Context: an optimization exercise on an open-source flow, tuned for small area, a short achievable clock period and few clock cycles. The choices shown serve that exercise and are no tape-out recipe.
RTL that was checked went through simulation tests only; none was proved equivalent to the original.
Some runs may be left out. An edit can pass the tests and still lose a function that they never use.
The RTL of runs 3 to 5 and 9 to 12 was laid out without a check of its function.

==> flow/design.v <==
module COMP2 #(
    parameter W_W = 7
)(
    input  [3:0]     A_char,
    input  [W_W-1:0] A_w,
    input  [3:0]     B_char,
    input  [W_W-1:0] B_w,
    output [3:0]     O0_char,
    output [W_W-1:0] O0_w,
    output [3:0]     O1_char,
    output [W_W-1:0] O1_w
);
    wire do_swap;
    assign do_swap = (A_w < B_w) ||
                     (A_w == B_w && A_char > B_char);
    assign O0_char = do_swap ? B_char : A_char;
    assign O0_w    = do_swap ? B_w    : A_w;
    assign O1_char = do_swap ? A_char : B_char;
    assign O1_w    = do_swap ? A_w    : B_w;
endmodule
module SORT_IP #(
    parameter IP_WIDTH = 8,
    parameter WEIGHT_W = 7
)(
    input  [IP_WIDTH*4-1:0]        IN_character,
    input  [IP_WIDTH*WEIGHT_W-1:0] IN_weight,
    output [IP_WIDTH*4-1:0]        OUT_character
);
    localparam PASSES = IP_WIDTH;
    localparam STAGES = PASSES + 1;
    wire [STAGES*IP_WIDTH*4-1:0]        S_CHAR;
    wire [STAGES*IP_WIDTH*WEIGHT_W-1:0] S_W;
    genvar s, i;
    generate
        for (i = 0; i < IP_WIDTH; i = i + 1) begin : UNPACK
            assign S_CHAR[(i*4) +: 4] =
                   IN_character[((IP_WIDTH-1-i)*4) +: 4];
            assign S_W[(i*WEIGHT_W) +: WEIGHT_W] =
                   IN_weight[((IP_WIDTH-1-i)*WEIGHT_W) +: WEIGHT_W];
        end
    endgenerate
    generate
        for (s = 0; s < STAGES-1; s = s + 1) begin : STAGE_LOOP
            if ((s & 1) == 0) begin : EVEN_STAGE
                for (i = 0; i < IP_WIDTH; i = i + 2) begin : EVEN_PAIR
                    if (i+1 < IP_WIDTH) begin
                        COMP2 #(.W_W(WEIGHT_W)) u_cmp (
                            .A_char(S_CHAR[((s*IP_WIDTH+i)*4) +: 4]),
                            .A_w   (S_W   [((s*IP_WIDTH+i)*WEIGHT_W) +: WEIGHT_W]),
                            .B_char(S_CHAR[((s*IP_WIDTH+i+1)*4) +: 4]),
                            .B_w   (S_W   [((s*IP_WIDTH+i+1)*WEIGHT_W) +: WEIGHT_W]),
                            .O0_char(S_CHAR[(((s+1)*IP_WIDTH+i)*4) +: 4]),
                            .O0_w   (S_W   [(((s+1)*IP_WIDTH+i)*WEIGHT_W) +: WEIGHT_W]),
                            .O1_char(S_CHAR[(((s+1)*IP_WIDTH+i+1)*4) +: 4]),
                            .O1_w   (S_W   [(((s+1)*IP_WIDTH+i+1)*WEIGHT_W) +: WEIGHT_W])
                        );
                    end
                    else begin
                        assign S_CHAR[(((s+1)*IP_WIDTH+i)*4) +: 4] =
                               S_CHAR[((s*IP_WIDTH+i)*4) +: 4];
                        assign S_W[(((s+1)*IP_WIDTH+i)*WEIGHT_W) +: WEIGHT_W] =
                               S_W[((s*IP_WIDTH+i)*WEIGHT_W) +: WEIGHT_W];
                    end
                end
            end
            else begin : ODD_STAGE
                assign S_CHAR[(((s+1)*IP_WIDTH)*4) +: 4] =
                       S_CHAR[((s*IP_WIDTH)*4) +: 4];
                assign S_W[(((s+1)*IP_WIDTH)*WEIGHT_W) +: WEIGHT_W] =
                       S_W[((s*IP_WIDTH)*WEIGHT_W) +: WEIGHT_W];
                for (i = 1; i < IP_WIDTH; i = i + 2) begin : ODD_PAIR
                    if (i+1 < IP_WIDTH) begin
                        COMP2 #(.W_W(WEIGHT_W)) u_cmp_o (
                            .A_char(S_CHAR[((s*IP_WIDTH+i)*4) +: 4]),
                            .A_w   (S_W   [((s*IP_WIDTH+i)*WEIGHT_W) +: WEIGHT_W]),
                            .B_char(S_CHAR[((s*IP_WIDTH+i+1)*4) +: 4]),
                            .B_w   (S_W   [((s*IP_WIDTH+i+1)*WEIGHT_W) +: WEIGHT_W]),
                            .O0_char(S_CHAR[(((s+1)*IP_WIDTH+i)*4) +: 4]),
                            .O0_w   (S_W   [(((s+1)*IP_WIDTH+i)*WEIGHT_W) +: WEIGHT_W]),
                            .O1_char(S_CHAR[(((s+1)*IP_WIDTH+i+1)*4) +: 4]),
                            .O1_w   (S_W   [(((s+1)*IP_WIDTH+i+1)*WEIGHT_W) +: WEIGHT_W])
                        );
                    end
                    else begin
                        assign S_CHAR[(((s+1)*IP_WIDTH+i)*4) +: 4] =
                               S_CHAR[((s*IP_WIDTH+i)*4) +: 4];
                        assign S_W[(((s+1)*IP_WIDTH+i)*WEIGHT_W) +: WEIGHT_W] =
                               S_W[((s*IP_WIDTH+i)*WEIGHT_W) +: WEIGHT_W];
                    end
                end
            end
        end
    endgenerate
    generate
        for (i = 0; i < IP_WIDTH; i = i + 1) begin : PACK
            assign OUT_character[((IP_WIDTH-1-i)*4) +: 4] =
                   S_CHAR[(((STAGES-1)*IP_WIDTH+i)*4) +: 4];
        end
    endgenerate
endmodule
`timescale 1ns/1ps
module HT_TOP #(
    parameter IP_WIDTH = 8,
    parameter W_W      = 7,
    parameter ID_W     = 4,
    parameter MAX_NODE = 15
)(
    input  wire            clk,
    input  wire            rst_n,
    input  wire            in_valid,
    input  wire [2:0]  in_weight,
    input  wire            out_mode,
    output reg             out_valid,
    output reg           out_code
);
localparam S_IDLE     = 4'd0,
           S_IN       = 4'd1,
           S_SORT     = 4'd2,
           S_PICK     = 4'd3,
           S_UPDATE   = 4'd4,
           S_DFS_INIT = 4'd5,
           S_DFS_RUN  = 4'd6,
           S_PREP_OUT = 4'd7,
           S_OUT      = 4'd8;
reg [3:0] state, next_state;
reg [W_W:0]  node_w     [0:MAX_NODE-1];
reg            node_valid [0:MAX_NODE-1];
reg [ID_W-1:0] node_l     [0:MAX_NODE-1];
reg [ID_W-1:0] node_r     [0:MAX_NODE-1];
reg [ID_W-1:0] next_node;
reg [ID_W-1:0] active_cnt;
reg out_done;
reg [ID_W-1:0] stack_node  [0:MAX_NODE-1];
reg [7:0]      stack_code  [0:MAX_NODE-1];
reg [3:0]      stack_depth [0:MAX_NODE-1];
reg [3:0]      sp;
reg [7:0] code_table [0:IP_WIDTH-1];
reg [3:0] code_len   [0:IP_WIDTH-1];
reg [3:0]      sp_next;
reg            dfs_pop;
reg            dfs_push;
reg            dfs_leaf;
reg [ID_W-1:0] cur_node;
reg [7:0]      cur_code;
reg [3:0]      cur_depth;
wire dfs_done;
assign dfs_done = (state == S_DFS_RUN) &&
                  dfs_pop &&
                  dfs_leaf &&
                  (sp == 1);
reg  [MAX_NODE*ID_W-1:0] si_char;
reg  [MAX_NODE*W_W-1:0]  si_weight;
wire [MAX_NODE*ID_W-1:0] so_char;
SORT_IP #(
    .IP_WIDTH (MAX_NODE),
    .WEIGHT_W (W_W)
) u_sort (
    .IN_character (si_char),
    .IN_weight    (si_weight),
    .OUT_character(so_char)
);
integer i;
always @(*) begin
    for (i = 0; i < MAX_NODE; i = i + 1) begin
        si_char[(MAX_NODE-1-i)*ID_W +: ID_W] = i[ID_W-1:0];
        if (i < next_node && node_valid[i])
            si_weight[(MAX_NODE-1-i)*W_W +: W_W] = node_w[i];
        else
            si_weight[(MAX_NODE-1-i)*W_W +: W_W] = {W_W{1'b1}};
    end
end
always @(*) begin
    next_state = state;
    case (state)
        S_IDLE     : if (in_valid)       next_state = S_IN;
        S_IN       : if (!in_valid)      next_state = S_SORT;
        S_SORT     :                     next_state = S_PICK;
        S_PICK     :                     next_state = S_UPDATE;
        S_UPDATE   : if (active_cnt > 1) next_state = S_SORT;
                     else                next_state = S_DFS_INIT;
        S_DFS_INIT :                     next_state = S_DFS_RUN;
        S_DFS_RUN  : if (dfs_done)         next_state = S_PREP_OUT;
        S_PREP_OUT :                     next_state = S_OUT;
        S_OUT      : if (out_done)        next_state = S_IDLE;
    endcase
end
always @(posedge clk or negedge rst_n)
    if (!rst_n) state <= S_IDLE;
    else        state <= next_state;
reg [ID_W-1:0] p0, p1;
always @(posedge clk)
    if (state == S_PICK) begin
        p0 <= so_char[ID_W-1:0];
        p1 <= so_char[2*ID_W-1:ID_W];
    end
wire p0_is_left =
    (node_w[p0] > node_w[p1]) ||
    ((node_w[p0] == node_w[p1]) && (p0 < p1));
reg [3:0] in_cnt;
always @(posedge clk or negedge rst_n) begin
    if (!rst_n) begin
        in_cnt <= 0;
        next_node <= 0;
        active_cnt <= 0;
        for (i = 0; i < MAX_NODE; i = i + 1) begin
            node_valid[i] <= 0;
            node_w[i] <= 0;
            node_l[i] <= {ID_W{1'b0}};
            node_r[i] <= {ID_W{1'b0}};
        end
    end
    else if (in_valid) begin
        node_w[in_cnt] <= in_weight;
        node_valid[in_cnt] <= 1'b1;
        in_cnt <= in_cnt + 1'b1;
    end
    else if (state == S_IDLE) begin
        for (i = 0; i < MAX_NODE; i = i + 1) begin
            node_valid[i] <= 0;
            node_w[i] <= 0;
            node_l[i] <= {ID_W{1'b0}};
            node_r[i] <= {ID_W{1'b0}};
        end
        in_cnt <= 0;
        next_node <= IP_WIDTH;
        active_cnt <= IP_WIDTH;
    end
    else if (state == S_UPDATE) begin
        node_valid[p0] <= 1'b0;
        node_valid[p1] <= 1'b0;
        node_valid[next_node] <= 1'b1;
        node_w[next_node] <= node_w[p0] + node_w[p1];
        if (p0_is_left) begin
            node_l[next_node] <= p0;
            node_r[next_node] <= p1;
        end else begin
            node_l[next_node] <= p1;
            node_r[next_node] <= p0;
        end
        if(next_node < MAX_NODE) begin
            next_node <= next_node + 1'b1;
        end
        active_cnt <= active_cnt - 1'b1;
    end
end
always @(*) begin
    dfs_pop  = 1'b0;
    dfs_push = 1'b0;
    dfs_leaf = 1'b0;
    sp_next  = sp;
    cur_node  = {ID_W{1'b0}};
    cur_code  = 8'd0;
    cur_depth = 4'd0;
    if (state == S_DFS_RUN && sp != 0) begin
        dfs_pop  = 1'b1;
        cur_node  = stack_node[sp-1];
        cur_code  = stack_code[sp-1];
        cur_depth = stack_depth[sp-1];
        if (cur_node < IP_WIDTH) begin
            dfs_leaf = 1'b1;
            sp_next  = sp - 1;           
        end
        else begin
            dfs_push = 1'b1;
            sp_next  = sp - 1 + 2;       
        end
    end
end
always @(posedge clk or negedge rst_n) begin
    if (!rst_n) begin
        sp <= 0;
    end
    else if (state == S_DFS_INIT) begin
        sp <= 1;
    end
    else if (state == S_IDLE) begin
        sp <= 0;
    end 
    else if (state == S_DFS_RUN && dfs_pop) begin
        sp <= sp_next;
    end
end
always @(posedge clk) begin
    if (state == S_DFS_INIT) begin
        stack_node[0]  <= next_node - 1;
        stack_code[0]  <= 8'd0;
        stack_depth[0] <= 4'd0;
    end
    else if (state == S_DFS_RUN && dfs_pop) begin
        if (dfs_leaf) begin
            code_table[cur_node] <= cur_code;
            code_len  [cur_node] <= cur_depth;
        end
        else if (dfs_push) begin
            stack_node[sp-1]  <= node_r[cur_node];
            stack_code[sp-1]  <= (cur_code << 1) | 1'b1;
            stack_depth[sp-1] <= cur_depth + 1;
            stack_node[sp]    <= node_l[cur_node];
            stack_code[sp]    <= (cur_code << 1);
            stack_depth[sp]   <= cur_depth + 1;
        end
    end
end
reg out_active;   
reg start_valid;
localparam IDX_A=0, IDX_B=1, IDX_C=2, IDX_E=3,
           IDX_I=4, IDX_L=5, IDX_O=6, IDX_V=7;
reg [2:0] out_char_idx;    
reg [3:0] out_bit_idx;
reg [3:0] cur_len;
reg [7:0] cur_code1;
wire [2:0] char_sel [0:4];
assign char_sel[0] = IDX_I;
assign char_sel[1] = out_mode ? IDX_C : IDX_L;
assign char_sel[2] = out_mode ? IDX_L : IDX_O;
assign char_sel[3] = out_mode ? IDX_A : IDX_V;
assign char_sel[4] = out_mode ? IDX_B : IDX_E;
wire last_bit  = (out_bit_idx  == cur_len - 1);
wire last_char = (out_char_idx == 3'd4);
always @(posedge clk or negedge rst_n) begin
    if (!rst_n) begin
        out_valid    <= 1'b0;
        out_active   <= 1'b0;
        out_code     <= 1'b0;
        out_done     <= 1'b0;
        out_char_idx <= 3'd0;
        out_bit_idx  <= 4'd0;
        cur_len      <= 4'd0;
        cur_code1    <= 8'd0;
        start_valid    <= 1'b0;
    end
    else if (state == S_PREP_OUT) begin
        out_char_idx <= 3'd0;
        out_bit_idx  <= 4'd0;
        cur_code1    <= code_table[char_sel[0]];
        cur_len      <= code_len  [char_sel[0]];
        out_active   <= 1'b1;   
        start_valid    <= 1'b1;
        out_done     <= 1'b0;
    end
    else if (state == S_OUT && out_active) begin
        out_code <= cur_code1[cur_len - 1 - out_bit_idx];
        if (start_valid)begin
            out_valid <= 1;
            end
        if (last_bit) begin
            out_bit_idx <= 4'd0;
            if (!last_char) begin
                out_char_idx <= out_char_idx + 1'b1;
                cur_code1    <= code_table[char_sel[out_char_idx + 1'b1]];
                cur_len      <= code_len  [char_sel[out_char_idx + 1'b1]];
            end
            else begin
                out_active <= 1'b0;  
                out_done   <= 1'b1;
            end
        end
        else begin
            out_bit_idx <= out_bit_idx + 1'b1;
        end
    end
    else begin
        out_valid <= out_active;  
        out_done  <= 1'b0;
        out_code <= 1'b0;
        start_valid    <= 1'b0;
            end
end      
endmodule    
==> flow/run.sh <==
#!/bin/bash
# synth_recipe.tcl (not shown) runs the flow's synth.tcl, then flattens the netlist and writes it again
# the make line also repeats each setting of config.mk as NAME=value (left out here)
make -C /OpenROAD-flow-scripts/flow DESIGN_CONFIG=/design/flow/config.mk WORK_HOME=/design/flow/orfs CLKGATE_MAP_FILE= SYNTH_SCRIPT=/design/flow/synth_recipe.tcl finish
==> flow/config.mk <==
export PLATFORM = sky130hd
export DESIGN_NAME = HT_TOP
export DESIGN_NICKNAME = HT_TOP
export VERILOG_FILES = /design/flow/design.v
export SDC_FILE = /design/flow/constraint.sdc
export NUM_CORES = 4
export LEC_CHECK = 0
export CAP_MARGIN = 20
export CORE_MARGIN = 2
export CORE_UTILIZATION = 40
export SLEW_MARGIN = 20
==> flow/constraint.sdc <==
create_clock -name core_clock -period 32.0 [get_ports {clk}]
set_input_delay 6.4000 -clock core_clock [delete_from_list [all_inputs] [get_ports {clk}]]
set_output_delay 6.4000 -clock core_clock [all_outputs]
set_load 0.01 [all_outputs]
**Run 1: wires at chosen ports, followed through buffers**

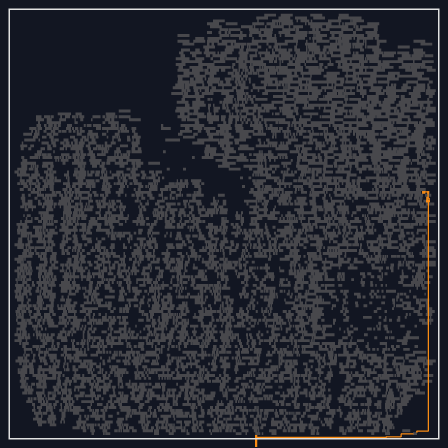
Key: `out_mode` = orange [direction input, edge south, end cells 5, buffers 1, wire 396 µm]
IO Pins: 9
count of port buffers added during placement: 8

**Run 1: signal wires on met3**

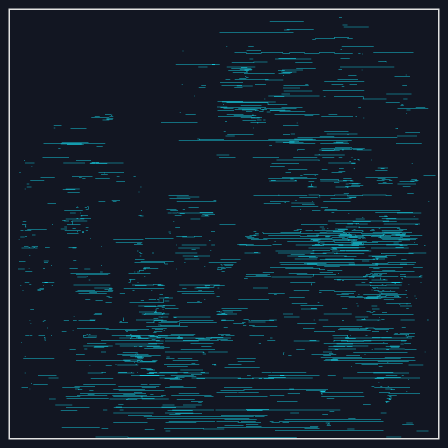
839 nets have wire on it. The wires run mostly horizontal. The longest straight run is 162 µm. The layer carries 17400 µm of wire.
Global Route met3 Usage: 3.83%
vias post-DR: 60700
final WL: 238000 µm

**Run 1: where the registers sit**

The bar under the picture is 100 µm long. Other sequential cells in the stronger grey, the rest of the logic in the fainter grey.
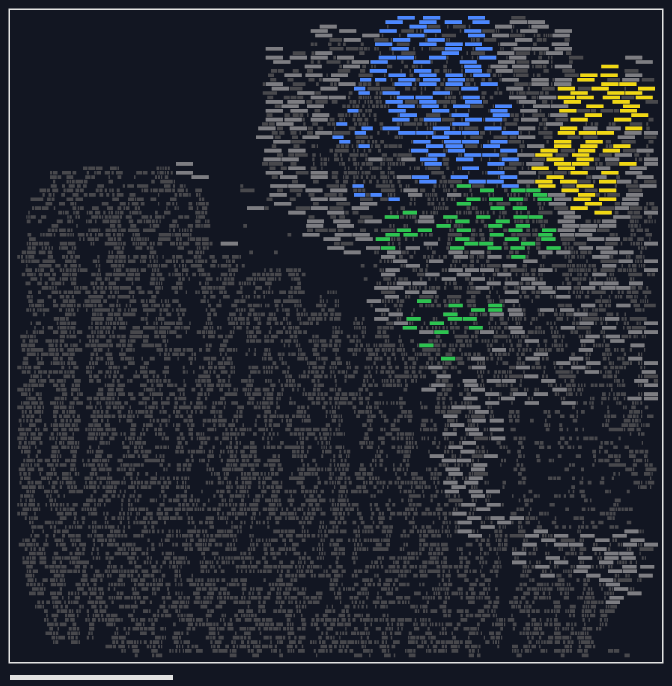
Key: `stack_code` = blue [flops 120]; `code_table` = yellow [flops 64, where north-east]; `node_l` = green [flops 60]
sequential cell area in the final layout: 17600 µm²

==> run notes, run 1 <==
run status: no timing/DRC/antenna violations
number of enable-type register cells in the synthesized netlist: 329
final-report setup violation count: 0
largest net degree at the start of global routing: 81
Compound-Gate Fraction of Synth Area: 24.7%
Most used DFF post-synth: edfxtp_1
Worst path max stage delay: 0.69 ns
Initial DRT Pass Iterations: 8
maximum level of the CTS H-tree: 3
routed length per placed instance: 24.3 µm
Worst R2R Setup Slack: 1.81 ns
final cell utilization of the core: 45.4%
Period Utilization, post-route: 94.4%
Root Buffer: clkbuf_16
area share of buffers outside the clock network: 4.42%
Reg clk slew, reported paths: 0.06 ns
slowest library cell on the worst path: mux2i_1
synthesized instance count: 7557
number of buffers inserted during clock tree synthesis: 70
non-filler instance count after layout: 9774
Worst Path Class, Setup: flip-flop to flip-flop
Filler Cell Count: 15300
dpl ws: -0.179 ns
Initial DRC Count: 6184
Testbench counts for the RTL of run 1, summed over its fixed seeds: cycles 22,225.
==> inputs of run 2 (changes only) <==
==> flow/design.v (replaced) <==
module HT_OP (
    input         merge,
    input  [47:0] wl,
    input  [2:0]  xin,
    input  [4:0]  newslot,
    input  [14:0] pin,
    input  [39:0] cin,
    output [47:0] wo,
    output [14:0] po,
    output [39:0] co
);
    wire [5:0] w [0:7];
    wire [5:0] r [0:7];
    wire [7:0] c;
    wire [5:0] x;
    genvar i, s;
    generate
        for (i = 0; i < 8; i = i + 1) begin : UNP
            assign w[i] = wl[6*i +: 6];
        end
        for (i = 0; i < 8; i = i + 1) begin : REM
            if (i < 6) begin : SH
                assign r[i] = merge ? w[i+2] : w[i];
            end else begin : TL
                assign r[i] = merge ? 6'd63 : w[i];
            end
            assign c[i] = (r[i] < x);
        end
    endgenerate
    assign x = merge ? (w[0] + w[1]) : {3'b000, xin};
    wire [2:0] k;
    assign k[2] = c[3];
    assign k[1] = (c[1] & ~c[3]) | c[5];
    assign k[0] = (c[0] & ~c[1]) | (c[2] & ~c[3]) | (c[4] & ~c[5]) | c[6];
    generate
        for (i = 0; i < 8; i = i + 1) begin : INS
            if (i == 0) begin : F
                assign wo[6*i +: 6] = c[i] ? r[i] : x;
            end else begin : N
                assign wo[6*i +: 6] = c[i] ? r[i] : (c[i-1] ? x : r[i-1]);
            end
        end
        for (s = 0; s < 5; s = s + 1) begin : SLOT
            wire [2:0] p   = pin[3*s +: 3];
            wire [7:0] cd  = cin[8*s +: 8];
            wire [2:0] j   = merge ? (p - 3'd2) : p;
            wire       hit = merge ? (p[2:1] == 2'b00) : newslot[s];
            assign po[3*s +: 3] = hit ? k : (j + {2'b00, ~c[j]});
            assign co[8*s +: 8] = (merge & hit)     ? {cd[6:0], ~p[0]} :
                                  (~merge & newslot[s]) ? 8'd1 : cd;
        end
    endgenerate
endmodule
`timescale 1ns/1ps
module HT_TOP (
    input  wire       clk,
    input  wire       rst_n,
    input  wire       in_valid,
    input  wire [2:0] in_weight,
    input  wire       out_mode,
    output reg        out_valid,
    output reg        out_code
);
localparam S_IDLE = 2'd0,
           S_MRG  = 2'd1,
           S_OUT  = 2'd2;
reg  [1:0]  state;
reg  [1:0]  mcnt;
reg         pend;
reg  [2:0]  xq;
reg         mode_q;
reg  [2:0]  idx;
reg  [47:0] wl;
reg  [14:0] ptr;
reg  [39:0] code;
wire [4:0] newslot;
assign newslot[0] = (idx == 3'd4);
assign newslot[1] = mode_q ? (idx == 3'd2) : (idx == 3'd5);
assign newslot[2] = mode_q ? (idx == 3'd5) : (idx == 3'd6);
assign newslot[3] = mode_q ? (idx == 3'd0) : (idx == 3'd7);
assign newslot[4] = mode_q ? (idx == 3'd1) : (idx == 3'd3);
wire in_mrg = (state == S_MRG);
wire [47:0] wa, wb;
wire [14:0] pa, pb;
wire [39:0] ca, cb;
HT_OP u_a (
    .merge(in_mrg), .wl(wl), .xin(xq), .newslot(newslot),
    .pin(ptr), .cin(code), .wo(wa), .po(pa), .co(ca)
);
HT_OP u_b (
    .merge(1'b1), .wl(wa), .xin(3'd0), .newslot(5'd0),
    .pin(pa), .cin(ca), .wo(wb), .po(pb), .co(cb)
);
wire do_b = in_mrg | (idx == 3'd7);
wire [7:0] c0 = code[7:0];
wire       c0_last = (c0[7:2] == 6'd0);
wire       all_done = c0_last & (code[15:8] == 8'd0);
wire [39:0] code_sh = c0_last ? {8'd0, code[39:8]} : {code[39:8], 1'b0, c0[7:1]};
wire fin_mrg = in_mrg & (mcnt == 2'd2);
wire [39:0] code_d = (state == S_OUT) ? code_sh : (do_b ? cb : ca);
wire        ov_d   = fin_mrg | ((state == S_OUT) & ~all_done);
always @(posedge clk) begin
    xq     <= in_weight;
    mode_q <= out_mode;
    ptr    <= do_b ? pb : pa;
    code   <= code_d;
    if (state == S_IDLE && !pend) begin
        wl  <= {48{1'b1}};
        idx <= 3'd0;
    end else begin
        wl  <= do_b ? wb : wa;
        idx <= idx + 3'd1;
    end
end
always @(posedge clk or negedge rst_n) begin
    if (!rst_n) begin
        state     <= S_IDLE;
        mcnt      <= 2'd0;
        pend      <= 1'b0;
        out_valid <= 1'b0;
        out_code  <= 1'b0;
    end else begin
        pend      <= in_valid;
        out_valid <= ov_d;
        out_code  <= ov_d & code_d[0];
        case (state)
            S_IDLE: begin
                mcnt <= 2'd0;
                if (pend && idx == 3'd7) state <= S_MRG;
            end
            S_MRG: begin
                mcnt <= mcnt + 2'd1;
                if (fin_mrg) state <= S_OUT;
            end
            default: begin
                if (all_done) state <= S_IDLE;
            end
        endcase
    end
end
endmodule
**Run 2: clock tree after CTS**

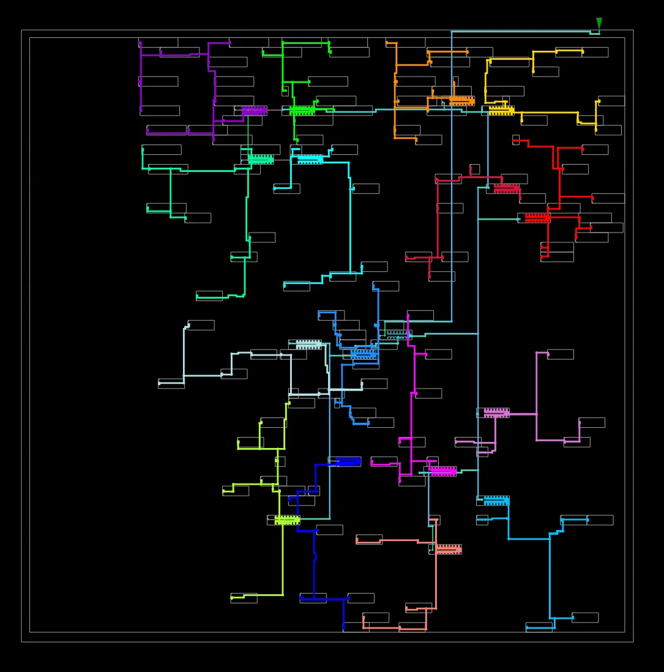
number of buffers inserted during clock tree synthesis: 17
number of flip-flops and latches: 117

**Run 2: wiring heat map**

The bar under the picture is 50 µm long. 34 x 34 tiles, from dark blue (low) to red (high), scaled to the fullest tile. Values are wire area over tile area, all layers added.
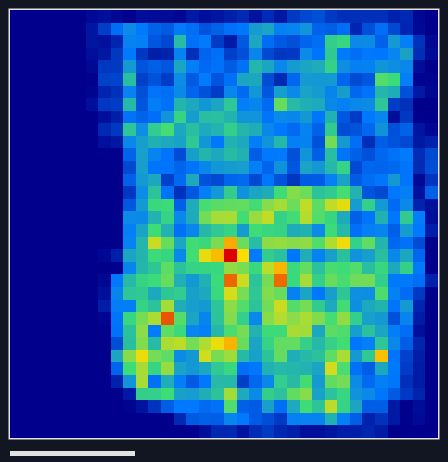
The mean over all tiles is 0.21. The fullest tile reaches 0.87. 27% of the tiles are nearly empty. The densest ninth of the die: centre. 12% of the tiles are over half the peak.
routed length per placed instance: 21.1 µm
vias post-DR: 10800
GR Util All Layers: 25.5%
final WL: 36600 µm

==> run 2 against run 1 <==
- final cell count decreased by 82%
- clock skew decreased by 0.023 ns
- cell area decreased by 83%
- worst hold slack improved by 0.0056 ns
- utilization decreased by 1.3 points
- maximum frequency increased to 3.1 times the previous value
- die area decreased by 82%
- global-route usage decreased by 2.9 points
- critical path depth decreased by 103
- wire length decreased by 85%
==> run notes, run 2 <==
Most used DFF post-synth: dfxtp_1
Global Route met3 Usage: 4.90% (+1.1 points)
Worst Path Class, Setup: flip-flop to flip-flop
hold wc startpoint: idx[0]$_SDFF_PP0_
Reg clk slew, reported paths: 0.06 ns (about the same)
stages on the worst setup path: 34
area share of buffers outside the clock network: 2.31% (-2.1 points)
final-report setup violation count: 0 (unchanged)
dpl ws: 22.42 ns (+22.60 ns)
Initial DRC Count: 1179 (-81%)
largest net degree at the start of global routing: 53 (-35%)
count of port buffers added during placement: 8 (unchanged)
run status: no timing/DRC/antenna violations
amount of wire on met3 after detailed routing: 3250 µm
Worst R2R Setup Slack: 22.37 ns (+20.57 ns)
total die area: 29200 µm²
number of enable-type register cells in the synthesized netlist: 32 (-90%)
non-filler instance count after layout: 1733 (-82%)
CP bufs+invs: 4
number of cells traversed by the worst register-to-register path: 34
Filler Cell Count: 2761 (-82%)
Top Metal Used: met4
maximum level of the CTS H-tree: 4 (+1)
Compound-Gate Fraction of Synth Area: 28.5% (+3.8 points)
synthesized instance count: 1364 (-82%)
Worst path max stage delay: 0.78 ns (+0.09 ns)
Period Utilization, post-route: 30.1% (-64 points)
Testbench counts for the RTL of run 2, summed over its fixed seeds: cycles 9,745.
**Run 2: the worst timing path**

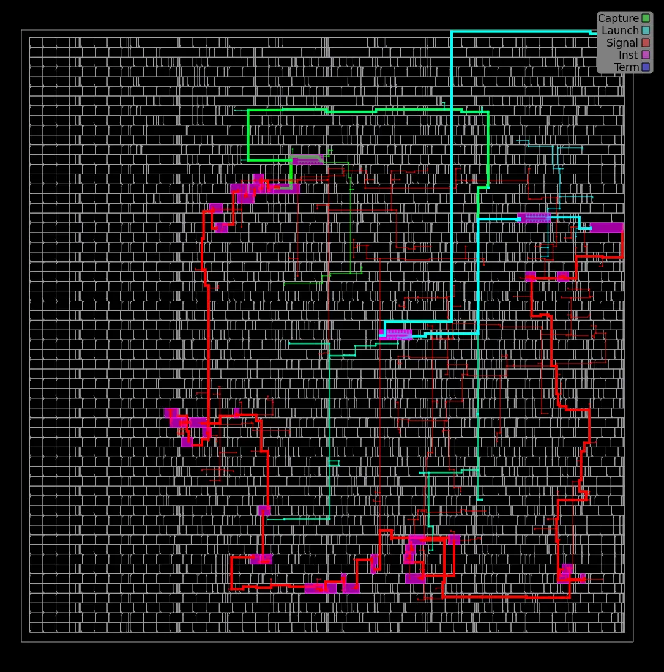
aggregate negative setup slack: 0 ns
final cell utilization of the core: 44.1%
Worst Slack Setup Final: 22.37 ns
clock period minus final worst setup slack: 9.63 ns

==> inputs of run 3 (changes only) <==
==> flow/design.v (replaced) <==
module HT_OP (
    input         merge,
    input  [47:0] wl,
    input  [2:0]  xin,
    input  [7:0]  vld,
    input  [4:0]  newslot,
    input  [14:0] pin,
    input  [39:0] cin,
    output [47:0] wo,
    output [14:0] po,
    output [39:0] co
);
    wire [5:0] w [0:7];
    wire [5:0] r [0:7];
    wire [7:0] c;
    wire [5:0] x;
    genvar i, s;
    generate
        for (i = 0; i < 8; i = i + 1) begin : UNP
            assign w[i] = wl[6*i +: 6];
        end
        for (i = 0; i < 8; i = i + 1) begin : REM
            if (i < 6) begin : SH
                assign r[i] = merge ? w[i+2] : {3'b000, w[i][2:0]};
            end else begin : TL
                assign r[i] = {3'b000, w[i][2:0]};
            end
            assign c[i] = vld[i] & (r[i] < x);
        end
    endgenerate
    assign x = merge ? (w[0] + w[1]) : {3'b000, xin};
    wire [2:0] k;
    assign k[2] = c[3];
    assign k[1] = (c[1] & ~c[3]) | c[5];
    assign k[0] = (c[0] & ~c[1]) | (c[2] & ~c[3]) | (c[4] & ~c[5]) | c[6];
    generate
        for (i = 0; i < 8; i = i + 1) begin : INS
            if (i == 0) begin : F
                assign wo[6*i +: 6] = c[i] ? r[i] : x;
            end else begin : N
                assign wo[6*i +: 6] = c[i] ? r[i] : (c[i-1] ? x : r[i-1]);
            end
        end
        for (s = 0; s < 5; s = s + 1) begin : SLOT
            wire [2:0] p   = pin[3*s +: 3];
            wire [7:0] cd  = cin[8*s +: 8];
            wire [2:0] j   = merge ? (p - 3'd2) : p;
            wire       hit = merge ? (p[2:1] == 2'b00) : newslot[s];
            assign po[3*s +: 3] = hit ? k : (j + {2'b00, ~c[j]});
            assign co[8*s +: 8] = (merge & hit) ? {cd[6:0], ~p[0]} : cd;
        end
    endgenerate
endmodule
`timescale 1ns/1ps
module HT_TOP (
    input  wire       clk,
    input  wire       rst_n,
    input  wire       in_valid,
    input  wire [2:0] in_weight,
    input  wire       out_mode,
    output reg        out_valid,
    output reg        out_code
);
reg  [3:0]  t;
reg         pend;
reg  [2:0]  xq;
reg         mode_q;
reg  [14:0] ptr;
reg  [39:0] code;
reg  [4:0]  w0, w1, w2;
reg  [3:0]  w3, w4, w5, w6;
reg  [2:0]  w7;
wire [47:0] wl = {3'd0, w7, 2'd0, w6, 2'd0, w5, 2'd0, w4, 2'd0, w3,
                  1'b0, w2, 1'b0, w1, 1'b0, w0};
wire       merge = t[3];
wire [2:0] u     = t[2:0];
wire [4:0] newslot;
assign newslot[0] = (u == 3'd4);
assign newslot[1] = mode_q ? (u == 3'd2) : (u == 3'd5);
assign newslot[2] = mode_q ? (u == 3'd5) : (u == 3'd6);
assign newslot[3] = mode_q ? (u == 3'd0) : (u == 3'd7);
assign newslot[4] = mode_q ? (u == 3'd1) : (u == 3'd3);
wire [7:0] vld;
genvar v;
generate
    for (v = 0; v < 8; v = v + 1) begin : VLD
        assign vld[v] = merge ? (u + v < 6) : (u > v);
    end
endgenerate
wire [47:0] wa;
wire [14:0] pa;
wire [39:0] ca;
HT_OP u_a (
    .merge(merge), .wl(wl), .xin(xq), .vld(vld), .newslot(newslot),
    .pin(ptr), .cin(code), .wo(wa), .po(pa), .co(ca)
);
wire [7:0]  c0       = code[7:0];
wire        c0_last  = (c0[7:2] == 6'd0);
wire        all_done = c0_last & (code[15:8] == 8'd0);
wire [39:0] code_sh  = c0_last ? {8'd0, code[39:8]} : {code[39:8], 1'b0, c0[7:1]};
wire idle   = ~merge & ~pend & ~out_valid;
wire fin    = (t == 4'd14);
wire ov_d   = fin | (out_valid & ~all_done);
wire [39:0] code_d = out_valid ? code_sh : idle ? {5{8'd1}} : ca;
always @(posedge clk) begin
    xq     <= in_weight;
    mode_q <= out_mode;
    ptr    <= pa;
    code   <= code_d;
    {w7, w6, w5, w4, w3, w2, w1, w0} <=
        {wa[44:42], wa[39:36], wa[33:30], wa[27:24], wa[21:18],
         wa[16:12], wa[10:6], wa[4:0]};
end
always @(posedge clk or negedge rst_n) begin
    if (!rst_n) begin
        t         <= 4'd0;
        pend      <= 1'b0;
        out_valid <= 1'b0;
        out_code  <= 1'b0;
    end else begin
        pend      <= in_valid;
        out_valid <= ov_d;
        out_code  <= ov_d & code_d[0];
        if (out_valid | idle)
            t <= 4'd0;
        else if (!fin)
            t <= t + 4'd1;
    end
end
endmodule
--- a/flow/config.mk
+++ b/flow/config.mk
@@ -5,6 +5,7 @@
 export SDC_FILE = /design/flow/constraint.sdc
 export NUM_CORES = 4
 export LEC_CHECK = 0
+export ABC_AREA = 1
 export CAP_MARGIN = 20
 export CORE_MARGIN = 2
 export CORE_UTILIZATION = 40
**Run 3: wires at chosen ports, followed through buffers**

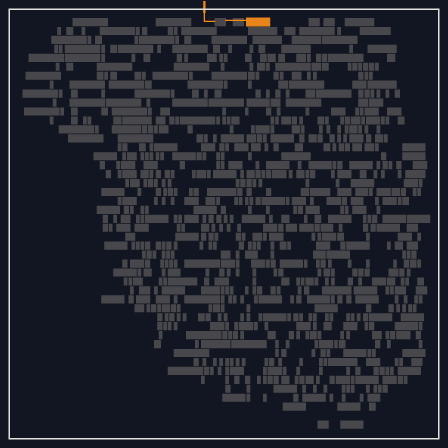
Key: `out_mode` = orange [direction input, edge north, end cells 1, buffers 1, wire 14.1 µm]

**Run 3: the worst timing path**

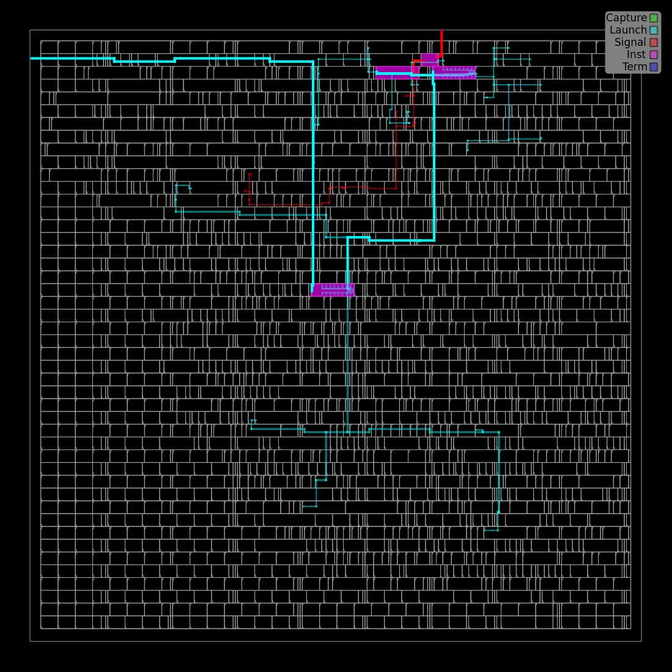
non-filler instance count after layout: 1021
clock period minus final worst setup slack: 7.89 ns
final cell utilization of the core: 43.4%

==> run 3 against run 2 <==
- die area decreased by 42%
- global-route usage down 8.6 points
- worst hold slack better by 0.032 ns
- cell area decreased by 44%
==> run notes, run 3 <==
Reg clk slew, reported paths: 0.08 ns (+0.02 ns)
Compound-Gate Fraction of Synth Area: 14.4% (-14 points)
fraction of standard cell area that is sequential: 36.5%
Filler Cell Count: 1633 (-41%)
Period Utilization, post-route: 24.7% (-5.4 points)
share of final-layout standard cells stronger than drive strength 1: 6.46%
synth top area cells: edfxtp_1, dfxtp_1, nand2_1
number of cells traversed by the worst register-to-register path: 19 (-44%)
Global Route met3 Usage: 3.24% (-1.7 points)
highest-count cells in the layout ignoring fill and taps: nand2_1, inv_1, o21ai_0
CP bufs+invs: 1 (-3)
final WL: 13900 µm (-62%)
hold wc startpoint: w6[3]$_SDFF_PP0_
count of state elements after synthesis: 100
amount of wire on met3 after detailed routing: 558 µm (-83%)
synthesized instance count: 809 (-41%)
GR Util All Layers: 17.0% (-8.6 points)
area share of buffers outside the clock network: 1.40% (-0.91 points)
global-route layer with the greatest usage: met2
Worst path top cell family by delay: buffers and inverters
CTS tree: done
run status: no timing/DRC/antenna violations
cells traversed along the worst timing path: clkdlybuf4s50_1
largest net degree at the start of global routing: 65 (+23%)
Worst path max stage delay: 0.60 ns (-0.18 ns)
dpl ws: 24.50 ns (+2.07 ns)
startpoint class of the critical path: flip-flop
number of nets with antenna violations after routing: 0
total die area: 16900 µm² (-42%)
Initial DRC Count: 365 (-69%)
count of port buffers added during placement: 8 (unchanged)
Top Metal Used: met4
final-report setup violation count: 0 (unchanged)
routed length per placed instance: 13.6 µm (-36%)
Worst R2R Setup Slack: 28.08 ns (+5.71 ns)
post-synthesis cell type count: 53
stages on the worst setup path: 1 (-97%)
gr ovfl total: 0
M1 GR Usage: 23.7%
aggregate negative setup slack: 0 ns (unchanged)
**Run 3: clock tree after CTS**

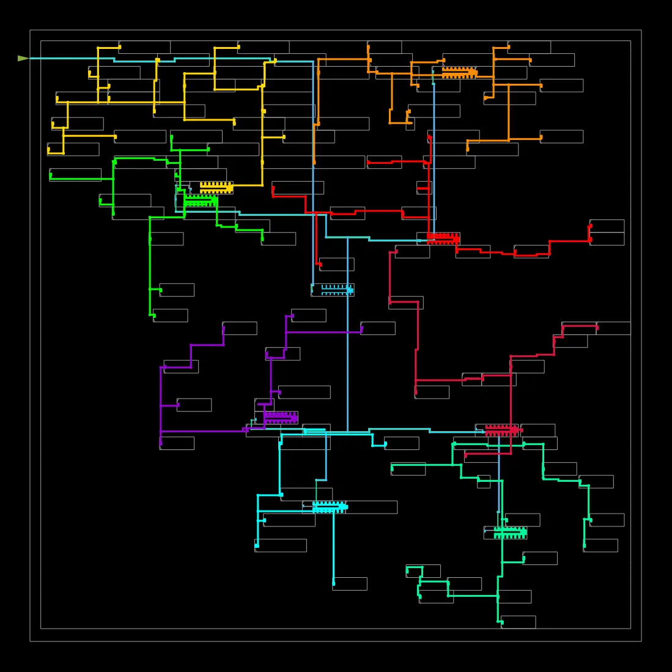
number of buffers inserted during clock tree synthesis: 9
number of flip-flops and latches: 100
maximum level of the CTS H-tree: 3
Root Buffer: clkbuf_16

==> inputs of run 4 (changes only) <==
--- a/flow/design.v
+++ b/flow/design.v
@@ -10,6 +10,17 @@
     output [14:0] po,
     output [39:0] co
 );
+    function lt6;
+        input [5:0] a, b;
+        integer n;
+        reg res;
+        begin
+            res = 1'b0;
+            for (n = 0; n < 6; n = n + 1)
+                res = (~a[n] & b[n]) | ((~a[n] | b[n]) & res);
+            lt6 = res;
+        end
+    endfunction
     wire [5:0] w [0:7];
     wire [5:0] r [0:7];
     wire [7:0] c;
@@ -25,7 +36,7 @@
             end else begin : TL
                 assign r[i] = {3'b000, w[i][2:0]};
             end
-            assign c[i] = vld[i] & (r[i] < x);
+            assign c[i] = vld[i] & lt6(r[i], x);
         end
     endgenerate
     assign x = merge ? (w[0] + w[1]) : {3'b000, xin};
@@ -98,10 +109,11 @@
 wire        c0_last  = (c0[7:2] == 6'd0);
 wire        all_done = c0_last & (code[15:8] == 8'd0);
 wire [39:0] code_sh  = c0_last ? {8'd0, code[39:8]} : {code[39:8], 1'b0, c0[7:1]};
-wire idle   = ~merge & ~pend & ~out_valid;
+wire snd    = (t == 4'd15);
+wire idle   = ~merge & ~pend;
 wire fin    = (t == 4'd14);
-wire ov_d   = fin | (out_valid & ~all_done);
-wire [39:0] code_d = out_valid ? code_sh : idle ? {5{8'd1}} : ca;
+wire ov_d   = fin | (snd & ~all_done);
+wire [39:0] code_d = snd ? code_sh : idle ? {5{8'd1}} : ca;
 always @(posedge clk) begin
     xq     <= in_weight;
     mode_q <= out_mode;
@@ -121,9 +133,9 @@
         pend      <= in_valid;
         out_valid <= ov_d;
         out_code  <= ov_d & code_d[0];
-        if (out_valid | idle)
+        if ((snd & all_done) | idle)
             t <= 4'd0;
-        else if (!fin)
+        else if (!snd)
             t <= t + 4'd1;
     end
 end
--- a/flow/config.mk
+++ b/flow/config.mk
@@ -9,4 +9,5 @@
 export CAP_MARGIN = 20
 export CORE_MARGIN = 2
 export CORE_UTILIZATION = 40
+export CTS_BUF_LIST = sky130_fd_sc_hd__clkbuf_8
 export SLEW_MARGIN = 20
==> run 4 against run 3 <==
- non-clock buffer count did not move
- global-route usage grew 0.41 points
- register-to-register slack gained 0.23 ns
- worst hold slack got worse by 0.0084 ns
- synthesized cell count up 3.1%
- worst setup slack improved by 0.25 ns
- critical endpoint is now out_code
==> run notes, run 4 <==
run status: no timing/DRC/antenna violations
dpl ws: 24.78 ns (+0.286 ns)
stages on the worst setup path: 1 (unchanged)
amount of wire on met3 after detailed routing: 366 µm (-34%)
number of nets with antenna violations after routing: 0 (unchanged)
count of port buffers added during placement: 8 (unchanged)
Top Metal Used: met4
post-synthesis cell type count: 45 (-15%)
clock period minus final worst setup slack: 7.64 ns (-0.247 ns)
hold wc startpoint: w2[4]$_SDFF_PP0_
final WL: 13700 µm (-1.4%)
Worst path max stage delay: 0.52 ns (-0.08 ns)
Worst R2R Setup Slack: 28.31 ns (+0.23 ns)
Root Buffer: clkbuf_8
number of buffers inserted during clock tree synthesis: 9 (unchanged)
final cell utilization of the core: 42.7% (-0.61 points)
Period Utilization, post-route: 23.9% (-0.77 points)
count of state elements after synthesis: 100 (unchanged)
largest net degree at the start of global routing: 76 (+17%)
final-report setup violation count: 0 (unchanged)
cells traversed along the worst timing path: clkdlybuf4s50_1
global-route layer with the greatest usage: met2
share of final-layout standard cells stronger than drive strength 1: 6.92% (+0.46 points)
Global Route met3 Usage: 4.50% (+1.3 points)
highest-count cells in the layout ignoring fill and taps: nand2_1, inv_1, nand3_1
Worst path top cell family by delay: buffers and inverters
Filler Cell Count: 1609 (-1.5%)
Initial DRC Count: 439 (+20%)
area share of buffers outside the clock network: 1.45% (+0.057 points)
synth top area cells: edfxtp_1, dfxtp_1, nand2_1
non-filler instance count after layout: 1035 (+1.4%)
total die area: 16800 µm² (-1.1%)
synthesized instance count: 834 (+3.1%)
**Run 4: where the registers sit**

The bar under the picture is 50 µm long. Other sequential cells in the stronger grey, the rest of the logic in the fainter grey.
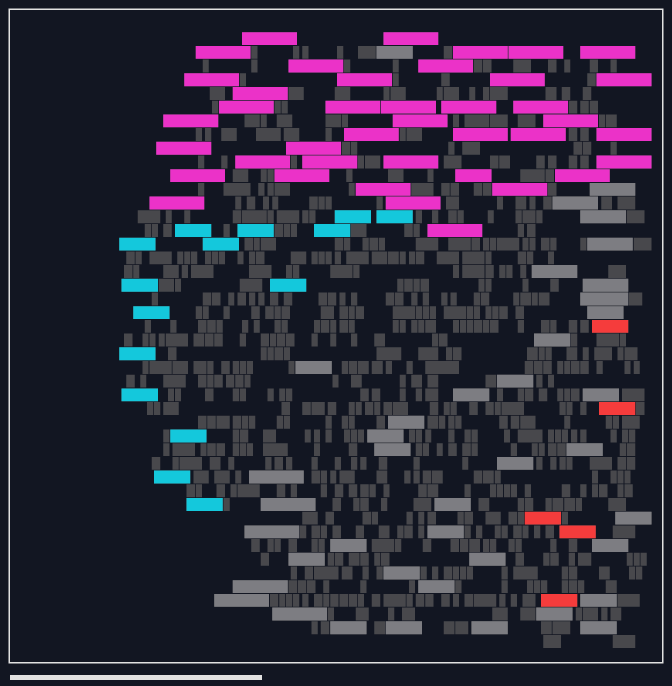
Key: `ptr` = cyan [flops 15]; `w1` = red [flops 5, where south-east]; `code` = magenta [flops 40]
Another 40 sequential cells are not coloured.
fraction of standard cell area that is sequential: 38.0%
sequential cell area in the final layout: 2490 µm²

**Run 4: wiring heat map**

The bar under the picture is 50 µm long. 26 x 26 tiles, from dark blue (low) to red (high), scaled to the fullest tile. Values are wire area over tile area, all layers added.
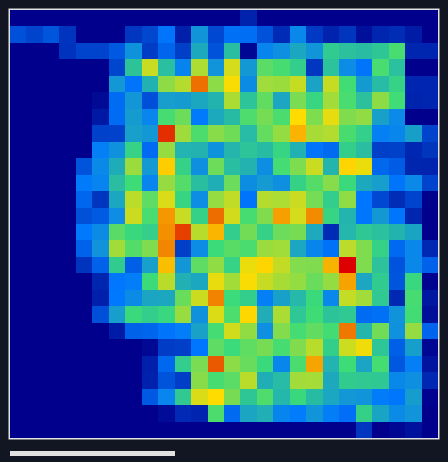
The emptiest ninth of the die: south-west. The mean over all tiles is 0.13. 28% of the tiles are nearly empty. The fullest tile reaches 0.43. The densest ninth of the die: centre.
routed length per placed instance: 13.3 µm
vias post-DR: 5078

**Run 4: wires at chosen ports, followed through buffers**

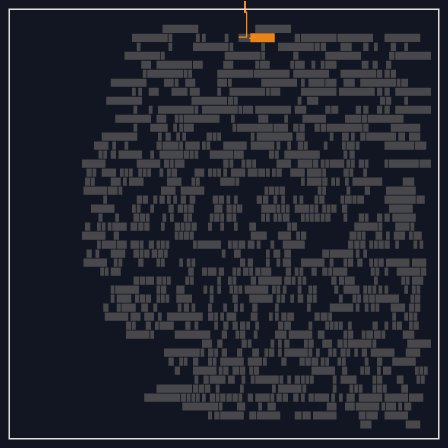
Key: `out_mode` = orange [direction input, edge north, end cells 1, buffers 1, wire 12.8 µm]

==> inputs of run 5 (changes only) <==
--- a/flow/config.mk
+++ b/flow/config.mk
@@ -5,7 +5,6 @@
 export SDC_FILE = /design/flow/constraint.sdc
 export NUM_CORES = 4
 export LEC_CHECK = 0
-export ABC_AREA = 1
 export CAP_MARGIN = 20
 export CORE_MARGIN = 2
 export CORE_UTILIZATION = 40
==> run 5 against run 4 <==
- critical endpoint unchanged
- largest cell class unchanged
- wire length up 15%
==> run notes, run 5 <==
count of state elements after synthesis: 100 (unchanged)
sequential cell area in the final layout: 2490 µm² (+0.10%)
routed length on met2: 6720 µm
synth top area cells: edfxtp_1, dfxtp_1, ha_1
routed length per placed instance: 18.2 µm (+38%)
count of port buffers added during placement: 8 (unchanged)
Filler Cell Count: 1479 (-8.1%)
Post-DP HPWL: 11100 µm
post-placement cell count: 850
global-route layer with the greatest usage: met1
final-report setup violation count: 0 (unchanged)
Worst R2R Setup Slack: 27.24 ns (-1.07 ns)
M1 GR Usage: 28.7%
wire length of the first global-routing pass: 25300 µm
number of buffers inserted during clock tree synthesis: 9 (unchanged)
post-synthesis cell type count: 74 (+64%)
sequential area share after synthesis: 39.6%
dpl ws: 24.76 ns (-0.0250 ns)
area share of buffers outside the clock network: 2.09% (+0.64 points)
Period Utilization, post-route: 23.9% (about the same)
cells traversed along the worst timing path: clkdlybuf4s50_1
stages on the worst setup path: 1 (unchanged)
run status: no timing/DRC/antenna violations
largest net degree at the start of global routing: 57 (-25%)
synthesized instance count: 667 (-20%)
fraction of standard cell area that is sequential: 37.2% (-0.82 points)
total die area: 16700 µm² (-0.19%)
final cell utilization of the core: 43.9% (+1.1 points)
highest-count cells in the layout ignoring fill and taps: a21oi_1, dfxtp_1, nor2_1
amount of wire on met3 after detailed routing: 874 µm (+140%)
number of nets with antenna violations after routing: 0 (unchanged)
Top Metal Used: met4
Worst path top cell family by delay: buffers and inverters
Critical Path AT: 1.24 ns
hold wc startpoint: code[39]$_DFFE_PP_
grt met2 use: 28.6%
Initial DRC Count: 628 (+43%)
area of the multi-input gates: 3480 µm²
**Run 5: clock tree after CTS**

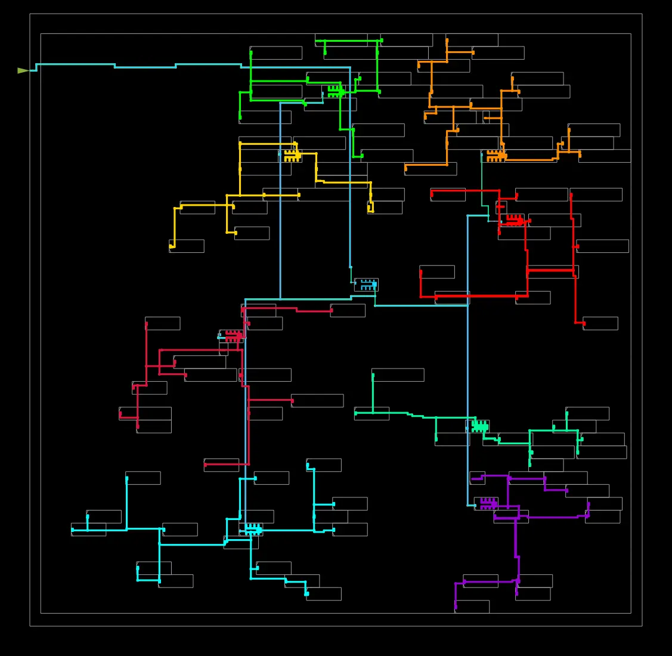
Sink Count: 100
Root Buffer: clkbuf_8

**Run 5: signal wires on met3**

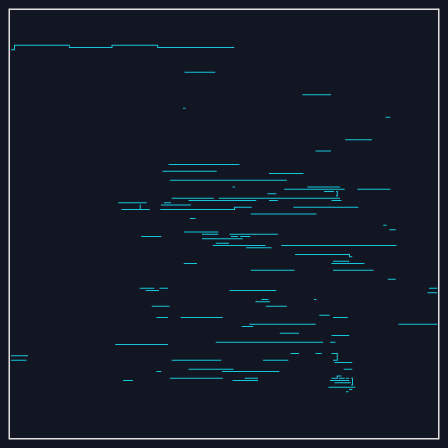
The layer carries 874 µm of wire. The wires run mostly horizontal. The layer holds 5.5% of the routed length. The longest straight run is 36.3 µm. 73 nets have wire on it.
Global Route met3 Usage: 2.97%
vias post-DR: 5100
final WL: 15800 µm

**Run 5: the worst timing path**

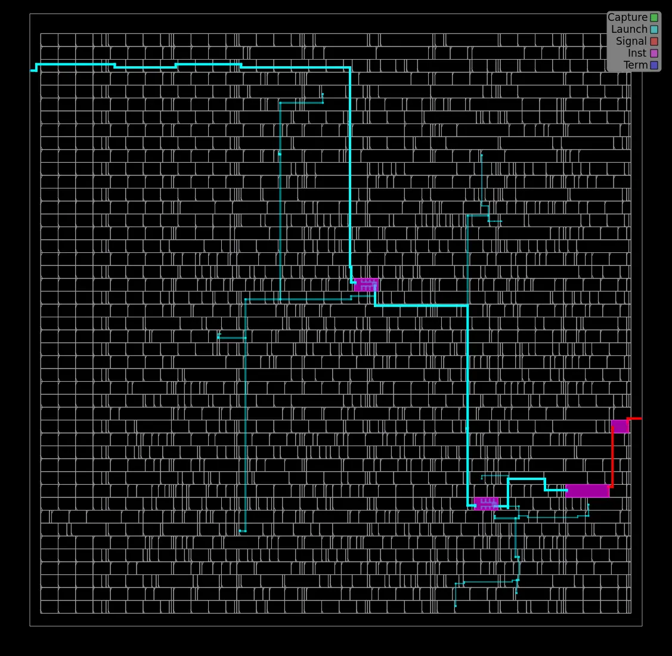
Worst Slack Setup Final: 24.36 ns
clock period minus final worst setup slack: 7.64 ns
non-filler instance count after layout: 866

==> inputs of run 6 (changes only) <==
--- a/flow/design.v
+++ b/flow/design.v
@@ -57,7 +57,7 @@
             wire [7:0] cd  = cin[8*s +: 8];
             wire [2:0] j   = merge ? (p - 3'd2) : p;
             wire       hit = merge ? (p[2:1] == 2'b00) : newslot[s];
-            assign po[3*s +: 3] = hit ? k : (j + {2'b00, ~c[j]});
+            assign po[3*s +: 3] = hit ? k : (j + {2'b00, (j >= k)});
             assign co[8*s +: 8] = (merge & hit) ? {cd[6:0], ~p[0]} : cd;
         end
     endgenerate
@@ -74,7 +74,6 @@
 );
 reg  [3:0]  t;
 reg         pend;
-reg  [2:0]  xq;
 reg         mode_q;
 reg  [14:0] ptr;
 reg  [39:0] code;
@@ -102,7 +101,7 @@
 wire [14:0] pa;
 wire [39:0] ca;
 HT_OP u_a (
-    .merge(merge), .wl(wl), .xin(xq), .vld(vld), .newslot(newslot),
+    .merge(merge), .wl(wl), .xin(w7), .vld(vld), .newslot(newslot),
     .pin(ptr), .cin(code), .wo(wa), .po(pa), .co(ca)
 );
 wire [7:0]  c0       = code[7:0];
@@ -115,12 +114,12 @@
 wire ov_d   = fin | (snd & ~all_done);
 wire [39:0] code_d = snd ? code_sh : idle ? {5{8'd1}} : ca;
 always @(posedge clk) begin
-    xq     <= in_weight;
     mode_q <= out_mode;
     ptr    <= pa;
     code   <= code_d;
-    {w7, w6, w5, w4, w3, w2, w1, w0} <=
-        {wa[44:42], wa[39:36], wa[33:30], wa[27:24], wa[21:18],
+    w7     <= in_valid ? in_weight : wa[44:42];
+    {w6, w5, w4, w3, w2, w1, w0} <=
+        {wa[39:36], wa[33:30], wa[27:24], wa[21:18],
          wa[16:12], wa[10:6], wa[4:0]};
 end
 always @(posedge clk or negedge rst_n) begin
--- a/flow/config.mk
+++ b/flow/config.mk
@@ -5,6 +5,7 @@
 export SDC_FILE = /design/flow/constraint.sdc
 export NUM_CORES = 4
 export LEC_CHECK = 0
+export ABC_AREA = 1
 export CAP_MARGIN = 20
 export CORE_MARGIN = 2
 export CORE_UTILIZATION = 40
**Run 6: clock tree after CTS**

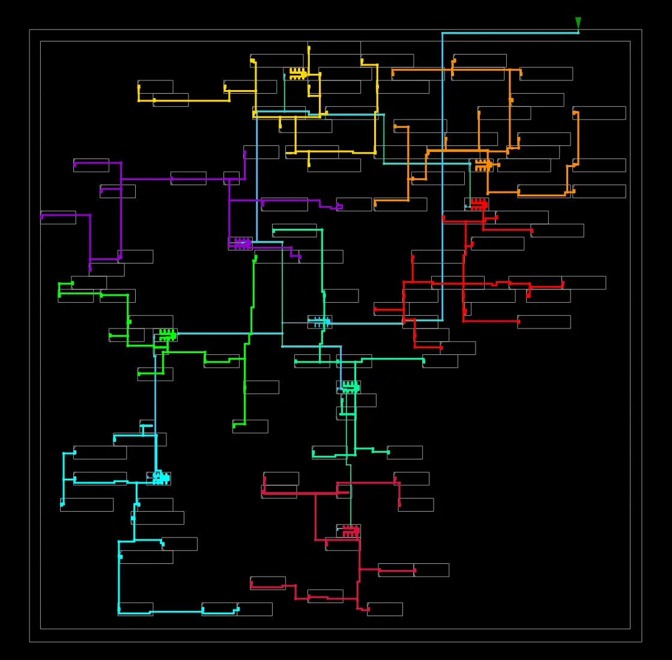
number of flip-flops and latches: 97
Sink Count: 97

**Run 6: wires at chosen ports, followed through buffers**

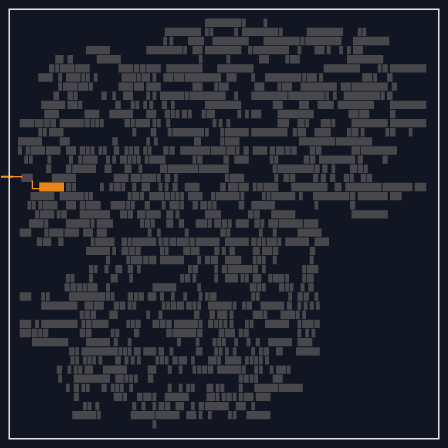
Key: `out_mode` = orange [direction input, edge west, end cells 1, buffers 1, wire 9.10 µm]

**Run 6: the worst timing path**

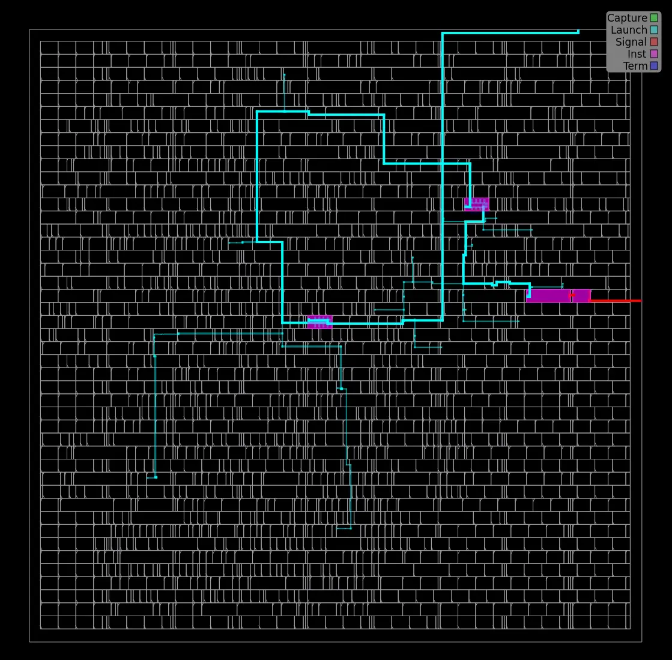
clock period minus final worst setup slack: 7.65 ns
final cell utilization of the core: 42.7%
Worst Slack Setup Final: 24.35 ns
non-filler instance count after layout: 962

==> run 6 against run 5 <==
- critical path type unchanged
- critical endpoint is now out_valid
- sequential share of layout area grew 0.59 points
- flip-flop and latch count shrank 3
- clock skew shrank 0.0012 ns
- worst setup slack lost 0.0057 ns
- still clean on timing, DRC and antenna
- utilization shrank 1.1 points
- die area shrank 2.7%
==> run notes, run 6 <==
number of nets with antenna violations after routing: 0 (unchanged)
post-synthesis cell type count: 40 (-46%)
type of element capturing the critical path: output pin
M1 GR Usage: 25.2% (-3.5 points)
mean cell area of the mapped netlist: 7.84 µm²
highest-count cells in the layout ignoring fill and taps: nand2_1, inv_1, o21ai_0
count of state elements after synthesis: 97 (-3.0%)
area of the multi-input gates: 3020 µm² (-13%)
Period Utilization, post-route: 23.9% (about the same)
amount of wire on met3 after detailed routing: 444 µm (-49%)
grt met2 use: 25.5% (-3.1 points)
total die area: 16300 µm² (-2.7%)
number of tapcells: 188
sequential area share after synthesis: 39.8% (+0.16 points)
number of buffers inserted during clock tree synthesis: 9 (unchanged)
synth top area cells: edfxtp_1, dfxtp_1, nand2_1
fraction of standard cell area that is sequential: 37.8% (+0.59 points)
sequential cell area in the final layout: 2430 µm² (-2.5%)
Initial DRC Count: 428 (-32%)
largest net degree at the start of global routing: 65 (+14%)
Worst R2R Setup Slack: 27.57 ns (+0.33 ns)
starting density of the core: 40.6%
wire length of the first global-routing pass: 22700 µm (-11%)
Global Route met3 Usage: 3.27% (+0.29 points)
area share of buffers outside the clock network: 1.36% (-0.73 points)
routed length on met2: 5790 µm (-14%)
Post-DP HPWL: 9290 µm (-17%)
Worst path top cell family by delay: buffers and inverters
Critical Path AT: 1.25 ns (about the same)
stages on the worst setup path: 1 (unchanged)
Root Buffer: clkbuf_8
IO Pins: 9
cells traversed along the worst timing path: clkdlybuf4s50_1
CTS hold repair buffers: 0
count of port buffers added during placement: 8 (unchanged)
Filler Cell Count: 1464 (-1.0%)
Leading cell kind: multi-input gates
run status: no timing/DRC/antenna violations
routed length per placed instance: 13.7 µm (-25%)
post-placement cell count: 946 (+11%)
portion of synthesized cell area occupied by the leading cell type: 22.1%
vias post-DR: 4902 (-3.9%)
final WL: 13200 µm (-16%)
final-report setup violation count: 0 (unchanged)
hold wc startpoint: w2[3]$_DFF_P_
dpl ws: 24.41 ns (-0.344 ns)
synthesized instance count: 779 (+17%)
global-route layer with the greatest usage: met2
Top Metal Used: met4
area share of fa/ha/maj cells after synthesis: 8.93%
Testbench counts for the RTL of run 6, summed over its fixed seeds: cycles 11,025.
==> inputs of run 7 (changes only) <==
==> flow/flow/run.sh (new file) <==
#!/bin/bash
# Layout: the standard ORFS flow (standard.sh), with two changes:
#  - synthesis does not extract half/full adder cells (ADDER_MAP_FILE
#    empty), so ABC maps that logic with the rest;
#  - ports are buffered with buf_2 cells instead of the default choice.
# make's full output goes to standard.log; ORFS keeps each step's log under
# orfs/logs.
set -uo pipefail
bash standard.sh ADDER_MAP_FILE= \
    "BUFFER_PORTS_ARGS=-buffer_cell sky130_fd_sc_hd__buf_2" \
    finish > standard.log 2>&1
status=$?
tail -n 30 standard.log
exit $status
==> flow/standard.sh (new file) <==
#!/bin/bash
# synth_recipe.tcl (not shown) runs the flow's synth.tcl, then flattens the netlist and writes it again
# the make line also repeats each setting of config.mk as NAME=value (left out here)
make -C /OpenROAD-flow-scripts/flow DESIGN_CONFIG=/design/flow/config.mk WORK_HOME=/design/flow/orfs CLKGATE_MAP_FILE= SYNTH_SCRIPT=/design/flow/synth_recipe.tcl "${@:-finish}"
removed: flow/run.sh
**Run 7: signal wires on met3**

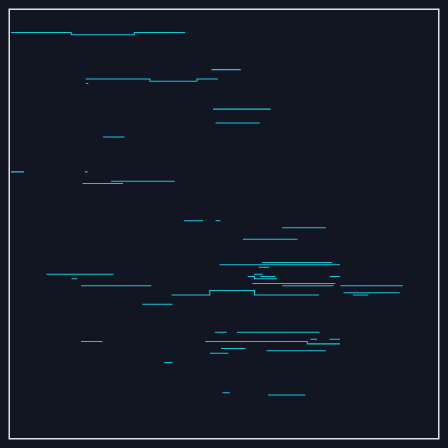
The layer holds 4.4% of the routed length. 31 nets have wire on it.
final WL: 12900 µm
vias post-DR: 5000
Global Route met3 Usage: 2.95%

**Run 7: wires at chosen ports, followed through buffers**

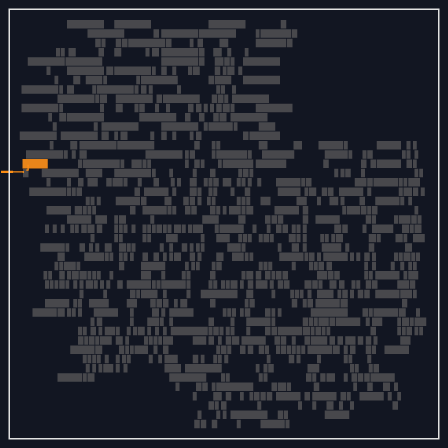
Key: `out_mode` = orange [direction input, edge west, end cells 1, buffers 1, wire 5.50 µm]

**Run 7: wiring heat map**

The bar under the picture is 50 µm long. 25 x 25 tiles, from dark blue (low) to red (high), scaled to the fullest tile. Values are wire area over tile area, all layers added.
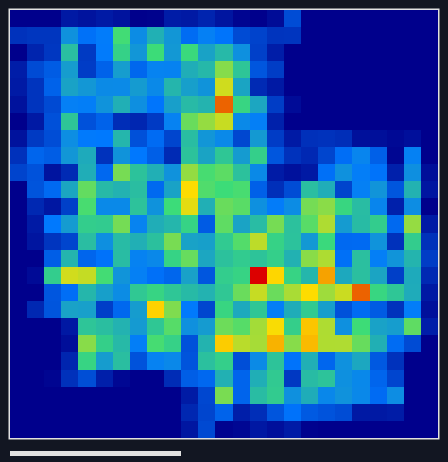
The emptiest ninth of the die: north-east. The densest ninth of the die: centre. 11% of the tiles are over half the peak. The fullest tile reaches 0.54.
GR Util All Layers: 17.2%
routed length per placed instance: 12.9 µm

==> run 7 against run 6 <==
- critical path depth is the same
- count of clock-buffer cells in the layout is the same
- still clean
- wire length shrank 2.3%
- worst setup slack gained 0.38 ns
==> run notes, run 7 <==
area share of buffers outside the clock network: 0.884% (-0.48 points)
Sink Count: 97 (unchanged)
Worst R2R Setup Slack: 28.24 ns (+0.67 ns)
routed length on met2: 5930 µm (+2.3%)
number of flip-flops and latches: 97 (unchanged)
sequential cell area in the final layout: 2430 µm² (unchanged)
Leading cell kind: multi-input gates
Filler Cell Count: 1530 (+4.5%)
synthesized instance count: 813 (+4.4%)
M1 GR Usage: 23.7% (-1.5 points)
sequential area share after synthesis: 41.3% (+1.5 points)
CTS hold repair buffers: 0 (unchanged)
area of the multi-input gates: 2830 µm² (-6.1%)
wire length of the first global-routing pass: 21900 µm (-3.2%)
post-synthesis cell type count: 42 (+5.0%)
area share of fa/ha/maj cells after synthesis: 0% (-8.9 points)
mean cell area of the mapped netlist: 7.23 µm² (-7.8%)
largest net degree at the start of global routing: 57 (-12%)
fraction of standard cell area that is sequential: 39.0% (+1.2 points)
IO Pins: 9 (unchanged)
number of nets with antenna violations after routing: 0 (unchanged)
number of buffers inserted during clock tree synthesis: 9 (unchanged)
grt met2 use: 27.5% (+2.0 points)
starting density of the core: 40.8% (+0.14 points)
final cell utilization of the core: 43.2% (+0.43 points)
Critical Path AT: 0.87 ns (-0.38 ns)
portion of synthesized cell area occupied by the leading cell type: 23.0% (+0.86 points)
synth top area cells: edfxtp_1, dfxtp_1, nand2_1
Post-DP HPWL: 9280 µm (-0.12%)
non-filler instance count after layout: 1003 (+4.3%)
type of element capturing the critical path: output pin
run status: no timing/DRC/antenna violations
count of state elements after synthesis: 97 (unchanged)
highest-count cells in the layout ignoring fill and taps: nand2_1, inv_1, o21ai_0
Period Utilization, post-route: 22.7% (-1.2 points)
total die area: 15700 µm² (-3.6%)
post-placement cell count: 987 (+4.3%)
clock period minus final worst setup slack: 7.27 ns (-0.376 ns)
Root Buffer: clkbuf_8
Initial DRC Count: 328 (-23%)
==> inputs of run 8 (changes only) <==
==> flow/flow/run.sh (replaced) <==
#!/bin/bash
# Layout: the standard ORFS flow (standard.sh), with these changes:
#  - synthesis: no half/full adder cell extraction (ADDER_MAP_FILE empty),
#    and ABC maps with flow/area.abc (see flow/own_synth.tcl);
#  - ports are buffered with buf_2 cells instead of the default choice.
# make's full output goes to standard.log; ORFS keeps each step's log under
# orfs/logs.
set -uo pipefail
export OWN_WORK_DIR=$PWD
export OWN_FLOW_DIR=$PWD/flow
bash standard.sh "SYNTH_SCRIPT=$OWN_FLOW_DIR/own_synth.tcl" ADDER_MAP_FILE= \
    "BUFFER_PORTS_ARGS=-buffer_cell sky130_fd_sc_hd__buf_2" \
    finish > standard.log 2>&1
status=$?
tail -n 30 standard.log
exit $status
==> flow/flow/area.abc (new file) <==
strash
&get -n
&fraig -x
&put
scorr
dc2
strash
&get -n
&dch -f
&nf -R 1000
&put
==> flow/flow/own_synth.tcl (new file) <==
# The standard flow's synthesis (synth_recipe.tcl in the work folder), with one change:
# ABC maps the logic with flow/area.abc instead of ORFS's abc_area.script.
# Registers are mapped before ABC runs, so they are the same as the standard flow's.
proc abc {args} {
  set i [lsearch -exact $args -script]
  if {$i >= 0} {
    lset args [expr {$i + 1}] [file join $::env(OWN_FLOW_DIR) area.abc]
  }
  yosys abc {*}$args
}
source [file join $::env(OWN_WORK_DIR) synth_recipe.tcl]
==> run 8 against run 7 <==
- register-to-register slack worse by 1.7 ns
- die area is 15% lower
- first-iteration DRC count is 7.0% higher
- flip-flop and latch count stayed put
- non-clock buffer count is 8 higher
- wire length is 14% lower
==> run notes, run 8 <==
area share of fa/ha/maj cells after synthesis: 1.61% (+1.6 points)
run status: no timing/DRC/antenna violations
buffer count from post-CTS setup fixing: 0
count of port buffers added during placement: 8
synthesized instance count: 525 (-35%)
Period Utilization, post-route: 22.7% (about the same)
Post-DP HPWL: 7640 µm (-18%)
post-placement cell count: 713 (-28%)
type of element capturing the critical path: output pin
Sink Count: 97 (unchanged)
sequential area share after synthesis: 48.9% (+7.6 points)
final cell utilization of the core: 45.7% (+2.6 points)
GR Util All Layers: 17.6% (+0.46 points)
synth top area cells: edfxtp_1, dfxtp_1, nand2_1
Leading cell kind: multi-input gates
post-synthesis cell type count: 42 (unchanged)
sequential cell area in the final layout: 2430 µm² (unchanged)
wire length of the first global-routing pass: 18500 µm (-16%)
Root Buffer: clkbuf_8
M1 GR Usage: 26.3% (+2.6 points)
fraction of standard cell area that is sequential: 44.0% (+5.0 points)
Simple-Gate Fraction of Synth Area: 14.8%
number of buffers inserted during clock tree synthesis: 9 (unchanged)
grt met2 use: 25.3% (-2.2 points)
share of final-layout standard cells stronger than drive strength 1: 7.13%
area of the multi-input gates: 2500 µm² (-12%)
mean cell area of the mapped netlist: 9.45 µm² (+31%)
count of state elements after synthesis: 97 (unchanged)
largest net degree at the start of global routing: 74 (+30%)
portion of synthesized cell area occupied by the leading cell type: 27.2% (+4.3 points)
Initial DRC Count: 351 (+7.0%)
highest-count cells in the layout ignoring fill and taps: nand2_1, o21ai_0, a21oi_1
total die area: 13300 µm² (-15%)
routed length on met2: 4980 µm (-16%)
multiplexer fraction of the synthesized cell area: 4.92%
number of nets with antenna violations after routing: 0 (unchanged)
CP Data Required Time: 25.60 ns
routed length per placed instance: 15.3 µm (+19%)
max-slew headroom at the worst pin: 39.0%
area share of buffers outside the clock network: 2.09% (+1.2 points)
CTS hold repair buffers: 0 (unchanged)
Critical Path AT: 0.87 ns (about the same)
IO Pins: 9 (unchanged)
**Run 8: signal wires on met3**

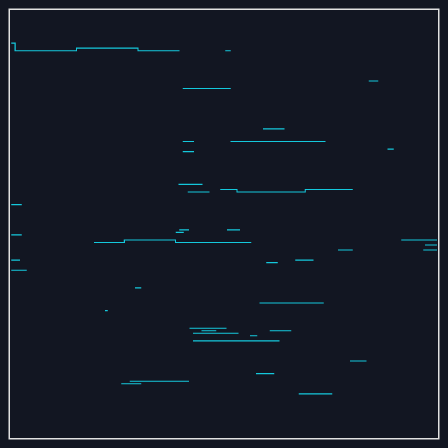
29 nets have wire on it. The layer holds 3.2% of the routed length.
final WL: 11100 µm
Global Route met3 Usage: 3.85%
vias post-DR: 4048

**Run 8: the worst timing path**

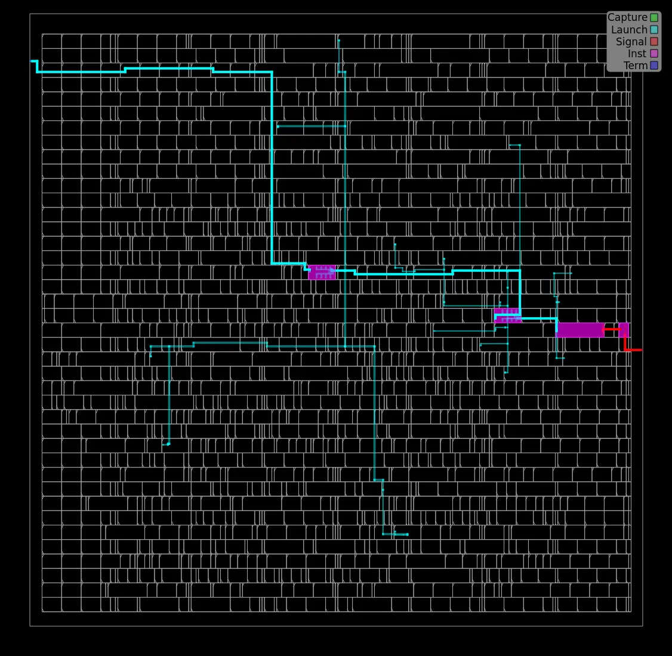
clock period minus final worst setup slack: 7.27 ns
Worst Slack Setup Final: 24.73 ns
non-filler instance count after layout: 729

**Run 8: wires at chosen ports, followed through buffers**

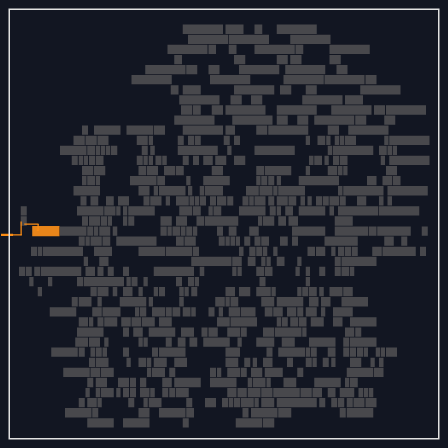
Key: `out_mode` = orange [direction input, edge west, end cells 1, buffers 1, wire 11.5 µm]

--- run 9 (changed files replaced; the others as in run 8) ---
==> flow/design.v <==
module HT_OP (
    input         merge,
    input  [47:0] wl,
    input  [2:0]  xin,
    input  [7:0]  vld,
    input  [4:0]  newslot,
    input  [14:0] pin,
    output [47:0] wo,
    output [14:0] po,
    output [2:0]  k
);
    function lt6;
        input [5:0] a, b;
        integer n;
        reg res;
        begin
            res = 1'b0;
            for (n = 0; n < 6; n = n + 1)
                res = (~a[n] & b[n]) | ((~a[n] | b[n]) & res);
            lt6 = res;
        end
    endfunction
    wire [5:0] w [0:7];
    wire [5:0] r [0:7];
    wire [7:0] c;
    wire [5:0] x;
    genvar i, s;
    generate
        for (i = 0; i < 8; i = i + 1) begin : UNP
            assign w[i] = wl[6*i +: 6];
        end
        for (i = 0; i < 8; i = i + 1) begin : REM
            if (i < 6) begin : SH
                assign r[i] = merge ? w[i+2] : {3'b000, w[i][2:0]};
            end else begin : TL
                assign r[i] = {3'b000, w[i][2:0]};
            end
            assign c[i] = vld[i] & lt6(r[i], x);
        end
    endgenerate
    assign x = merge ? (w[0] + w[1]) : {3'b000, xin};
    assign k[2] = c[3];
    assign k[1] = (c[1] & ~c[3]) | c[5];
    assign k[0] = (c[0] & ~c[1]) | (c[2] & ~c[3]) | (c[4] & ~c[5]) | c[6];
    generate
        for (i = 0; i < 8; i = i + 1) begin : INS
            if (i == 0) begin : F
                assign wo[6*i +: 6] = c[i] ? r[i] : x;
            end else begin : N
                assign wo[6*i +: 6] = c[i] ? r[i] : (c[i-1] ? x : r[i-1]);
            end
        end
        for (s = 0; s < 5; s = s + 1) begin : SLOT
            wire [2:0] p = pin[3*s +: 3];
            assign po[3*s +: 3] = newslot[s] ? k : (p + {2'b00, (p >= k)});
        end
    endgenerate
endmodule
module HT_PATH (
    input  [2:0] p,
    input  [2:0] k1, k2, k3,
    input  [1:0] k4, k5,
    input        k6,
    output [7:1] h,
    output [7:1] b
);
    function [2:0] step;
        input [2:0] q, km;
        reg   [2:0] j;
        begin
            j = q - 3'd2;
            if (q[2:1] == 2'b00)
                step = km;
            else
                step = j + {2'b00, (j >= km)};
        end
    endfunction
    wire [2:0] q1 = p;
    wire [2:0] q2 = step(q1, k1);
    wire [2:0] q3 = step(q2, k2);
    wire [2:0] q4 = step(q3, k3);
    wire [1:0] q5 = step(q4, {1'b0, k4});
    wire [1:0] q6 = step({1'b0, q5}, {1'b0, k5});
    wire       q7 = step({1'b0, q6}, {2'b00, k6});
    assign h[1] = (q1[2:1] == 2'b00);
    assign h[2] = (q2[2:1] == 2'b00);
    assign h[3] = (q3[2:1] == 2'b00);
    assign h[4] = (q4[2:1] == 2'b00);
    assign h[5] = ~q5[1];
    assign h[6] = ~q6[1];
    assign h[7] = 1'b1;
    assign b = {~q7, ~q6[0], ~q5[0], ~q4[0], ~q3[0], ~q2[0], ~q1[0]};
endmodule
`timescale 1ns/1ps
module HT_TOP (
    input  wire       clk,
    input  wire       rst_n,
    input  wire       in_valid,
    input  wire [2:0] in_weight,
    input  wire       out_mode,
    output reg        out_valid,
    output reg        out_code
);
reg  [3:0]  t;
reg         pend;
reg         mode_q;
reg  [14:0] ptr;
reg  [2:0]  sc;       
reg  [2:0]  m;        
reg  [4:0]  w0, w1, w2;
reg  [3:0]  w3, w4, w5, w6;
reg  [2:0]  w7;
wire [47:0] wl = {3'd0, w7, 2'd0, w6, 2'd0, w5, 2'd0, w4, 2'd0, w3,
                  1'b0, w2, 1'b0, w1, 1'b0, w0};
wire       merge = t[3];
wire [2:0] u     = t[2:0];
wire [4:0] newslot;
assign newslot[0] = (u == 3'd4);
assign newslot[1] = mode_q ? (u == 3'd2) : (u == 3'd5);
assign newslot[2] = mode_q ? (u == 3'd5) : (u == 3'd6);
assign newslot[3] = mode_q ? (u == 3'd0) : (u == 3'd7);
assign newslot[4] = mode_q ? (u == 3'd1) : (u == 3'd3);
wire [7:0] vld;
genvar v;
generate
    for (v = 0; v < 8; v = v + 1) begin : VLD
        assign vld[v] = merge ? (u + v < 6) : (u > v);
    end
endgenerate
wire [47:0] wa;
wire [14:0] pa;
wire [2:0]  ka;
HT_OP u_a (
    .merge(merge), .wl(wl), .xin(w7), .vld(vld), .newslot(newslot),
    .pin(ptr), .wo(wa), .po(pa), .k(ka)
);
reg [2:0] ps;
always @(*) begin
    case (sc)
        3'd0:    ps = ptr[2:0];
        3'd1:    ps = ptr[5:3];
        3'd2:    ps = ptr[8:6];
        3'd3:    ps = ptr[11:9];
        default: ps = ptr[14:12];
    endcase
end
wire [7:1] h, b;
HT_PATH u_path (.p(ps), .k1(w2[2:0]), .k2(w3[2:0]), .k3(w4[2:0]),
                .k4(w5[1:0]), .k5(w6[1:0]), .k6(w7[0]), .h(h), .b(b));
wire [7:1] rest = h & ((7'd1 << (m - 3'd1)) - 7'd1);
reg  [2:0] mn;
always @(*) begin
    casez (rest)
        7'b?1?????: mn = 3'd6;
        7'b?01????: mn = 3'd5;
        7'b?001???: mn = 3'd4;
        7'b?0001??: mn = 3'd3;
        7'b?00001?: mn = 3'd2;
        7'b?000001: mn = 3'd1;
        default:    mn = 3'd7;
    endcase
end
wire more = (rest != 7'd0);
wire bit_m = b[m];
wire snd  = (t == 4'd15);
wire keep = merge & u[2] & u[1];
wire idle = ~merge & ~pend;
wire fin  = (t == 4'd14);
wire emit = fin | snd;
wire last = ~more & (sc == 3'd4);
always @(posedge clk) begin
    mode_q <= out_mode;
    if (!merge)
        ptr <= pa;
    if (emit) begin
        m  <= mn;
        sc <= more ? sc : sc + 3'd1;
    end else begin
        m  <= 3'd7;
        sc <= 3'd0;
    end
    if (in_valid)
        w7 <= in_weight;
    else begin
        w7[2:1] <= merge ? ka[2:1] : wa[44:43];
        if (!keep)
            w7[0] <= merge ? ka[0] : wa[42];
    end
    if (!keep)
        {w6[1:0], w5[1:0], w4[2:0], w3[2:0], w2[2:0]} <=
            {wa[37:36], wa[31:30], wa[26:24], wa[20:18], wa[14:12]};
    {w6[3:2], w5[3:2], w4[3], w3[3], w2[4:3]} <=
        {wa[39:38], wa[33:32], wa[27], wa[21], wa[16:15]};
    {w1, w0} <= {wa[10:6], wa[4:0]};
end
always @(posedge clk or negedge rst_n) begin
    if (!rst_n) begin
        t         <= 4'd0;
        pend      <= 1'b0;
        out_valid <= 1'b0;
        out_code  <= 1'b0;
    end else begin
        pend      <= in_valid;
        out_valid <= emit;
        out_code  <= emit & bit_m;
        if ((snd & last) | idle)
            t <= 4'd0;
        else if (!snd)
            t <= t + 4'd1;
    end
end
endmodule
**Run 9: wiring heat map**

The bar under the picture is 20 µm long. 21 x 21 tiles, from dark blue (low) to red (high), scaled to the fullest tile. Values are wire area over tile area, all layers added.
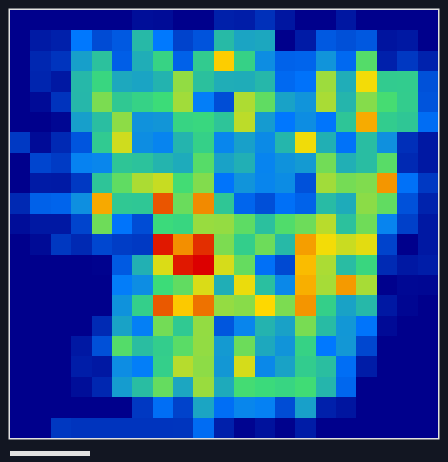
The densest ninth of the die: centre. The mean over all tiles is 0.16. 20% of the tiles are over half the peak. The emptiest ninth of the die: south-west.
GR Util All Layers: 21.0%
final WL: 11400 µm

**Run 9: clock tree after CTS**

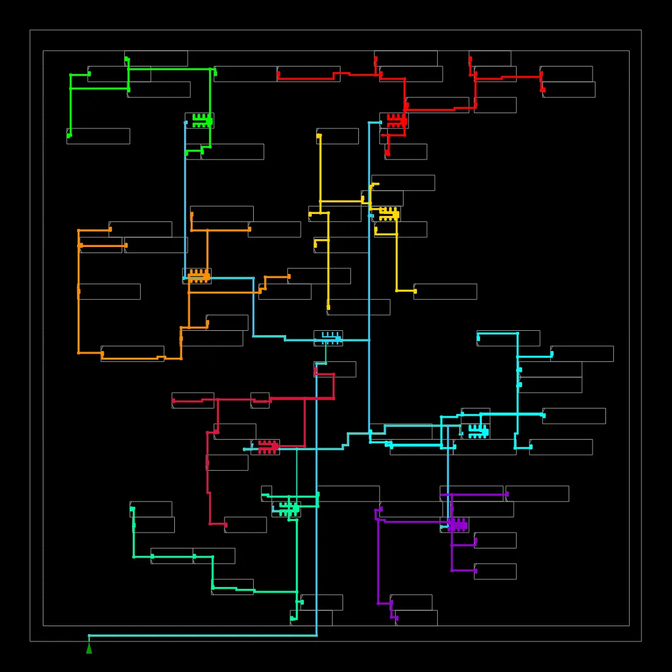
number of flip-flops and latches: 63
Sink Count: 63

==> run 9 against run 8 <==
- maximum frequency down 7.3%
- sequential share of layout area is 9.9 points lower
- worst setup slack got worse by 0.57 ns
- still clean
- critical path type is now flip-flop to flip-flop
- via count decreased by 1.2%
==> run notes, run 9 <==
Leading cell kind: multi-input gates
portion of synthesized cell area occupied by the leading cell type: 22.6% (-4.6 points)
M1 GR Usage: 29.0% (+2.7 points)
non-filler instance count after layout: 689 (-5.5%)
sequential cell area in the final layout: 1620 µm² (-33%)
clock period minus final worst setup slack: 7.85 ns (+0.574 ns)
largest net degree at the start of global routing: 55 (-26%)
highest-count cells in the layout ignoring fill and taps: nand2_1, o21ai_0, nor2_1
Period Utilization, post-route: 24.5% (+1.8 points)
CP Data Required Time: 32.21 ns (+6.61 ns)
reg-to-reg startpoint: sc[1]$_SDFFE_PN0N_
grt met2 use: 32.8% (+7.6 points)
number of buffers inserted during clock tree synthesis: 9 (unchanged)
run status: no timing/DRC/antenna violations
count of port buffers added during placement: 8 (unchanged)
IO Pins: 9 (unchanged)
Root Buffer: clkbuf_8
post-synthesis cell type count: 45 (+7.1%)
synthesized instance count: 521 (-0.76%)
buffer count from post-CTS setup fixing: 0 (unchanged)
fraction of standard cell area that is sequential: 34.2% (-9.9 points)
type of element capturing the critical path: flip-flop
number of nets with antenna violations after routing: 0 (unchanged)
area share of fa/ha/maj cells after synthesis: 1.65% (+0.037 points)
routed length on met2: 5360 µm (+7.6%)
Post-DP HPWL: 8020 µm (+5.0%)
count of state elements after synthesis: 63 (-35%)
area share of buffers outside the clock network: 1.96% (-0.13 points)
Initial DRC Count: 341 (-2.8%)
Worst Slack Setup Final: 24.15 ns (-0.574 ns)
vias post-DR: 4001 (-1.2%)
total die area: 11400 µm² (-14%)
routed length per placed instance: 16.5 µm (+8.3%)
Simple-Gate Fraction of Synth Area: 22.3% (+7.6 points)
mean cell area of the mapped netlist: 8.14 µm² (-14%)
Global Route met3 Usage: 2.74% (-1.1 points)
sequential area share after synthesis: 38.1% (-11 points)
synth top area cells: edfxtp_1, dfxtp_1, o21ai_0
wire length of the first global-routing pass: 18900 µm (+2.1%)
CTS hold repair buffers: 0 (unchanged)
final cell utilization of the core: 45.8% (+0.12 points)
share of final-layout standard cells stronger than drive strength 1: 5.61% (-1.5 points)
**Run 9: wires at chosen ports, followed through buffers**

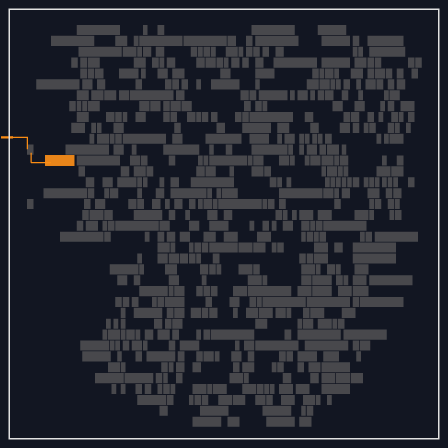
Key: `out_mode` = orange [direction input, edge west, end cells 1, buffers 1, wire 14.1 µm]

==> inputs of run 10 (changes only) <==
--- a/flow/design.v
+++ b/flow/design.v
@@ -4,6 +4,7 @@
     input  [2:0]  xin,
     input  [7:0]  vld,
     input  [4:0]  newslot,
+    input         hold,
     input  [14:0] pin,
     output [47:0] wo,
     output [14:0] po,
@@ -52,7 +53,7 @@
         end
         for (s = 0; s < 5; s = s + 1) begin : SLOT
             wire [2:0] p = pin[3*s +: 3];
-            assign po[3*s +: 3] = newslot[s] ? k : (p + {2'b00, (p >= k)});
+            assign po[3*s +: 3] = newslot[s] ? k : (p + {2'b00, ~hold & (p >= k)});
         end
     endgenerate
 endmodule
@@ -112,26 +113,28 @@
 reg  [2:0]  w7;
 wire [47:0] wl = {3'd0, w7, 2'd0, w6, 2'd0, w5, 2'd0, w4, 2'd0, w3,
                   1'b0, w2, 1'b0, w1, 1'b0, w0};
-wire       merge = t[3];
 wire [2:0] u     = t[2:0];
+wire       merge = t[3] & ~(u[2] & u[1]);
+wire       keep  = t[3] & u[2] & u[1];
 wire [4:0] newslot;
-assign newslot[0] = (u == 3'd4);
-assign newslot[1] = mode_q ? (u == 3'd2) : (u == 3'd5);
-assign newslot[2] = mode_q ? (u == 3'd5) : (u == 3'd6);
-assign newslot[3] = mode_q ? (u == 3'd0) : (u == 3'd7);
-assign newslot[4] = mode_q ? (u == 3'd1) : (u == 3'd3);
+assign newslot[0] = ~t[3] & (u == 3'd4);
+assign newslot[1] = ~t[3] & (mode_q ? (u == 3'd2) : (u == 3'd5));
+assign newslot[2] = ~t[3] & (mode_q ? (u == 3'd5) : (u == 3'd6));
+assign newslot[3] = ~t[3] & (mode_q ? (u == 3'd0) : (u == 3'd7));
+assign newslot[4] = ~t[3] & (mode_q ? (u == 3'd1) : (u == 3'd3));
 wire [7:0] vld;
 genvar v;
 generate
     for (v = 0; v < 8; v = v + 1) begin : VLD
-        assign vld[v] = merge ? (u + v < 6) : (u > v);
+        assign vld[v] = keep | (merge ? (u + v < 6) : (u > v));
     end
 endgenerate
 wire [47:0] wa;
 wire [14:0] pa;
 wire [2:0]  ka;
 HT_OP u_a (
-    .merge(merge), .wl(wl), .xin(w7), .vld(vld), .newslot(newslot),
+    .merge(merge), .wl(wl), .xin(keep ? 3'd7 : w7), .vld(vld),
+    .newslot(newslot), .hold(t[3]),
     .pin(ptr), .wo(wa), .po(pa), .k(ka)
 );
 reg [2:0] ps;
@@ -163,15 +166,13 @@
 wire more = (rest != 7'd0);
 wire bit_m = b[m];
 wire snd  = (t == 4'd15);
-wire keep = merge & u[2] & u[1];
-wire idle = ~merge & ~pend;
+wire idle = ~t[3] & ~pend;
 wire fin  = (t == 4'd14);
 wire emit = fin | snd;
 wire last = ~more & (sc == 3'd4);
 always @(posedge clk) begin
     mode_q <= out_mode;
-    if (!merge)
-        ptr <= pa;
+    ptr <= pa;
     if (emit) begin
         m  <= mn;
         sc <= more ? sc : sc + 3'd1;
@@ -179,18 +180,9 @@
         m  <= 3'd7;
         sc <= 3'd0;
     end
-    if (in_valid)
-        w7 <= in_weight;
-    else begin
-        w7[2:1] <= merge ? ka[2:1] : wa[44:43];
-        if (!keep)
-            w7[0] <= merge ? ka[0] : wa[42];
-    end
-    if (!keep)
-        {w6[1:0], w5[1:0], w4[2:0], w3[2:0], w2[2:0]} <=
-            {wa[37:36], wa[31:30], wa[26:24], wa[20:18], wa[14:12]};
-    {w6[3:2], w5[3:2], w4[3], w3[3], w2[4:3]} <=
-        {wa[39:38], wa[33:32], wa[27], wa[21], wa[16:15]};
+    w7 <= in_valid ? in_weight : merge ? ka : wa[44:42];
+    {w6, w5, w4, w3, w2} <=
+        {wa[39:36], wa[33:30], wa[27:24], wa[21:18], wa[16:12]};
     {w1, w0} <= {wa[10:6], wa[4:0]};
 end
 always @(posedge clk or negedge rst_n) begin
**Run 10: signal wires on met3**

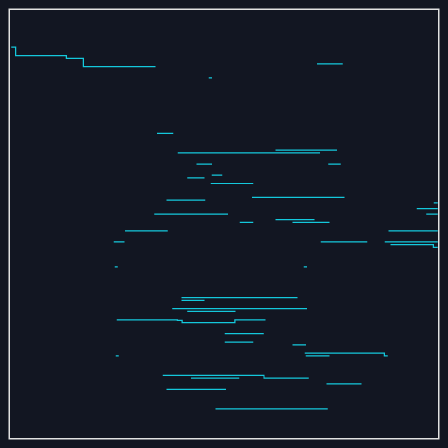
The wires run mostly horizontal. 29 nets have wire on it. The longest straight run is 34.5 µm. The layer carries 517 µm of wire.
final WL: 11100 µm
Global Route met3 Usage: 4.05%

**Run 10: where the registers sit**

The bar under the picture is 20 µm long. Other sequential cells in the stronger grey, the rest of the logic in the fainter grey.
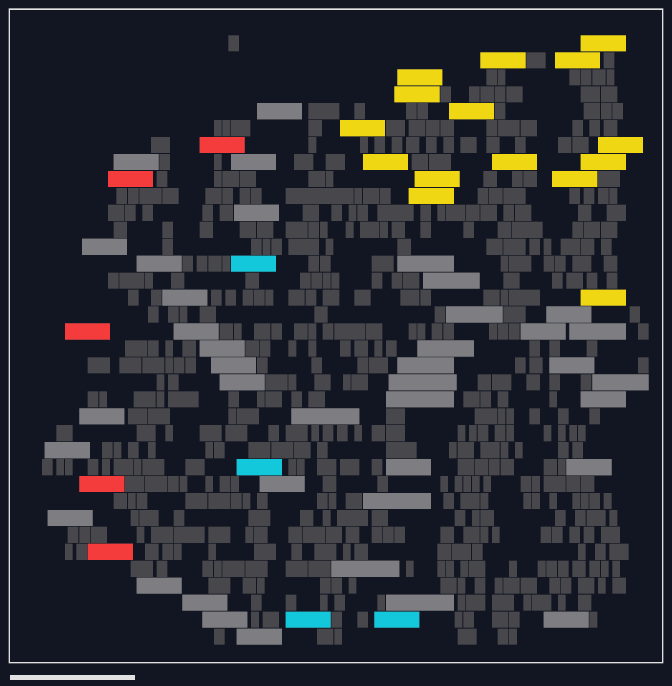
Key: `ptr` = yellow [flops 15, where north-east]; `w5` = cyan [flops 4]; `w1` = red [flops 5]
Another 39 sequential cells are not coloured.
final cell utilization of the core: 46.0%
sequential cell area in the final layout: 1360 µm²
fraction of standard cell area that is sequential: 30.1%

==> run 10 against run 9 <==
- first-iteration DRC count is 21% lower
- still clean on timing, DRC and antenna
- highest routed layer unchanged
- critical path type unchanged
- register-to-register slack got worse by 0.64 ns
- worst setup slack worse by 0.64 ns
- final cell count up 0.44%
- cell area decreased by 4.7%
==> run notes, run 10 <==
Simple-Gate Fraction of Synth Area: 20.6% (-1.7 points)
vias post-DR: 4035 (+0.85%)
number of buffers inserted during clock tree synthesis: 9 (unchanged)
reg-to-reg startpoint: sc[2]$_SDFFE_PN0N_
wire length of the first global-routing pass: 18600 µm (-1.4%)
area share of buffers outside the clock network: 2.22% (+0.26 points)
CP Data Required Time: 32.23 ns (+0.02 ns)
grt met2 use: 33.2% (+0.35 points)
GR Util All Layers: 20.8% (-0.27 points)
total of warnings raised by yosys: 3
sequential area share after synthesis: 33.5% (-4.6 points)
Period Utilization, post-route: 26.5% (+2.0 points)
routed length on met2: 5070 µm (-5.4%)
number of nets with antenna violations after routing: 0 (unchanged)
number of flip-flops and latches: 63 (unchanged)
count of port buffers added during placement: 8 (unchanged)
share of final-layout standard cells stronger than drive strength 1: 5.72% (+0.12 points)
highest-count cells in the layout ignoring fill and taps: nand2_1, o21ai_0, a21oi_1
IO Pins: 9 (unchanged)
area share of fa/ha/maj cells after synthesis: 2.22% (+0.57 points)
standard-cell row count: 36
Leading cell kind: multi-input gates
routed length per placed instance: 16.0 µm (-3.0%)
cell repeated most along the worst path: o21ai_0
mean cell area of the mapped netlist: 7.69 µm² (-5.6%)
CTS hold repair buffers: 0 (unchanged)
Post-DP HPWL: 7990 µm (-0.33%)
Initial DRC Count: 269 (-21%)
run status: no timing/DRC/antenna violations
synth top area cells: dfxtp_1, o21ai_0, a21oi_1
total die area: 10900 µm² (-4.3%)
portion of synthesized cell area occupied by the leading cell type: 24.7% (+2.1 points)
type of element capturing the critical path: flip-flop
Max Slew Vio Count: 0
Sink Count: 63 (unchanged)
**Run 10: the worst timing path**

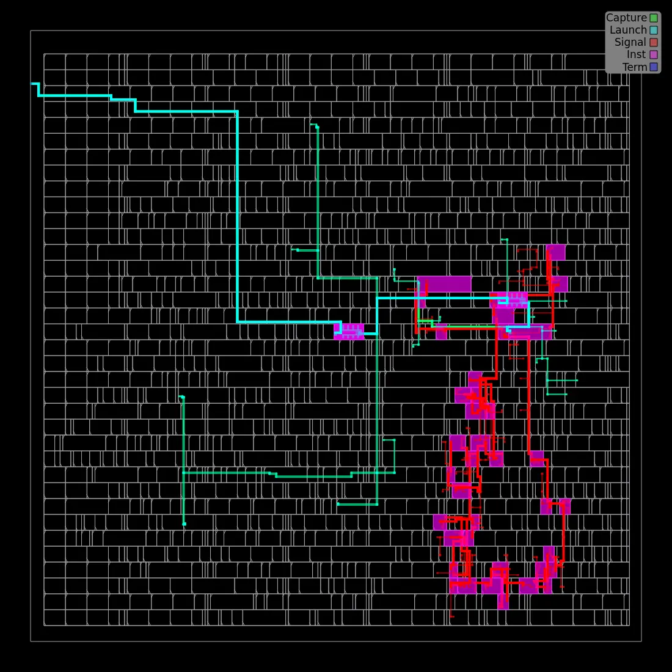
clock period minus final worst setup slack: 8.49 ns
non-filler instance count after layout: 692
Worst Slack Setup Final: 23.51 ns

==> inputs of run 11 (changes only) <==
--- a/flow/design.v
+++ b/flow/design.v
@@ -36,10 +36,15 @@
             end else begin : TL
                 assign r[i] = {3'b000, w[i][2:0]};
             end
-            assign c[i] = vld[i] & lt6(r[i], x);
+            if (i < 6) begin : CM
+                assign c[i] = vld[i] & lt6(r[i], x);
+            end else begin : CI
+                assign c[i] = vld[i] & lt6(r[i], {3'b000, xin});
+            end
         end
     endgenerate
-    assign x = merge ? (w[0] + w[1]) : {3'b000, xin};
+    wire [4:0] sum = w[0][4:0] + w[1][4:0];
+    assign x = merge ? {1'b0, sum} : {3'b000, xin};
     assign k[2] = c[3];
     assign k[1] = (c[1] & ~c[3]) | c[5];
     assign k[0] = (c[0] & ~c[1]) | (c[2] & ~c[3]) | (c[4] & ~c[5]) | c[6];
@@ -65,32 +70,49 @@
     output [7:1] h,
     output [7:1] b
 );
-    function [2:0] step;
-        input [2:0] q, km;
-        reg   [2:0] j;
-        begin
-            j = q - 3'd2;
-            if (q[2:1] == 2'b00)
-                step = km;
-            else
-                step = j + {2'b00, (j >= km)};
-        end
-    endfunction
-    wire [2:0] q1 = p;
-    wire [2:0] q2 = step(q1, k1);
-    wire [2:0] q3 = step(q2, k2);
-    wire [2:0] q4 = step(q3, k3);
-    wire [1:0] q5 = step(q4, {1'b0, k4});
-    wire [1:0] q6 = step({1'b0, q5}, {1'b0, k5});
-    wire       q7 = step({1'b0, q6}, {2'b00, k6});
-    assign h[1] = (q1[2:1] == 2'b00);
-    assign h[2] = (q2[2:1] == 2'b00);
-    assign h[3] = (q3[2:1] == 2'b00);
-    assign h[4] = (q4[2:1] == 2'b00);
-    assign h[5] = ~q5[1];
-    assign h[6] = ~q6[1];
-    assign h[7] = 1'b1;
-    assign b = {~q7, ~q6[0], ~q5[0], ~q4[0], ~q3[0], ~q2[0], ~q1[0]};
+    wire [7:0] q1 = 8'd1 << p;
+    wire [6:0] q2;
+    wire [5:0] q3;
+    wire [4:0] q4;
+    wire [3:0] q5;
+    wire [2:0] q6;
+    wire [1:0] q7;
+    genvar i;
+    generate
+        for (i = 0; i < 7; i = i + 1) begin : S1
+            wire gt = (i > k1);
+            wire eq = (i == k1);
+            assign q2[i] = eq ? (q1[0] | q1[1]) : gt ? q1[i+1] : q1[i+2];
+        end
+        for (i = 0; i < 6; i = i + 1) begin : S2
+            wire gt = (i > k2);
+            wire eq = (i == k2);
+            assign q3[i] = eq ? (q2[0] | q2[1]) : gt ? q2[i+1] : q2[i+2];
+        end
+        for (i = 0; i < 5; i = i + 1) begin : S3
+            wire gt = (i > k3);
+            wire eq = (i == k3);
+            assign q4[i] = eq ? (q3[0] | q3[1]) : gt ? q3[i+1] : q3[i+2];
+        end
+        for (i = 0; i < 4; i = i + 1) begin : S4
+            wire gt = (i > k4);
+            wire eq = (i == k4);
+            assign q5[i] = eq ? (q4[0] | q4[1]) : gt ? q4[i+1] : q4[i+2];
+        end
+        for (i = 0; i < 3; i = i + 1) begin : S5
+            wire gt = (i > k5);
+            wire eq = (i == k5);
+            assign q6[i] = eq ? (q5[0] | q5[1]) : gt ? q5[i+1] : q5[i+2];
+        end
+        for (i = 0; i < 2; i = i + 1) begin : S6
+            wire gt = (i > k6);
+            wire eq = (i == k6);
+            assign q7[i] = eq ? (q6[0] | q6[1]) : gt ? q6[i+1] : q6[i+2];
+        end
+    endgenerate
+    assign h = {1'b1, q6[0] | q6[1], q5[0] | q5[1], q4[0] | q4[1],
+                q3[0] | q3[1], q2[0] | q2[1], q1[0] | q1[1]};
+    assign b = {q7[0], q6[0], q5[0], q4[0], q3[0], q2[0], q1[0]};
 endmodule
 `timescale 1ns/1ps
 module HT_TOP (
--- a/flow/config.mk
+++ b/flow/config.mk
@@ -6,8 +6,8 @@
 export NUM_CORES = 4
 export LEC_CHECK = 0
 export ABC_AREA = 1
-export CAP_MARGIN = 20
+export CAP_MARGIN = 0
 export CORE_MARGIN = 2
 export CORE_UTILIZATION = 40
 export CTS_BUF_LIST = sky130_fd_sc_hd__clkbuf_8
-export SLEW_MARGIN = 20
+export SLEW_MARGIN = 0
==> run 11 against run 10 <==
- still clean on timing, DRC and antenna
- area after synthesis rose by 1.9%
- final cell count is 2.5% higher
- via count is 1.5% higher
- count of clock-buffer cells in the layout increased by 2
- register-to-register slack better by 3.0 ns
- worst hold slack worse by 0.020 ns
- flip-flop and latch count stayed put
- cell area grew 0.97%
- critical path type is now flip-flop to output pin
- largest cell class unchanged
==> run notes, run 11 <==
Largest register FFs: 15
Period Utilization, post-route: 22.6% (-4.0 points)
Initial DRC Count: 245 (-8.9%)
grt met2 use: 31.7% (-1.5 points)
highest-count cells in the layout ignoring fill and taps: nor2_1, nand2_1, a21oi_1
count of state elements after synthesis: 63
type of element capturing the critical path: output pin
wire length of the first global-routing pass: 18800 µm (+1.0%)
synth top area cells: dfxtp_1, mux2i_1, a21oi_1
DRC violations left: 0
Worst Slack Setup Final: 24.78 ns (+1.27 ns)
routed length on met2: 5000 µm (-1.4%)
mean cell area of the mapped netlist: 7.59 µm² (-1.2%)
sequential cell area in the final layout: 1360 µm² (unchanged)
fraction of standard cell area that is sequential: 29.8% (-0.29 points)
Simple-Gate Fraction of Synth Area: 23.8% (+3.2 points)
run status: no timing/DRC/antenna violations
IO Pins: 9 (unchanged)
sequential area share after synthesis: 32.8% (-0.64 points)
CTS hold repair buffers: 0 (unchanged)
non-filler instance count after layout: 709 (+2.5%)
stages on the worst setup path: 1
final cell utilization of the core: 44.7% (-1.2 points)
Post-DP HPWL: 8060 µm (+0.82%)
Max Clock Skew: 0.00991 ns
CP Data Required Time: 25.60 ns (-6.63 ns)
total of warnings raised by yosys: 8 (+5)
clock period minus final worst setup slack: 7.22 ns (-1.27 ns)
Leading cell kind: multi-input gates
number of nets with antenna violations after routing: 0 (unchanged)
Global Route met3 Usage: 3.83% (-0.22 points)
largest net degree at the start of global routing: 34
Worst Hold Class: flip-flop to flip-flop
portion of synthesized cell area occupied by the leading cell type: 24.2% (-0.47 points)
reg-to-reg startpoint: t[1]$_DFFE_PN0P_
Compound-Gate Fraction of Synth Area: 28.0%
count of port buffers added during placement: 8 (unchanged)
total die area: 11200 µm² (+1.9%)
area share of fa/ha/maj cells after synthesis: 1.45% (-0.77 points)
**Run 11: wires at chosen ports, followed through buffers**

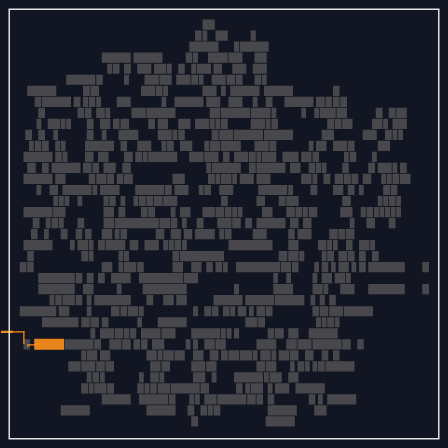
Key: `out_mode` = orange [direction input, edge west, end cells 1, buffers 1, wire 9.70 µm]

**Run 11: clock tree after CTS**

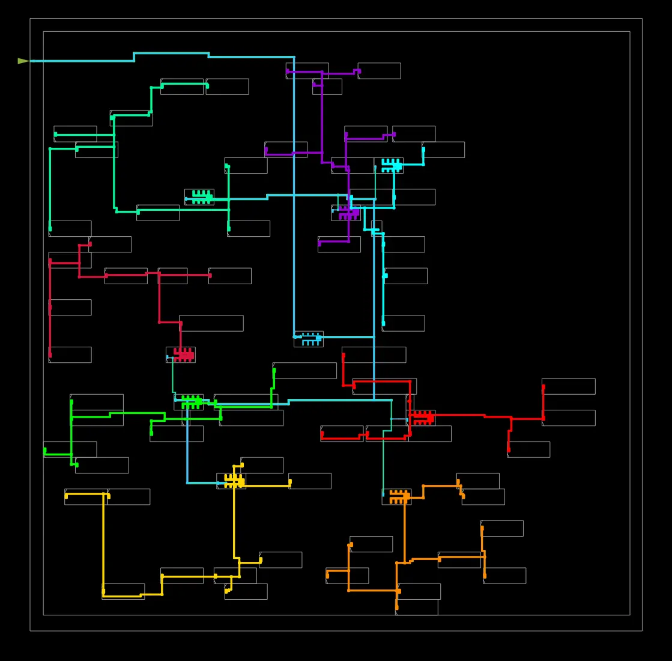

**Run 11: wiring heat map**

The bar under the picture is 20 µm long. 21 x 21 tiles, from dark blue (low) to red (high), scaled to the fullest tile. Values are wire area over tile area, all layers added.
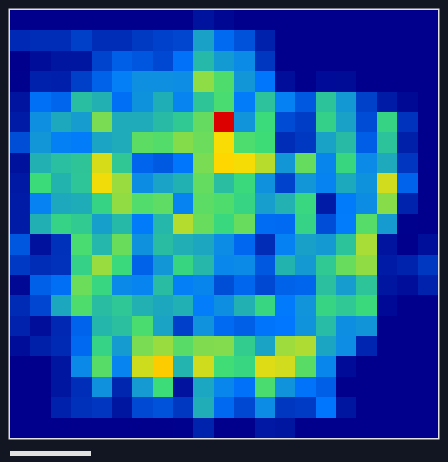
The fullest tile reaches 0.64. The mean over all tiles is 0.16. The densest ninth of the die: centre.
GR Util All Layers: 20.8%
routed length per placed instance: 15.6 µm
final WL: 11100 µm
vias post-DR: 4097

==> inputs of run 12 (changes only) <==
==> flow/flow/run.sh (replaced) <==
#!/bin/bash
# Layout: the standard ORFS flow (standard.sh), with these changes:
#  - synthesis: no half/full adder cell extraction (ADDER_MAP_FILE empty),
#    and ABC maps with flow/area.abc (see flow/own_synth.tcl);
#  - ports are buffered with buf_2 cells instead of the default choice;
#  - clock tree: clkbuf_8 buffers, up to 16 flip-flops per leaf buffer, and
#    no dummy loads.
# make's full output goes to standard.log; ORFS keeps each step's log under
# orfs/logs.
set -uo pipefail
export OWN_WORK_DIR=$PWD
export OWN_FLOW_DIR=$PWD/flow
bash standard.sh "SYNTH_SCRIPT=$OWN_FLOW_DIR/own_synth.tcl" ADDER_MAP_FILE= \
    "BUFFER_PORTS_ARGS=-buffer_cell sky130_fd_sc_hd__buf_2" \
    "CTS_ARGS=-sink_clustering_enable -repair_clock_nets -buf_list sky130_fd_sc_hd__clkbuf_8 -sink_clustering_size 16 -sink_clustering_max_diameter 100 -dont_use_dummy_load" \
    finish > standard.log 2>&1
status=$?
tail -n 30 standard.log
exit $status
--- a/flow/config.mk
+++ b/flow/config.mk
@@ -9,5 +9,5 @@
 export CAP_MARGIN = 0
 export CORE_MARGIN = 2
 export CORE_UTILIZATION = 40
-export CTS_BUF_LIST = sky130_fd_sc_hd__clkbuf_8
+export GPL_TIMING_DRIVEN = 0
 export SLEW_MARGIN = 0
==> run 12 against run 11 <==
- highest routed layer unchanged
- utilization is 0.57 points lower
- critical path type unchanged
- maximum frequency shrank 0.24%
- still clean on timing, DRC and antenna
- critical endpoint unchanged
- largest cell class unchanged
==> run notes, run 12 <==
Initial DRC Count: 284 (+16%)
IO Pins: 9 (unchanged)
count of port buffers added during placement: 8 (unchanged)
Global Route met3 Usage: 3.15% (-0.68 points)
Simple-Gate Fraction of Synth Area: 23.8% (unchanged)
Post-DP HPWL: 8030 µm (-0.40%)
stages on the worst setup path: 1 (unchanged)
largest net degree at the start of global routing: 31 (-8.8%)
Largest register FFs: 15 (unchanged)
type of element capturing the critical path: output pin
Compound-Gate Fraction of Synth Area: 28.0% (unchanged)
number of nets with antenna violations after routing: 0 (unchanged)
wire length of the first global-routing pass: 18000 µm (-4.3%)
reg-to-reg startpoint: t[3]$_DFFE_PN0P_
fraction of standard cell area that is sequential: 30.1% (+0.38 points)
routed length on met2: 4840 µm (-3.1%)
routed length per placed instance: 15.7 µm (+0.75%)
mean cell area of the mapped netlist: 7.59 µm² (unchanged)
run status: no timing/DRC/antenna violations
Leading cell kind: multi-input gates
Max Clock Skew: 0.0208 ns (+0.0109 ns)
count of state elements after synthesis: 63 (unchanged)
final WL: 11000 µm (-0.67%)
Period Utilization, post-route: 22.6% (+0.055 points)
sequential cell area in the final layout: 1360 µm² (unchanged)
GR Util All Layers: 20.2% (-0.65 points)
Worst Hold Class: flip-flop to flip-flop
**Run 12: wires at chosen ports, followed through buffers**

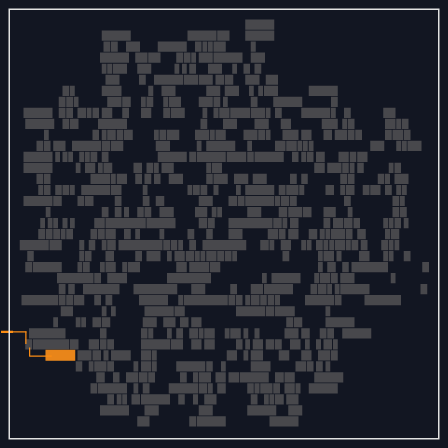
Key: `out_mode` = orange [direction input, edge west, end cells 1, buffers 1, wire 13.8 µm]

**Run 12: where the registers sit**

The bar under the picture is 20 µm long. Other sequential cells in the stronger grey, the rest of the logic in the fainter grey.
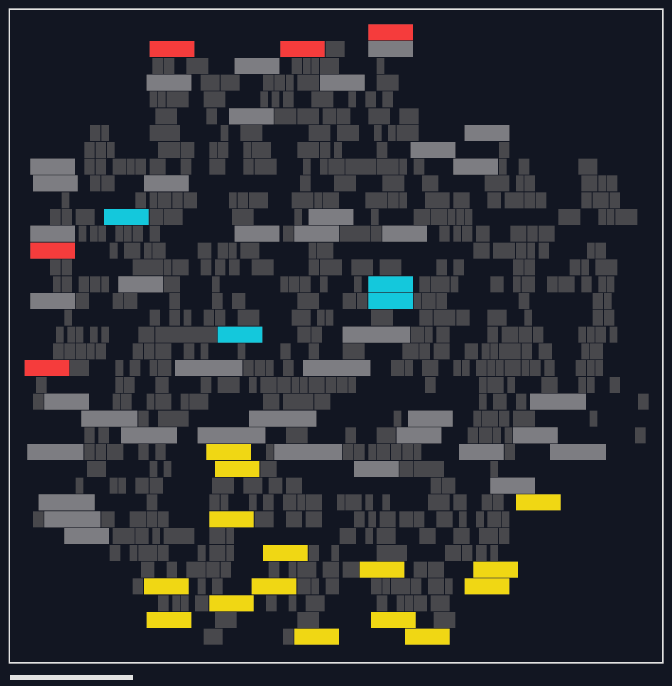
Key: `w5` = cyan [flops 4, where centre]; `ptr` = yellow [flops 15]; `w1` = red [flops 5]
final cell utilization of the core: 44.2%

**Run 12: clock tree after CTS**

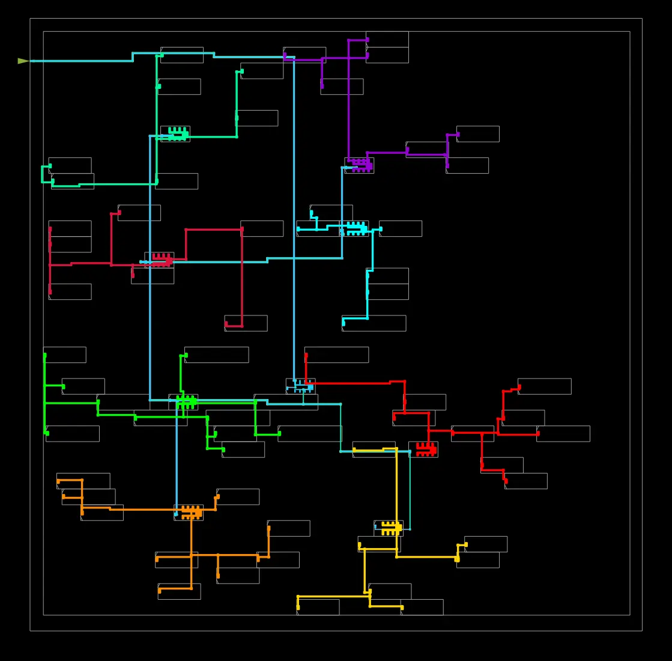

==> inputs of run 13 (changes only) <==
--- a/flow/design.v
+++ b/flow/design.v
@@ -36,15 +36,10 @@
             end else begin : TL
                 assign r[i] = {3'b000, w[i][2:0]};
             end
-            if (i < 6) begin : CM
-                assign c[i] = vld[i] & lt6(r[i], x);
-            end else begin : CI
-                assign c[i] = vld[i] & lt6(r[i], {3'b000, xin});
-            end
+            assign c[i] = vld[i] & lt6(r[i], x);
         end
     endgenerate
-    wire [4:0] sum = w[0][4:0] + w[1][4:0];
-    assign x = merge ? {1'b0, sum} : {3'b000, xin};
+    assign x = merge ? (w[0] + w[1]) : {3'b000, xin};
     assign k[2] = c[3];
     assign k[1] = (c[1] & ~c[3]) | c[5];
     assign k[0] = (c[0] & ~c[1]) | (c[2] & ~c[3]) | (c[4] & ~c[5]) | c[6];
==> flow/flow/run.sh (replaced) <==
#!/bin/bash
# Layout: the standard ORFS flow (standard.sh), with these changes:
#  - synthesis: no half/full adder cell extraction (ADDER_MAP_FILE empty),
#    and ABC maps with flow/area.abc (see flow/own_synth.tcl);
#  - ports are buffered with buf_2 cells instead of the default choice.
# make's full output goes to standard.log; ORFS keeps each step's log under
# orfs/logs.
set -uo pipefail
export OWN_WORK_DIR=$PWD
export OWN_FLOW_DIR=$PWD/flow
bash standard.sh "SYNTH_SCRIPT=$OWN_FLOW_DIR/own_synth.tcl" ADDER_MAP_FILE= \
    "BUFFER_PORTS_ARGS=-buffer_cell sky130_fd_sc_hd__buf_2" \
    finish > standard.log 2>&1
status=$?
tail -n 30 standard.log
exit $status
--- a/flow/config.mk
+++ b/flow/config.mk
@@ -6,8 +6,8 @@
 export NUM_CORES = 4
 export LEC_CHECK = 0
 export ABC_AREA = 1
-export CAP_MARGIN = 0
+export CAP_MARGIN = 20
 export CORE_MARGIN = 2
 export CORE_UTILIZATION = 40
-export GPL_TIMING_DRIVEN = 0
-export SLEW_MARGIN = 0
+export CTS_BUF_LIST = sky130_fd_sc_hd__clkbuf_8
+export SLEW_MARGIN = 20
==> run 13 against run 12 <==
- clock skew fell by 0.0064 ns
- cell area rose by 4.1%
- count of clock-buffer cells in the layout rose by 1
- flip-flop and latch count did not move
- utilization rose by 1.4 points
- highest routed layer unchanged
==> run notes, run 13 <==
run status: no timing/DRC/antenna violations
sequential cell area in the final layout: 1360 µm² (unchanged)
count of state elements after synthesis: 63 (unchanged)
count of port buffers added during placement: 8 (unchanged)
Simple-Gate Fraction of Synth Area: 25.1% (+1.2 points)
stages on the worst setup path: 1 (unchanged)
Compound-Gate Fraction of Synth Area: 27.3% (-0.74 points)
non-filler instance count after layout: 725
routed length on met2: 5100 µm (+5.4%)
Sink Count: 63
total of max-cap violations: 0
aggregate negative setup slack: 0 ns
GR Util All Layers: 20.2% (+0.054 points)
Worst Hold Class: flip-flop to flip-flop
amount of wire on met3 after detailed routing: 453 µm
CTS tree: done
cell area after layout: 4680 µm²
number of nets with antenna violations after routing: 0 (unchanged)
Worst Path Class, Setup: flip-flop to output pin
Leading cell kind: multi-input gates
Period Utilization, post-route: 22.7% (+0.031 points)
buffer count from post-CTS setup fixing: 0
Reg clk slew, reported paths: 0.07 ns
routed length per placed instance: 15.4 µm (-2.4%)
Initial DRT Pass Iterations: 5
fraction of standard cell area that is sequential: 29.0% (-1.2 points)
final cell utilization of the core: 45.6% (+1.4 points)
IO Pins: 9 (unchanged)
Root Buffer: clkbuf_8
Post-DP HPWL: 8000 µm (-0.33%)
Testbench counts for the RTL of run 13, summed over its fixed seeds: cycles 11,025.
**Run 13: clock tree after CTS**

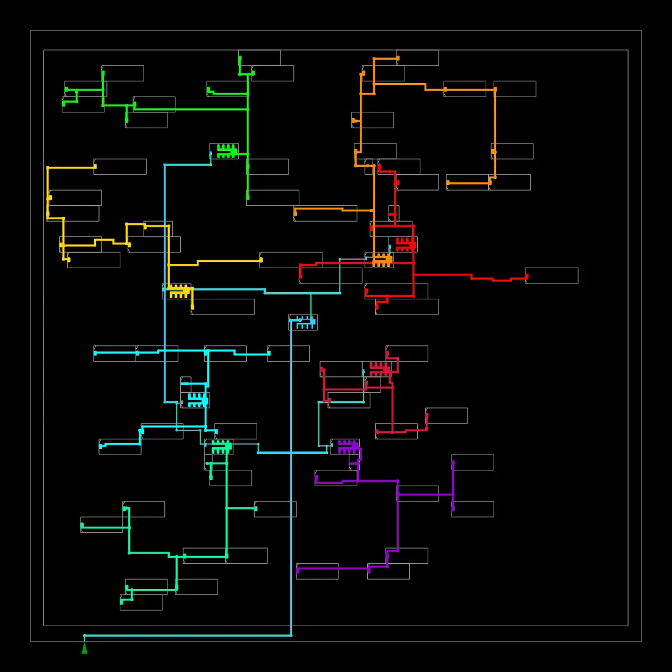

**Run 13: wires at chosen ports, followed through buffers**

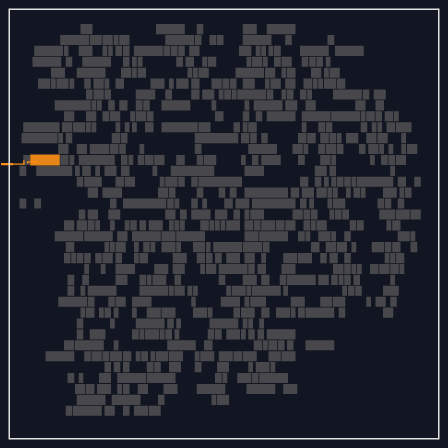
Key: `out_mode` = orange [direction input, edge west, end cells 1, buffers 1, wire 6.30 µm]

**Run 13: signal wires on met3**

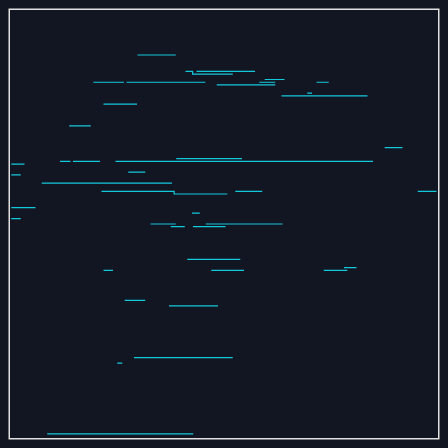
The layer carries 454 µm of wire. The layer holds 4.1% of the routed length. The wires run mostly horizontal. 30 nets have wire on it. The longest straight run is 63.9 µm.
Global Route met3 Usage: 2.86%
vias post-DR: 4111
final WL: 11100 µm


## Gallery

Wiring heat map.
shot_01.png
The bar under the picture is 50 µm long. 26 x 26 tiles, from dark blue (low) to red (high), scaled to the fullest tile. Values are wire area over tile area, all layers added.
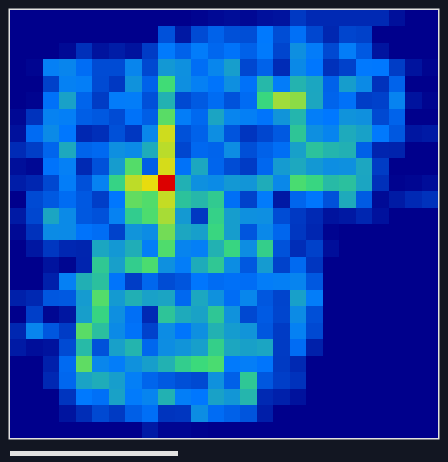
shot_02.png
The bar under the picture is 20 µm long. 21 x 21 tiles, from dark blue (low) to red (high), scaled to the fullest tile. Values are wire area over tile area, all layers added.
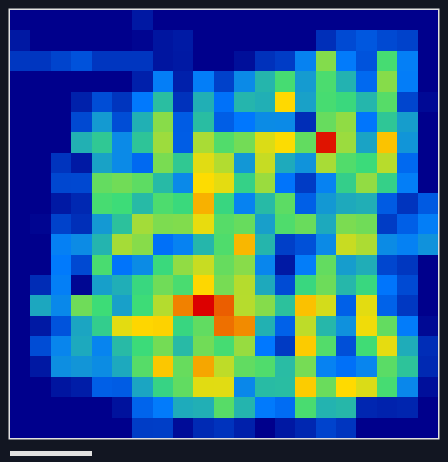
shot_03.png
The bar under the picture is 100 µm long. 20 x 20 tiles, from dark blue (low) to red (high), scaled to the fullest tile. Values are wire area over tile area, all layers added.
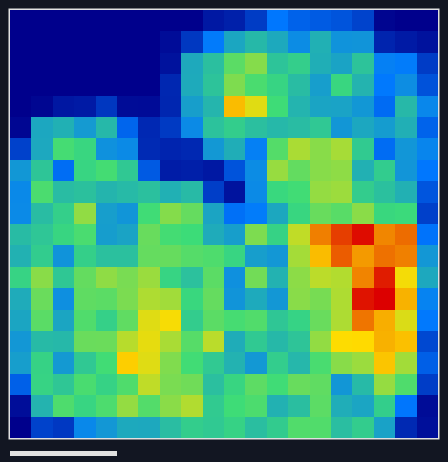
shot_04.png
The bar under the picture is 20 µm long. 21 x 21 tiles, from dark blue (low) to red (high), scaled to the fullest tile. Values are wire area over tile area, all layers added.
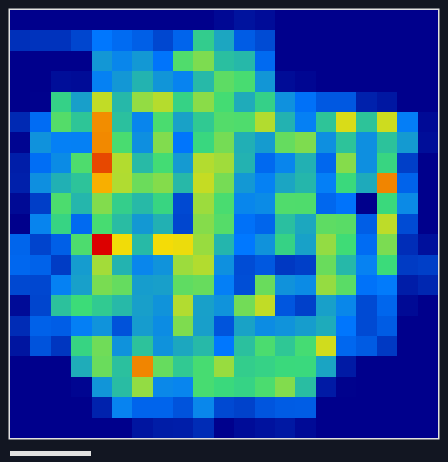
shot_05.png
The bar under the picture is 50 µm long. 26 x 26 tiles, from dark blue (low) to red (high), scaled to the fullest tile. Values are wire area over tile area, all layers added.
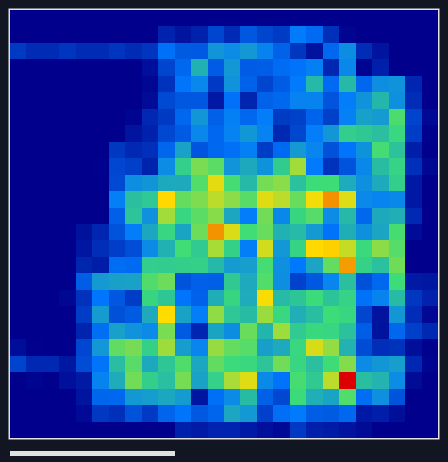
shot_06.png
The bar under the picture is 50 µm long. 26 x 26 tiles, from dark blue (low) to red (high), scaled to the fullest tile. Values are wire area over tile area, all layers added.
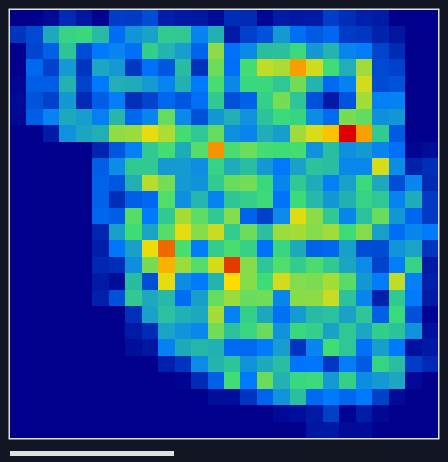
run 3 -> shot_06.png
run 10 -> shot_02.png
run 12 -> shot_04.png
run 1 -> shot_03.png
run 6 -> shot_01.png
run 5 -> shot_05.png
The one with the largest die is shot_03.png.

Key to shot_06.png:
The fullest tile reaches 0.51. 14% of the tiles are over half the peak. The densest ninth of the die: centre. The emptiest ninth of the die: south-west. 26% of the tiles are nearly empty. The mean over all tiles is 0.13.

==> what the ideal ports hide <==
The flow's constraints put no driver on any port. The routed layouts listed below were extracted and timed again, unchanged, in two steps.
Step 1: set_driving_cell puts a clkbuf_16 on clk and a buf_2 on each other input, an assumption about the parent block.
Step 2 times the ports against the registers' clock, not the clock port: input delays grow and output delays shrink by t, the midpoint of the rising clock arrivals with the driver on.
Three values: ideal, step 1, step 2; two values: the first two.
run	t, ns	slack for setup (ns)	latest minus earliest clock arrival (ns)
run 1	0.736	1.806 / 1.806 / 1.806	0.032 / 0.032
run 2	0.478	22.371 / 22.371 / 22.371	0.009 / 0.009
run 3	0.398	24.110 / 24.069 / 24.467	0.016 / 0.016
run 4	0.426	24.357 / 24.318 / 24.744	0.013 / 0.014
run 5	0.414	24.359 / 24.325 / 24.740	0.014 / 0.015
run 6	0.424	24.353 / 24.315 / 24.425	0.013 / 0.013
run 7	0.418	24.729 / 24.693 / 24.978	0.013 / 0.014
run 8	0.415	24.726 / 24.694 / 25.035	0.016 / 0.017
run 9	0.390	24.152 / 24.152 / 24.152	0.012 / 0.013
run 10	0.385	23.513 / 23.513 / 23.513	0.007 / 0.006
run 11	0.370	24.778 / 24.744 / 24.797	0.010 / 0.010
run 12	0.378	24.760 / 24.724 / 24.803	0.021 / 0.021
run 13	0.372	24.750 / 24.719 / 24.730	0.014 / 0.014
After both steps every run listed still meets setup and hold. The setup slack of run 13, which loses most, moves by -0.031 ns with the drivers and by -0.020 ns with both steps.
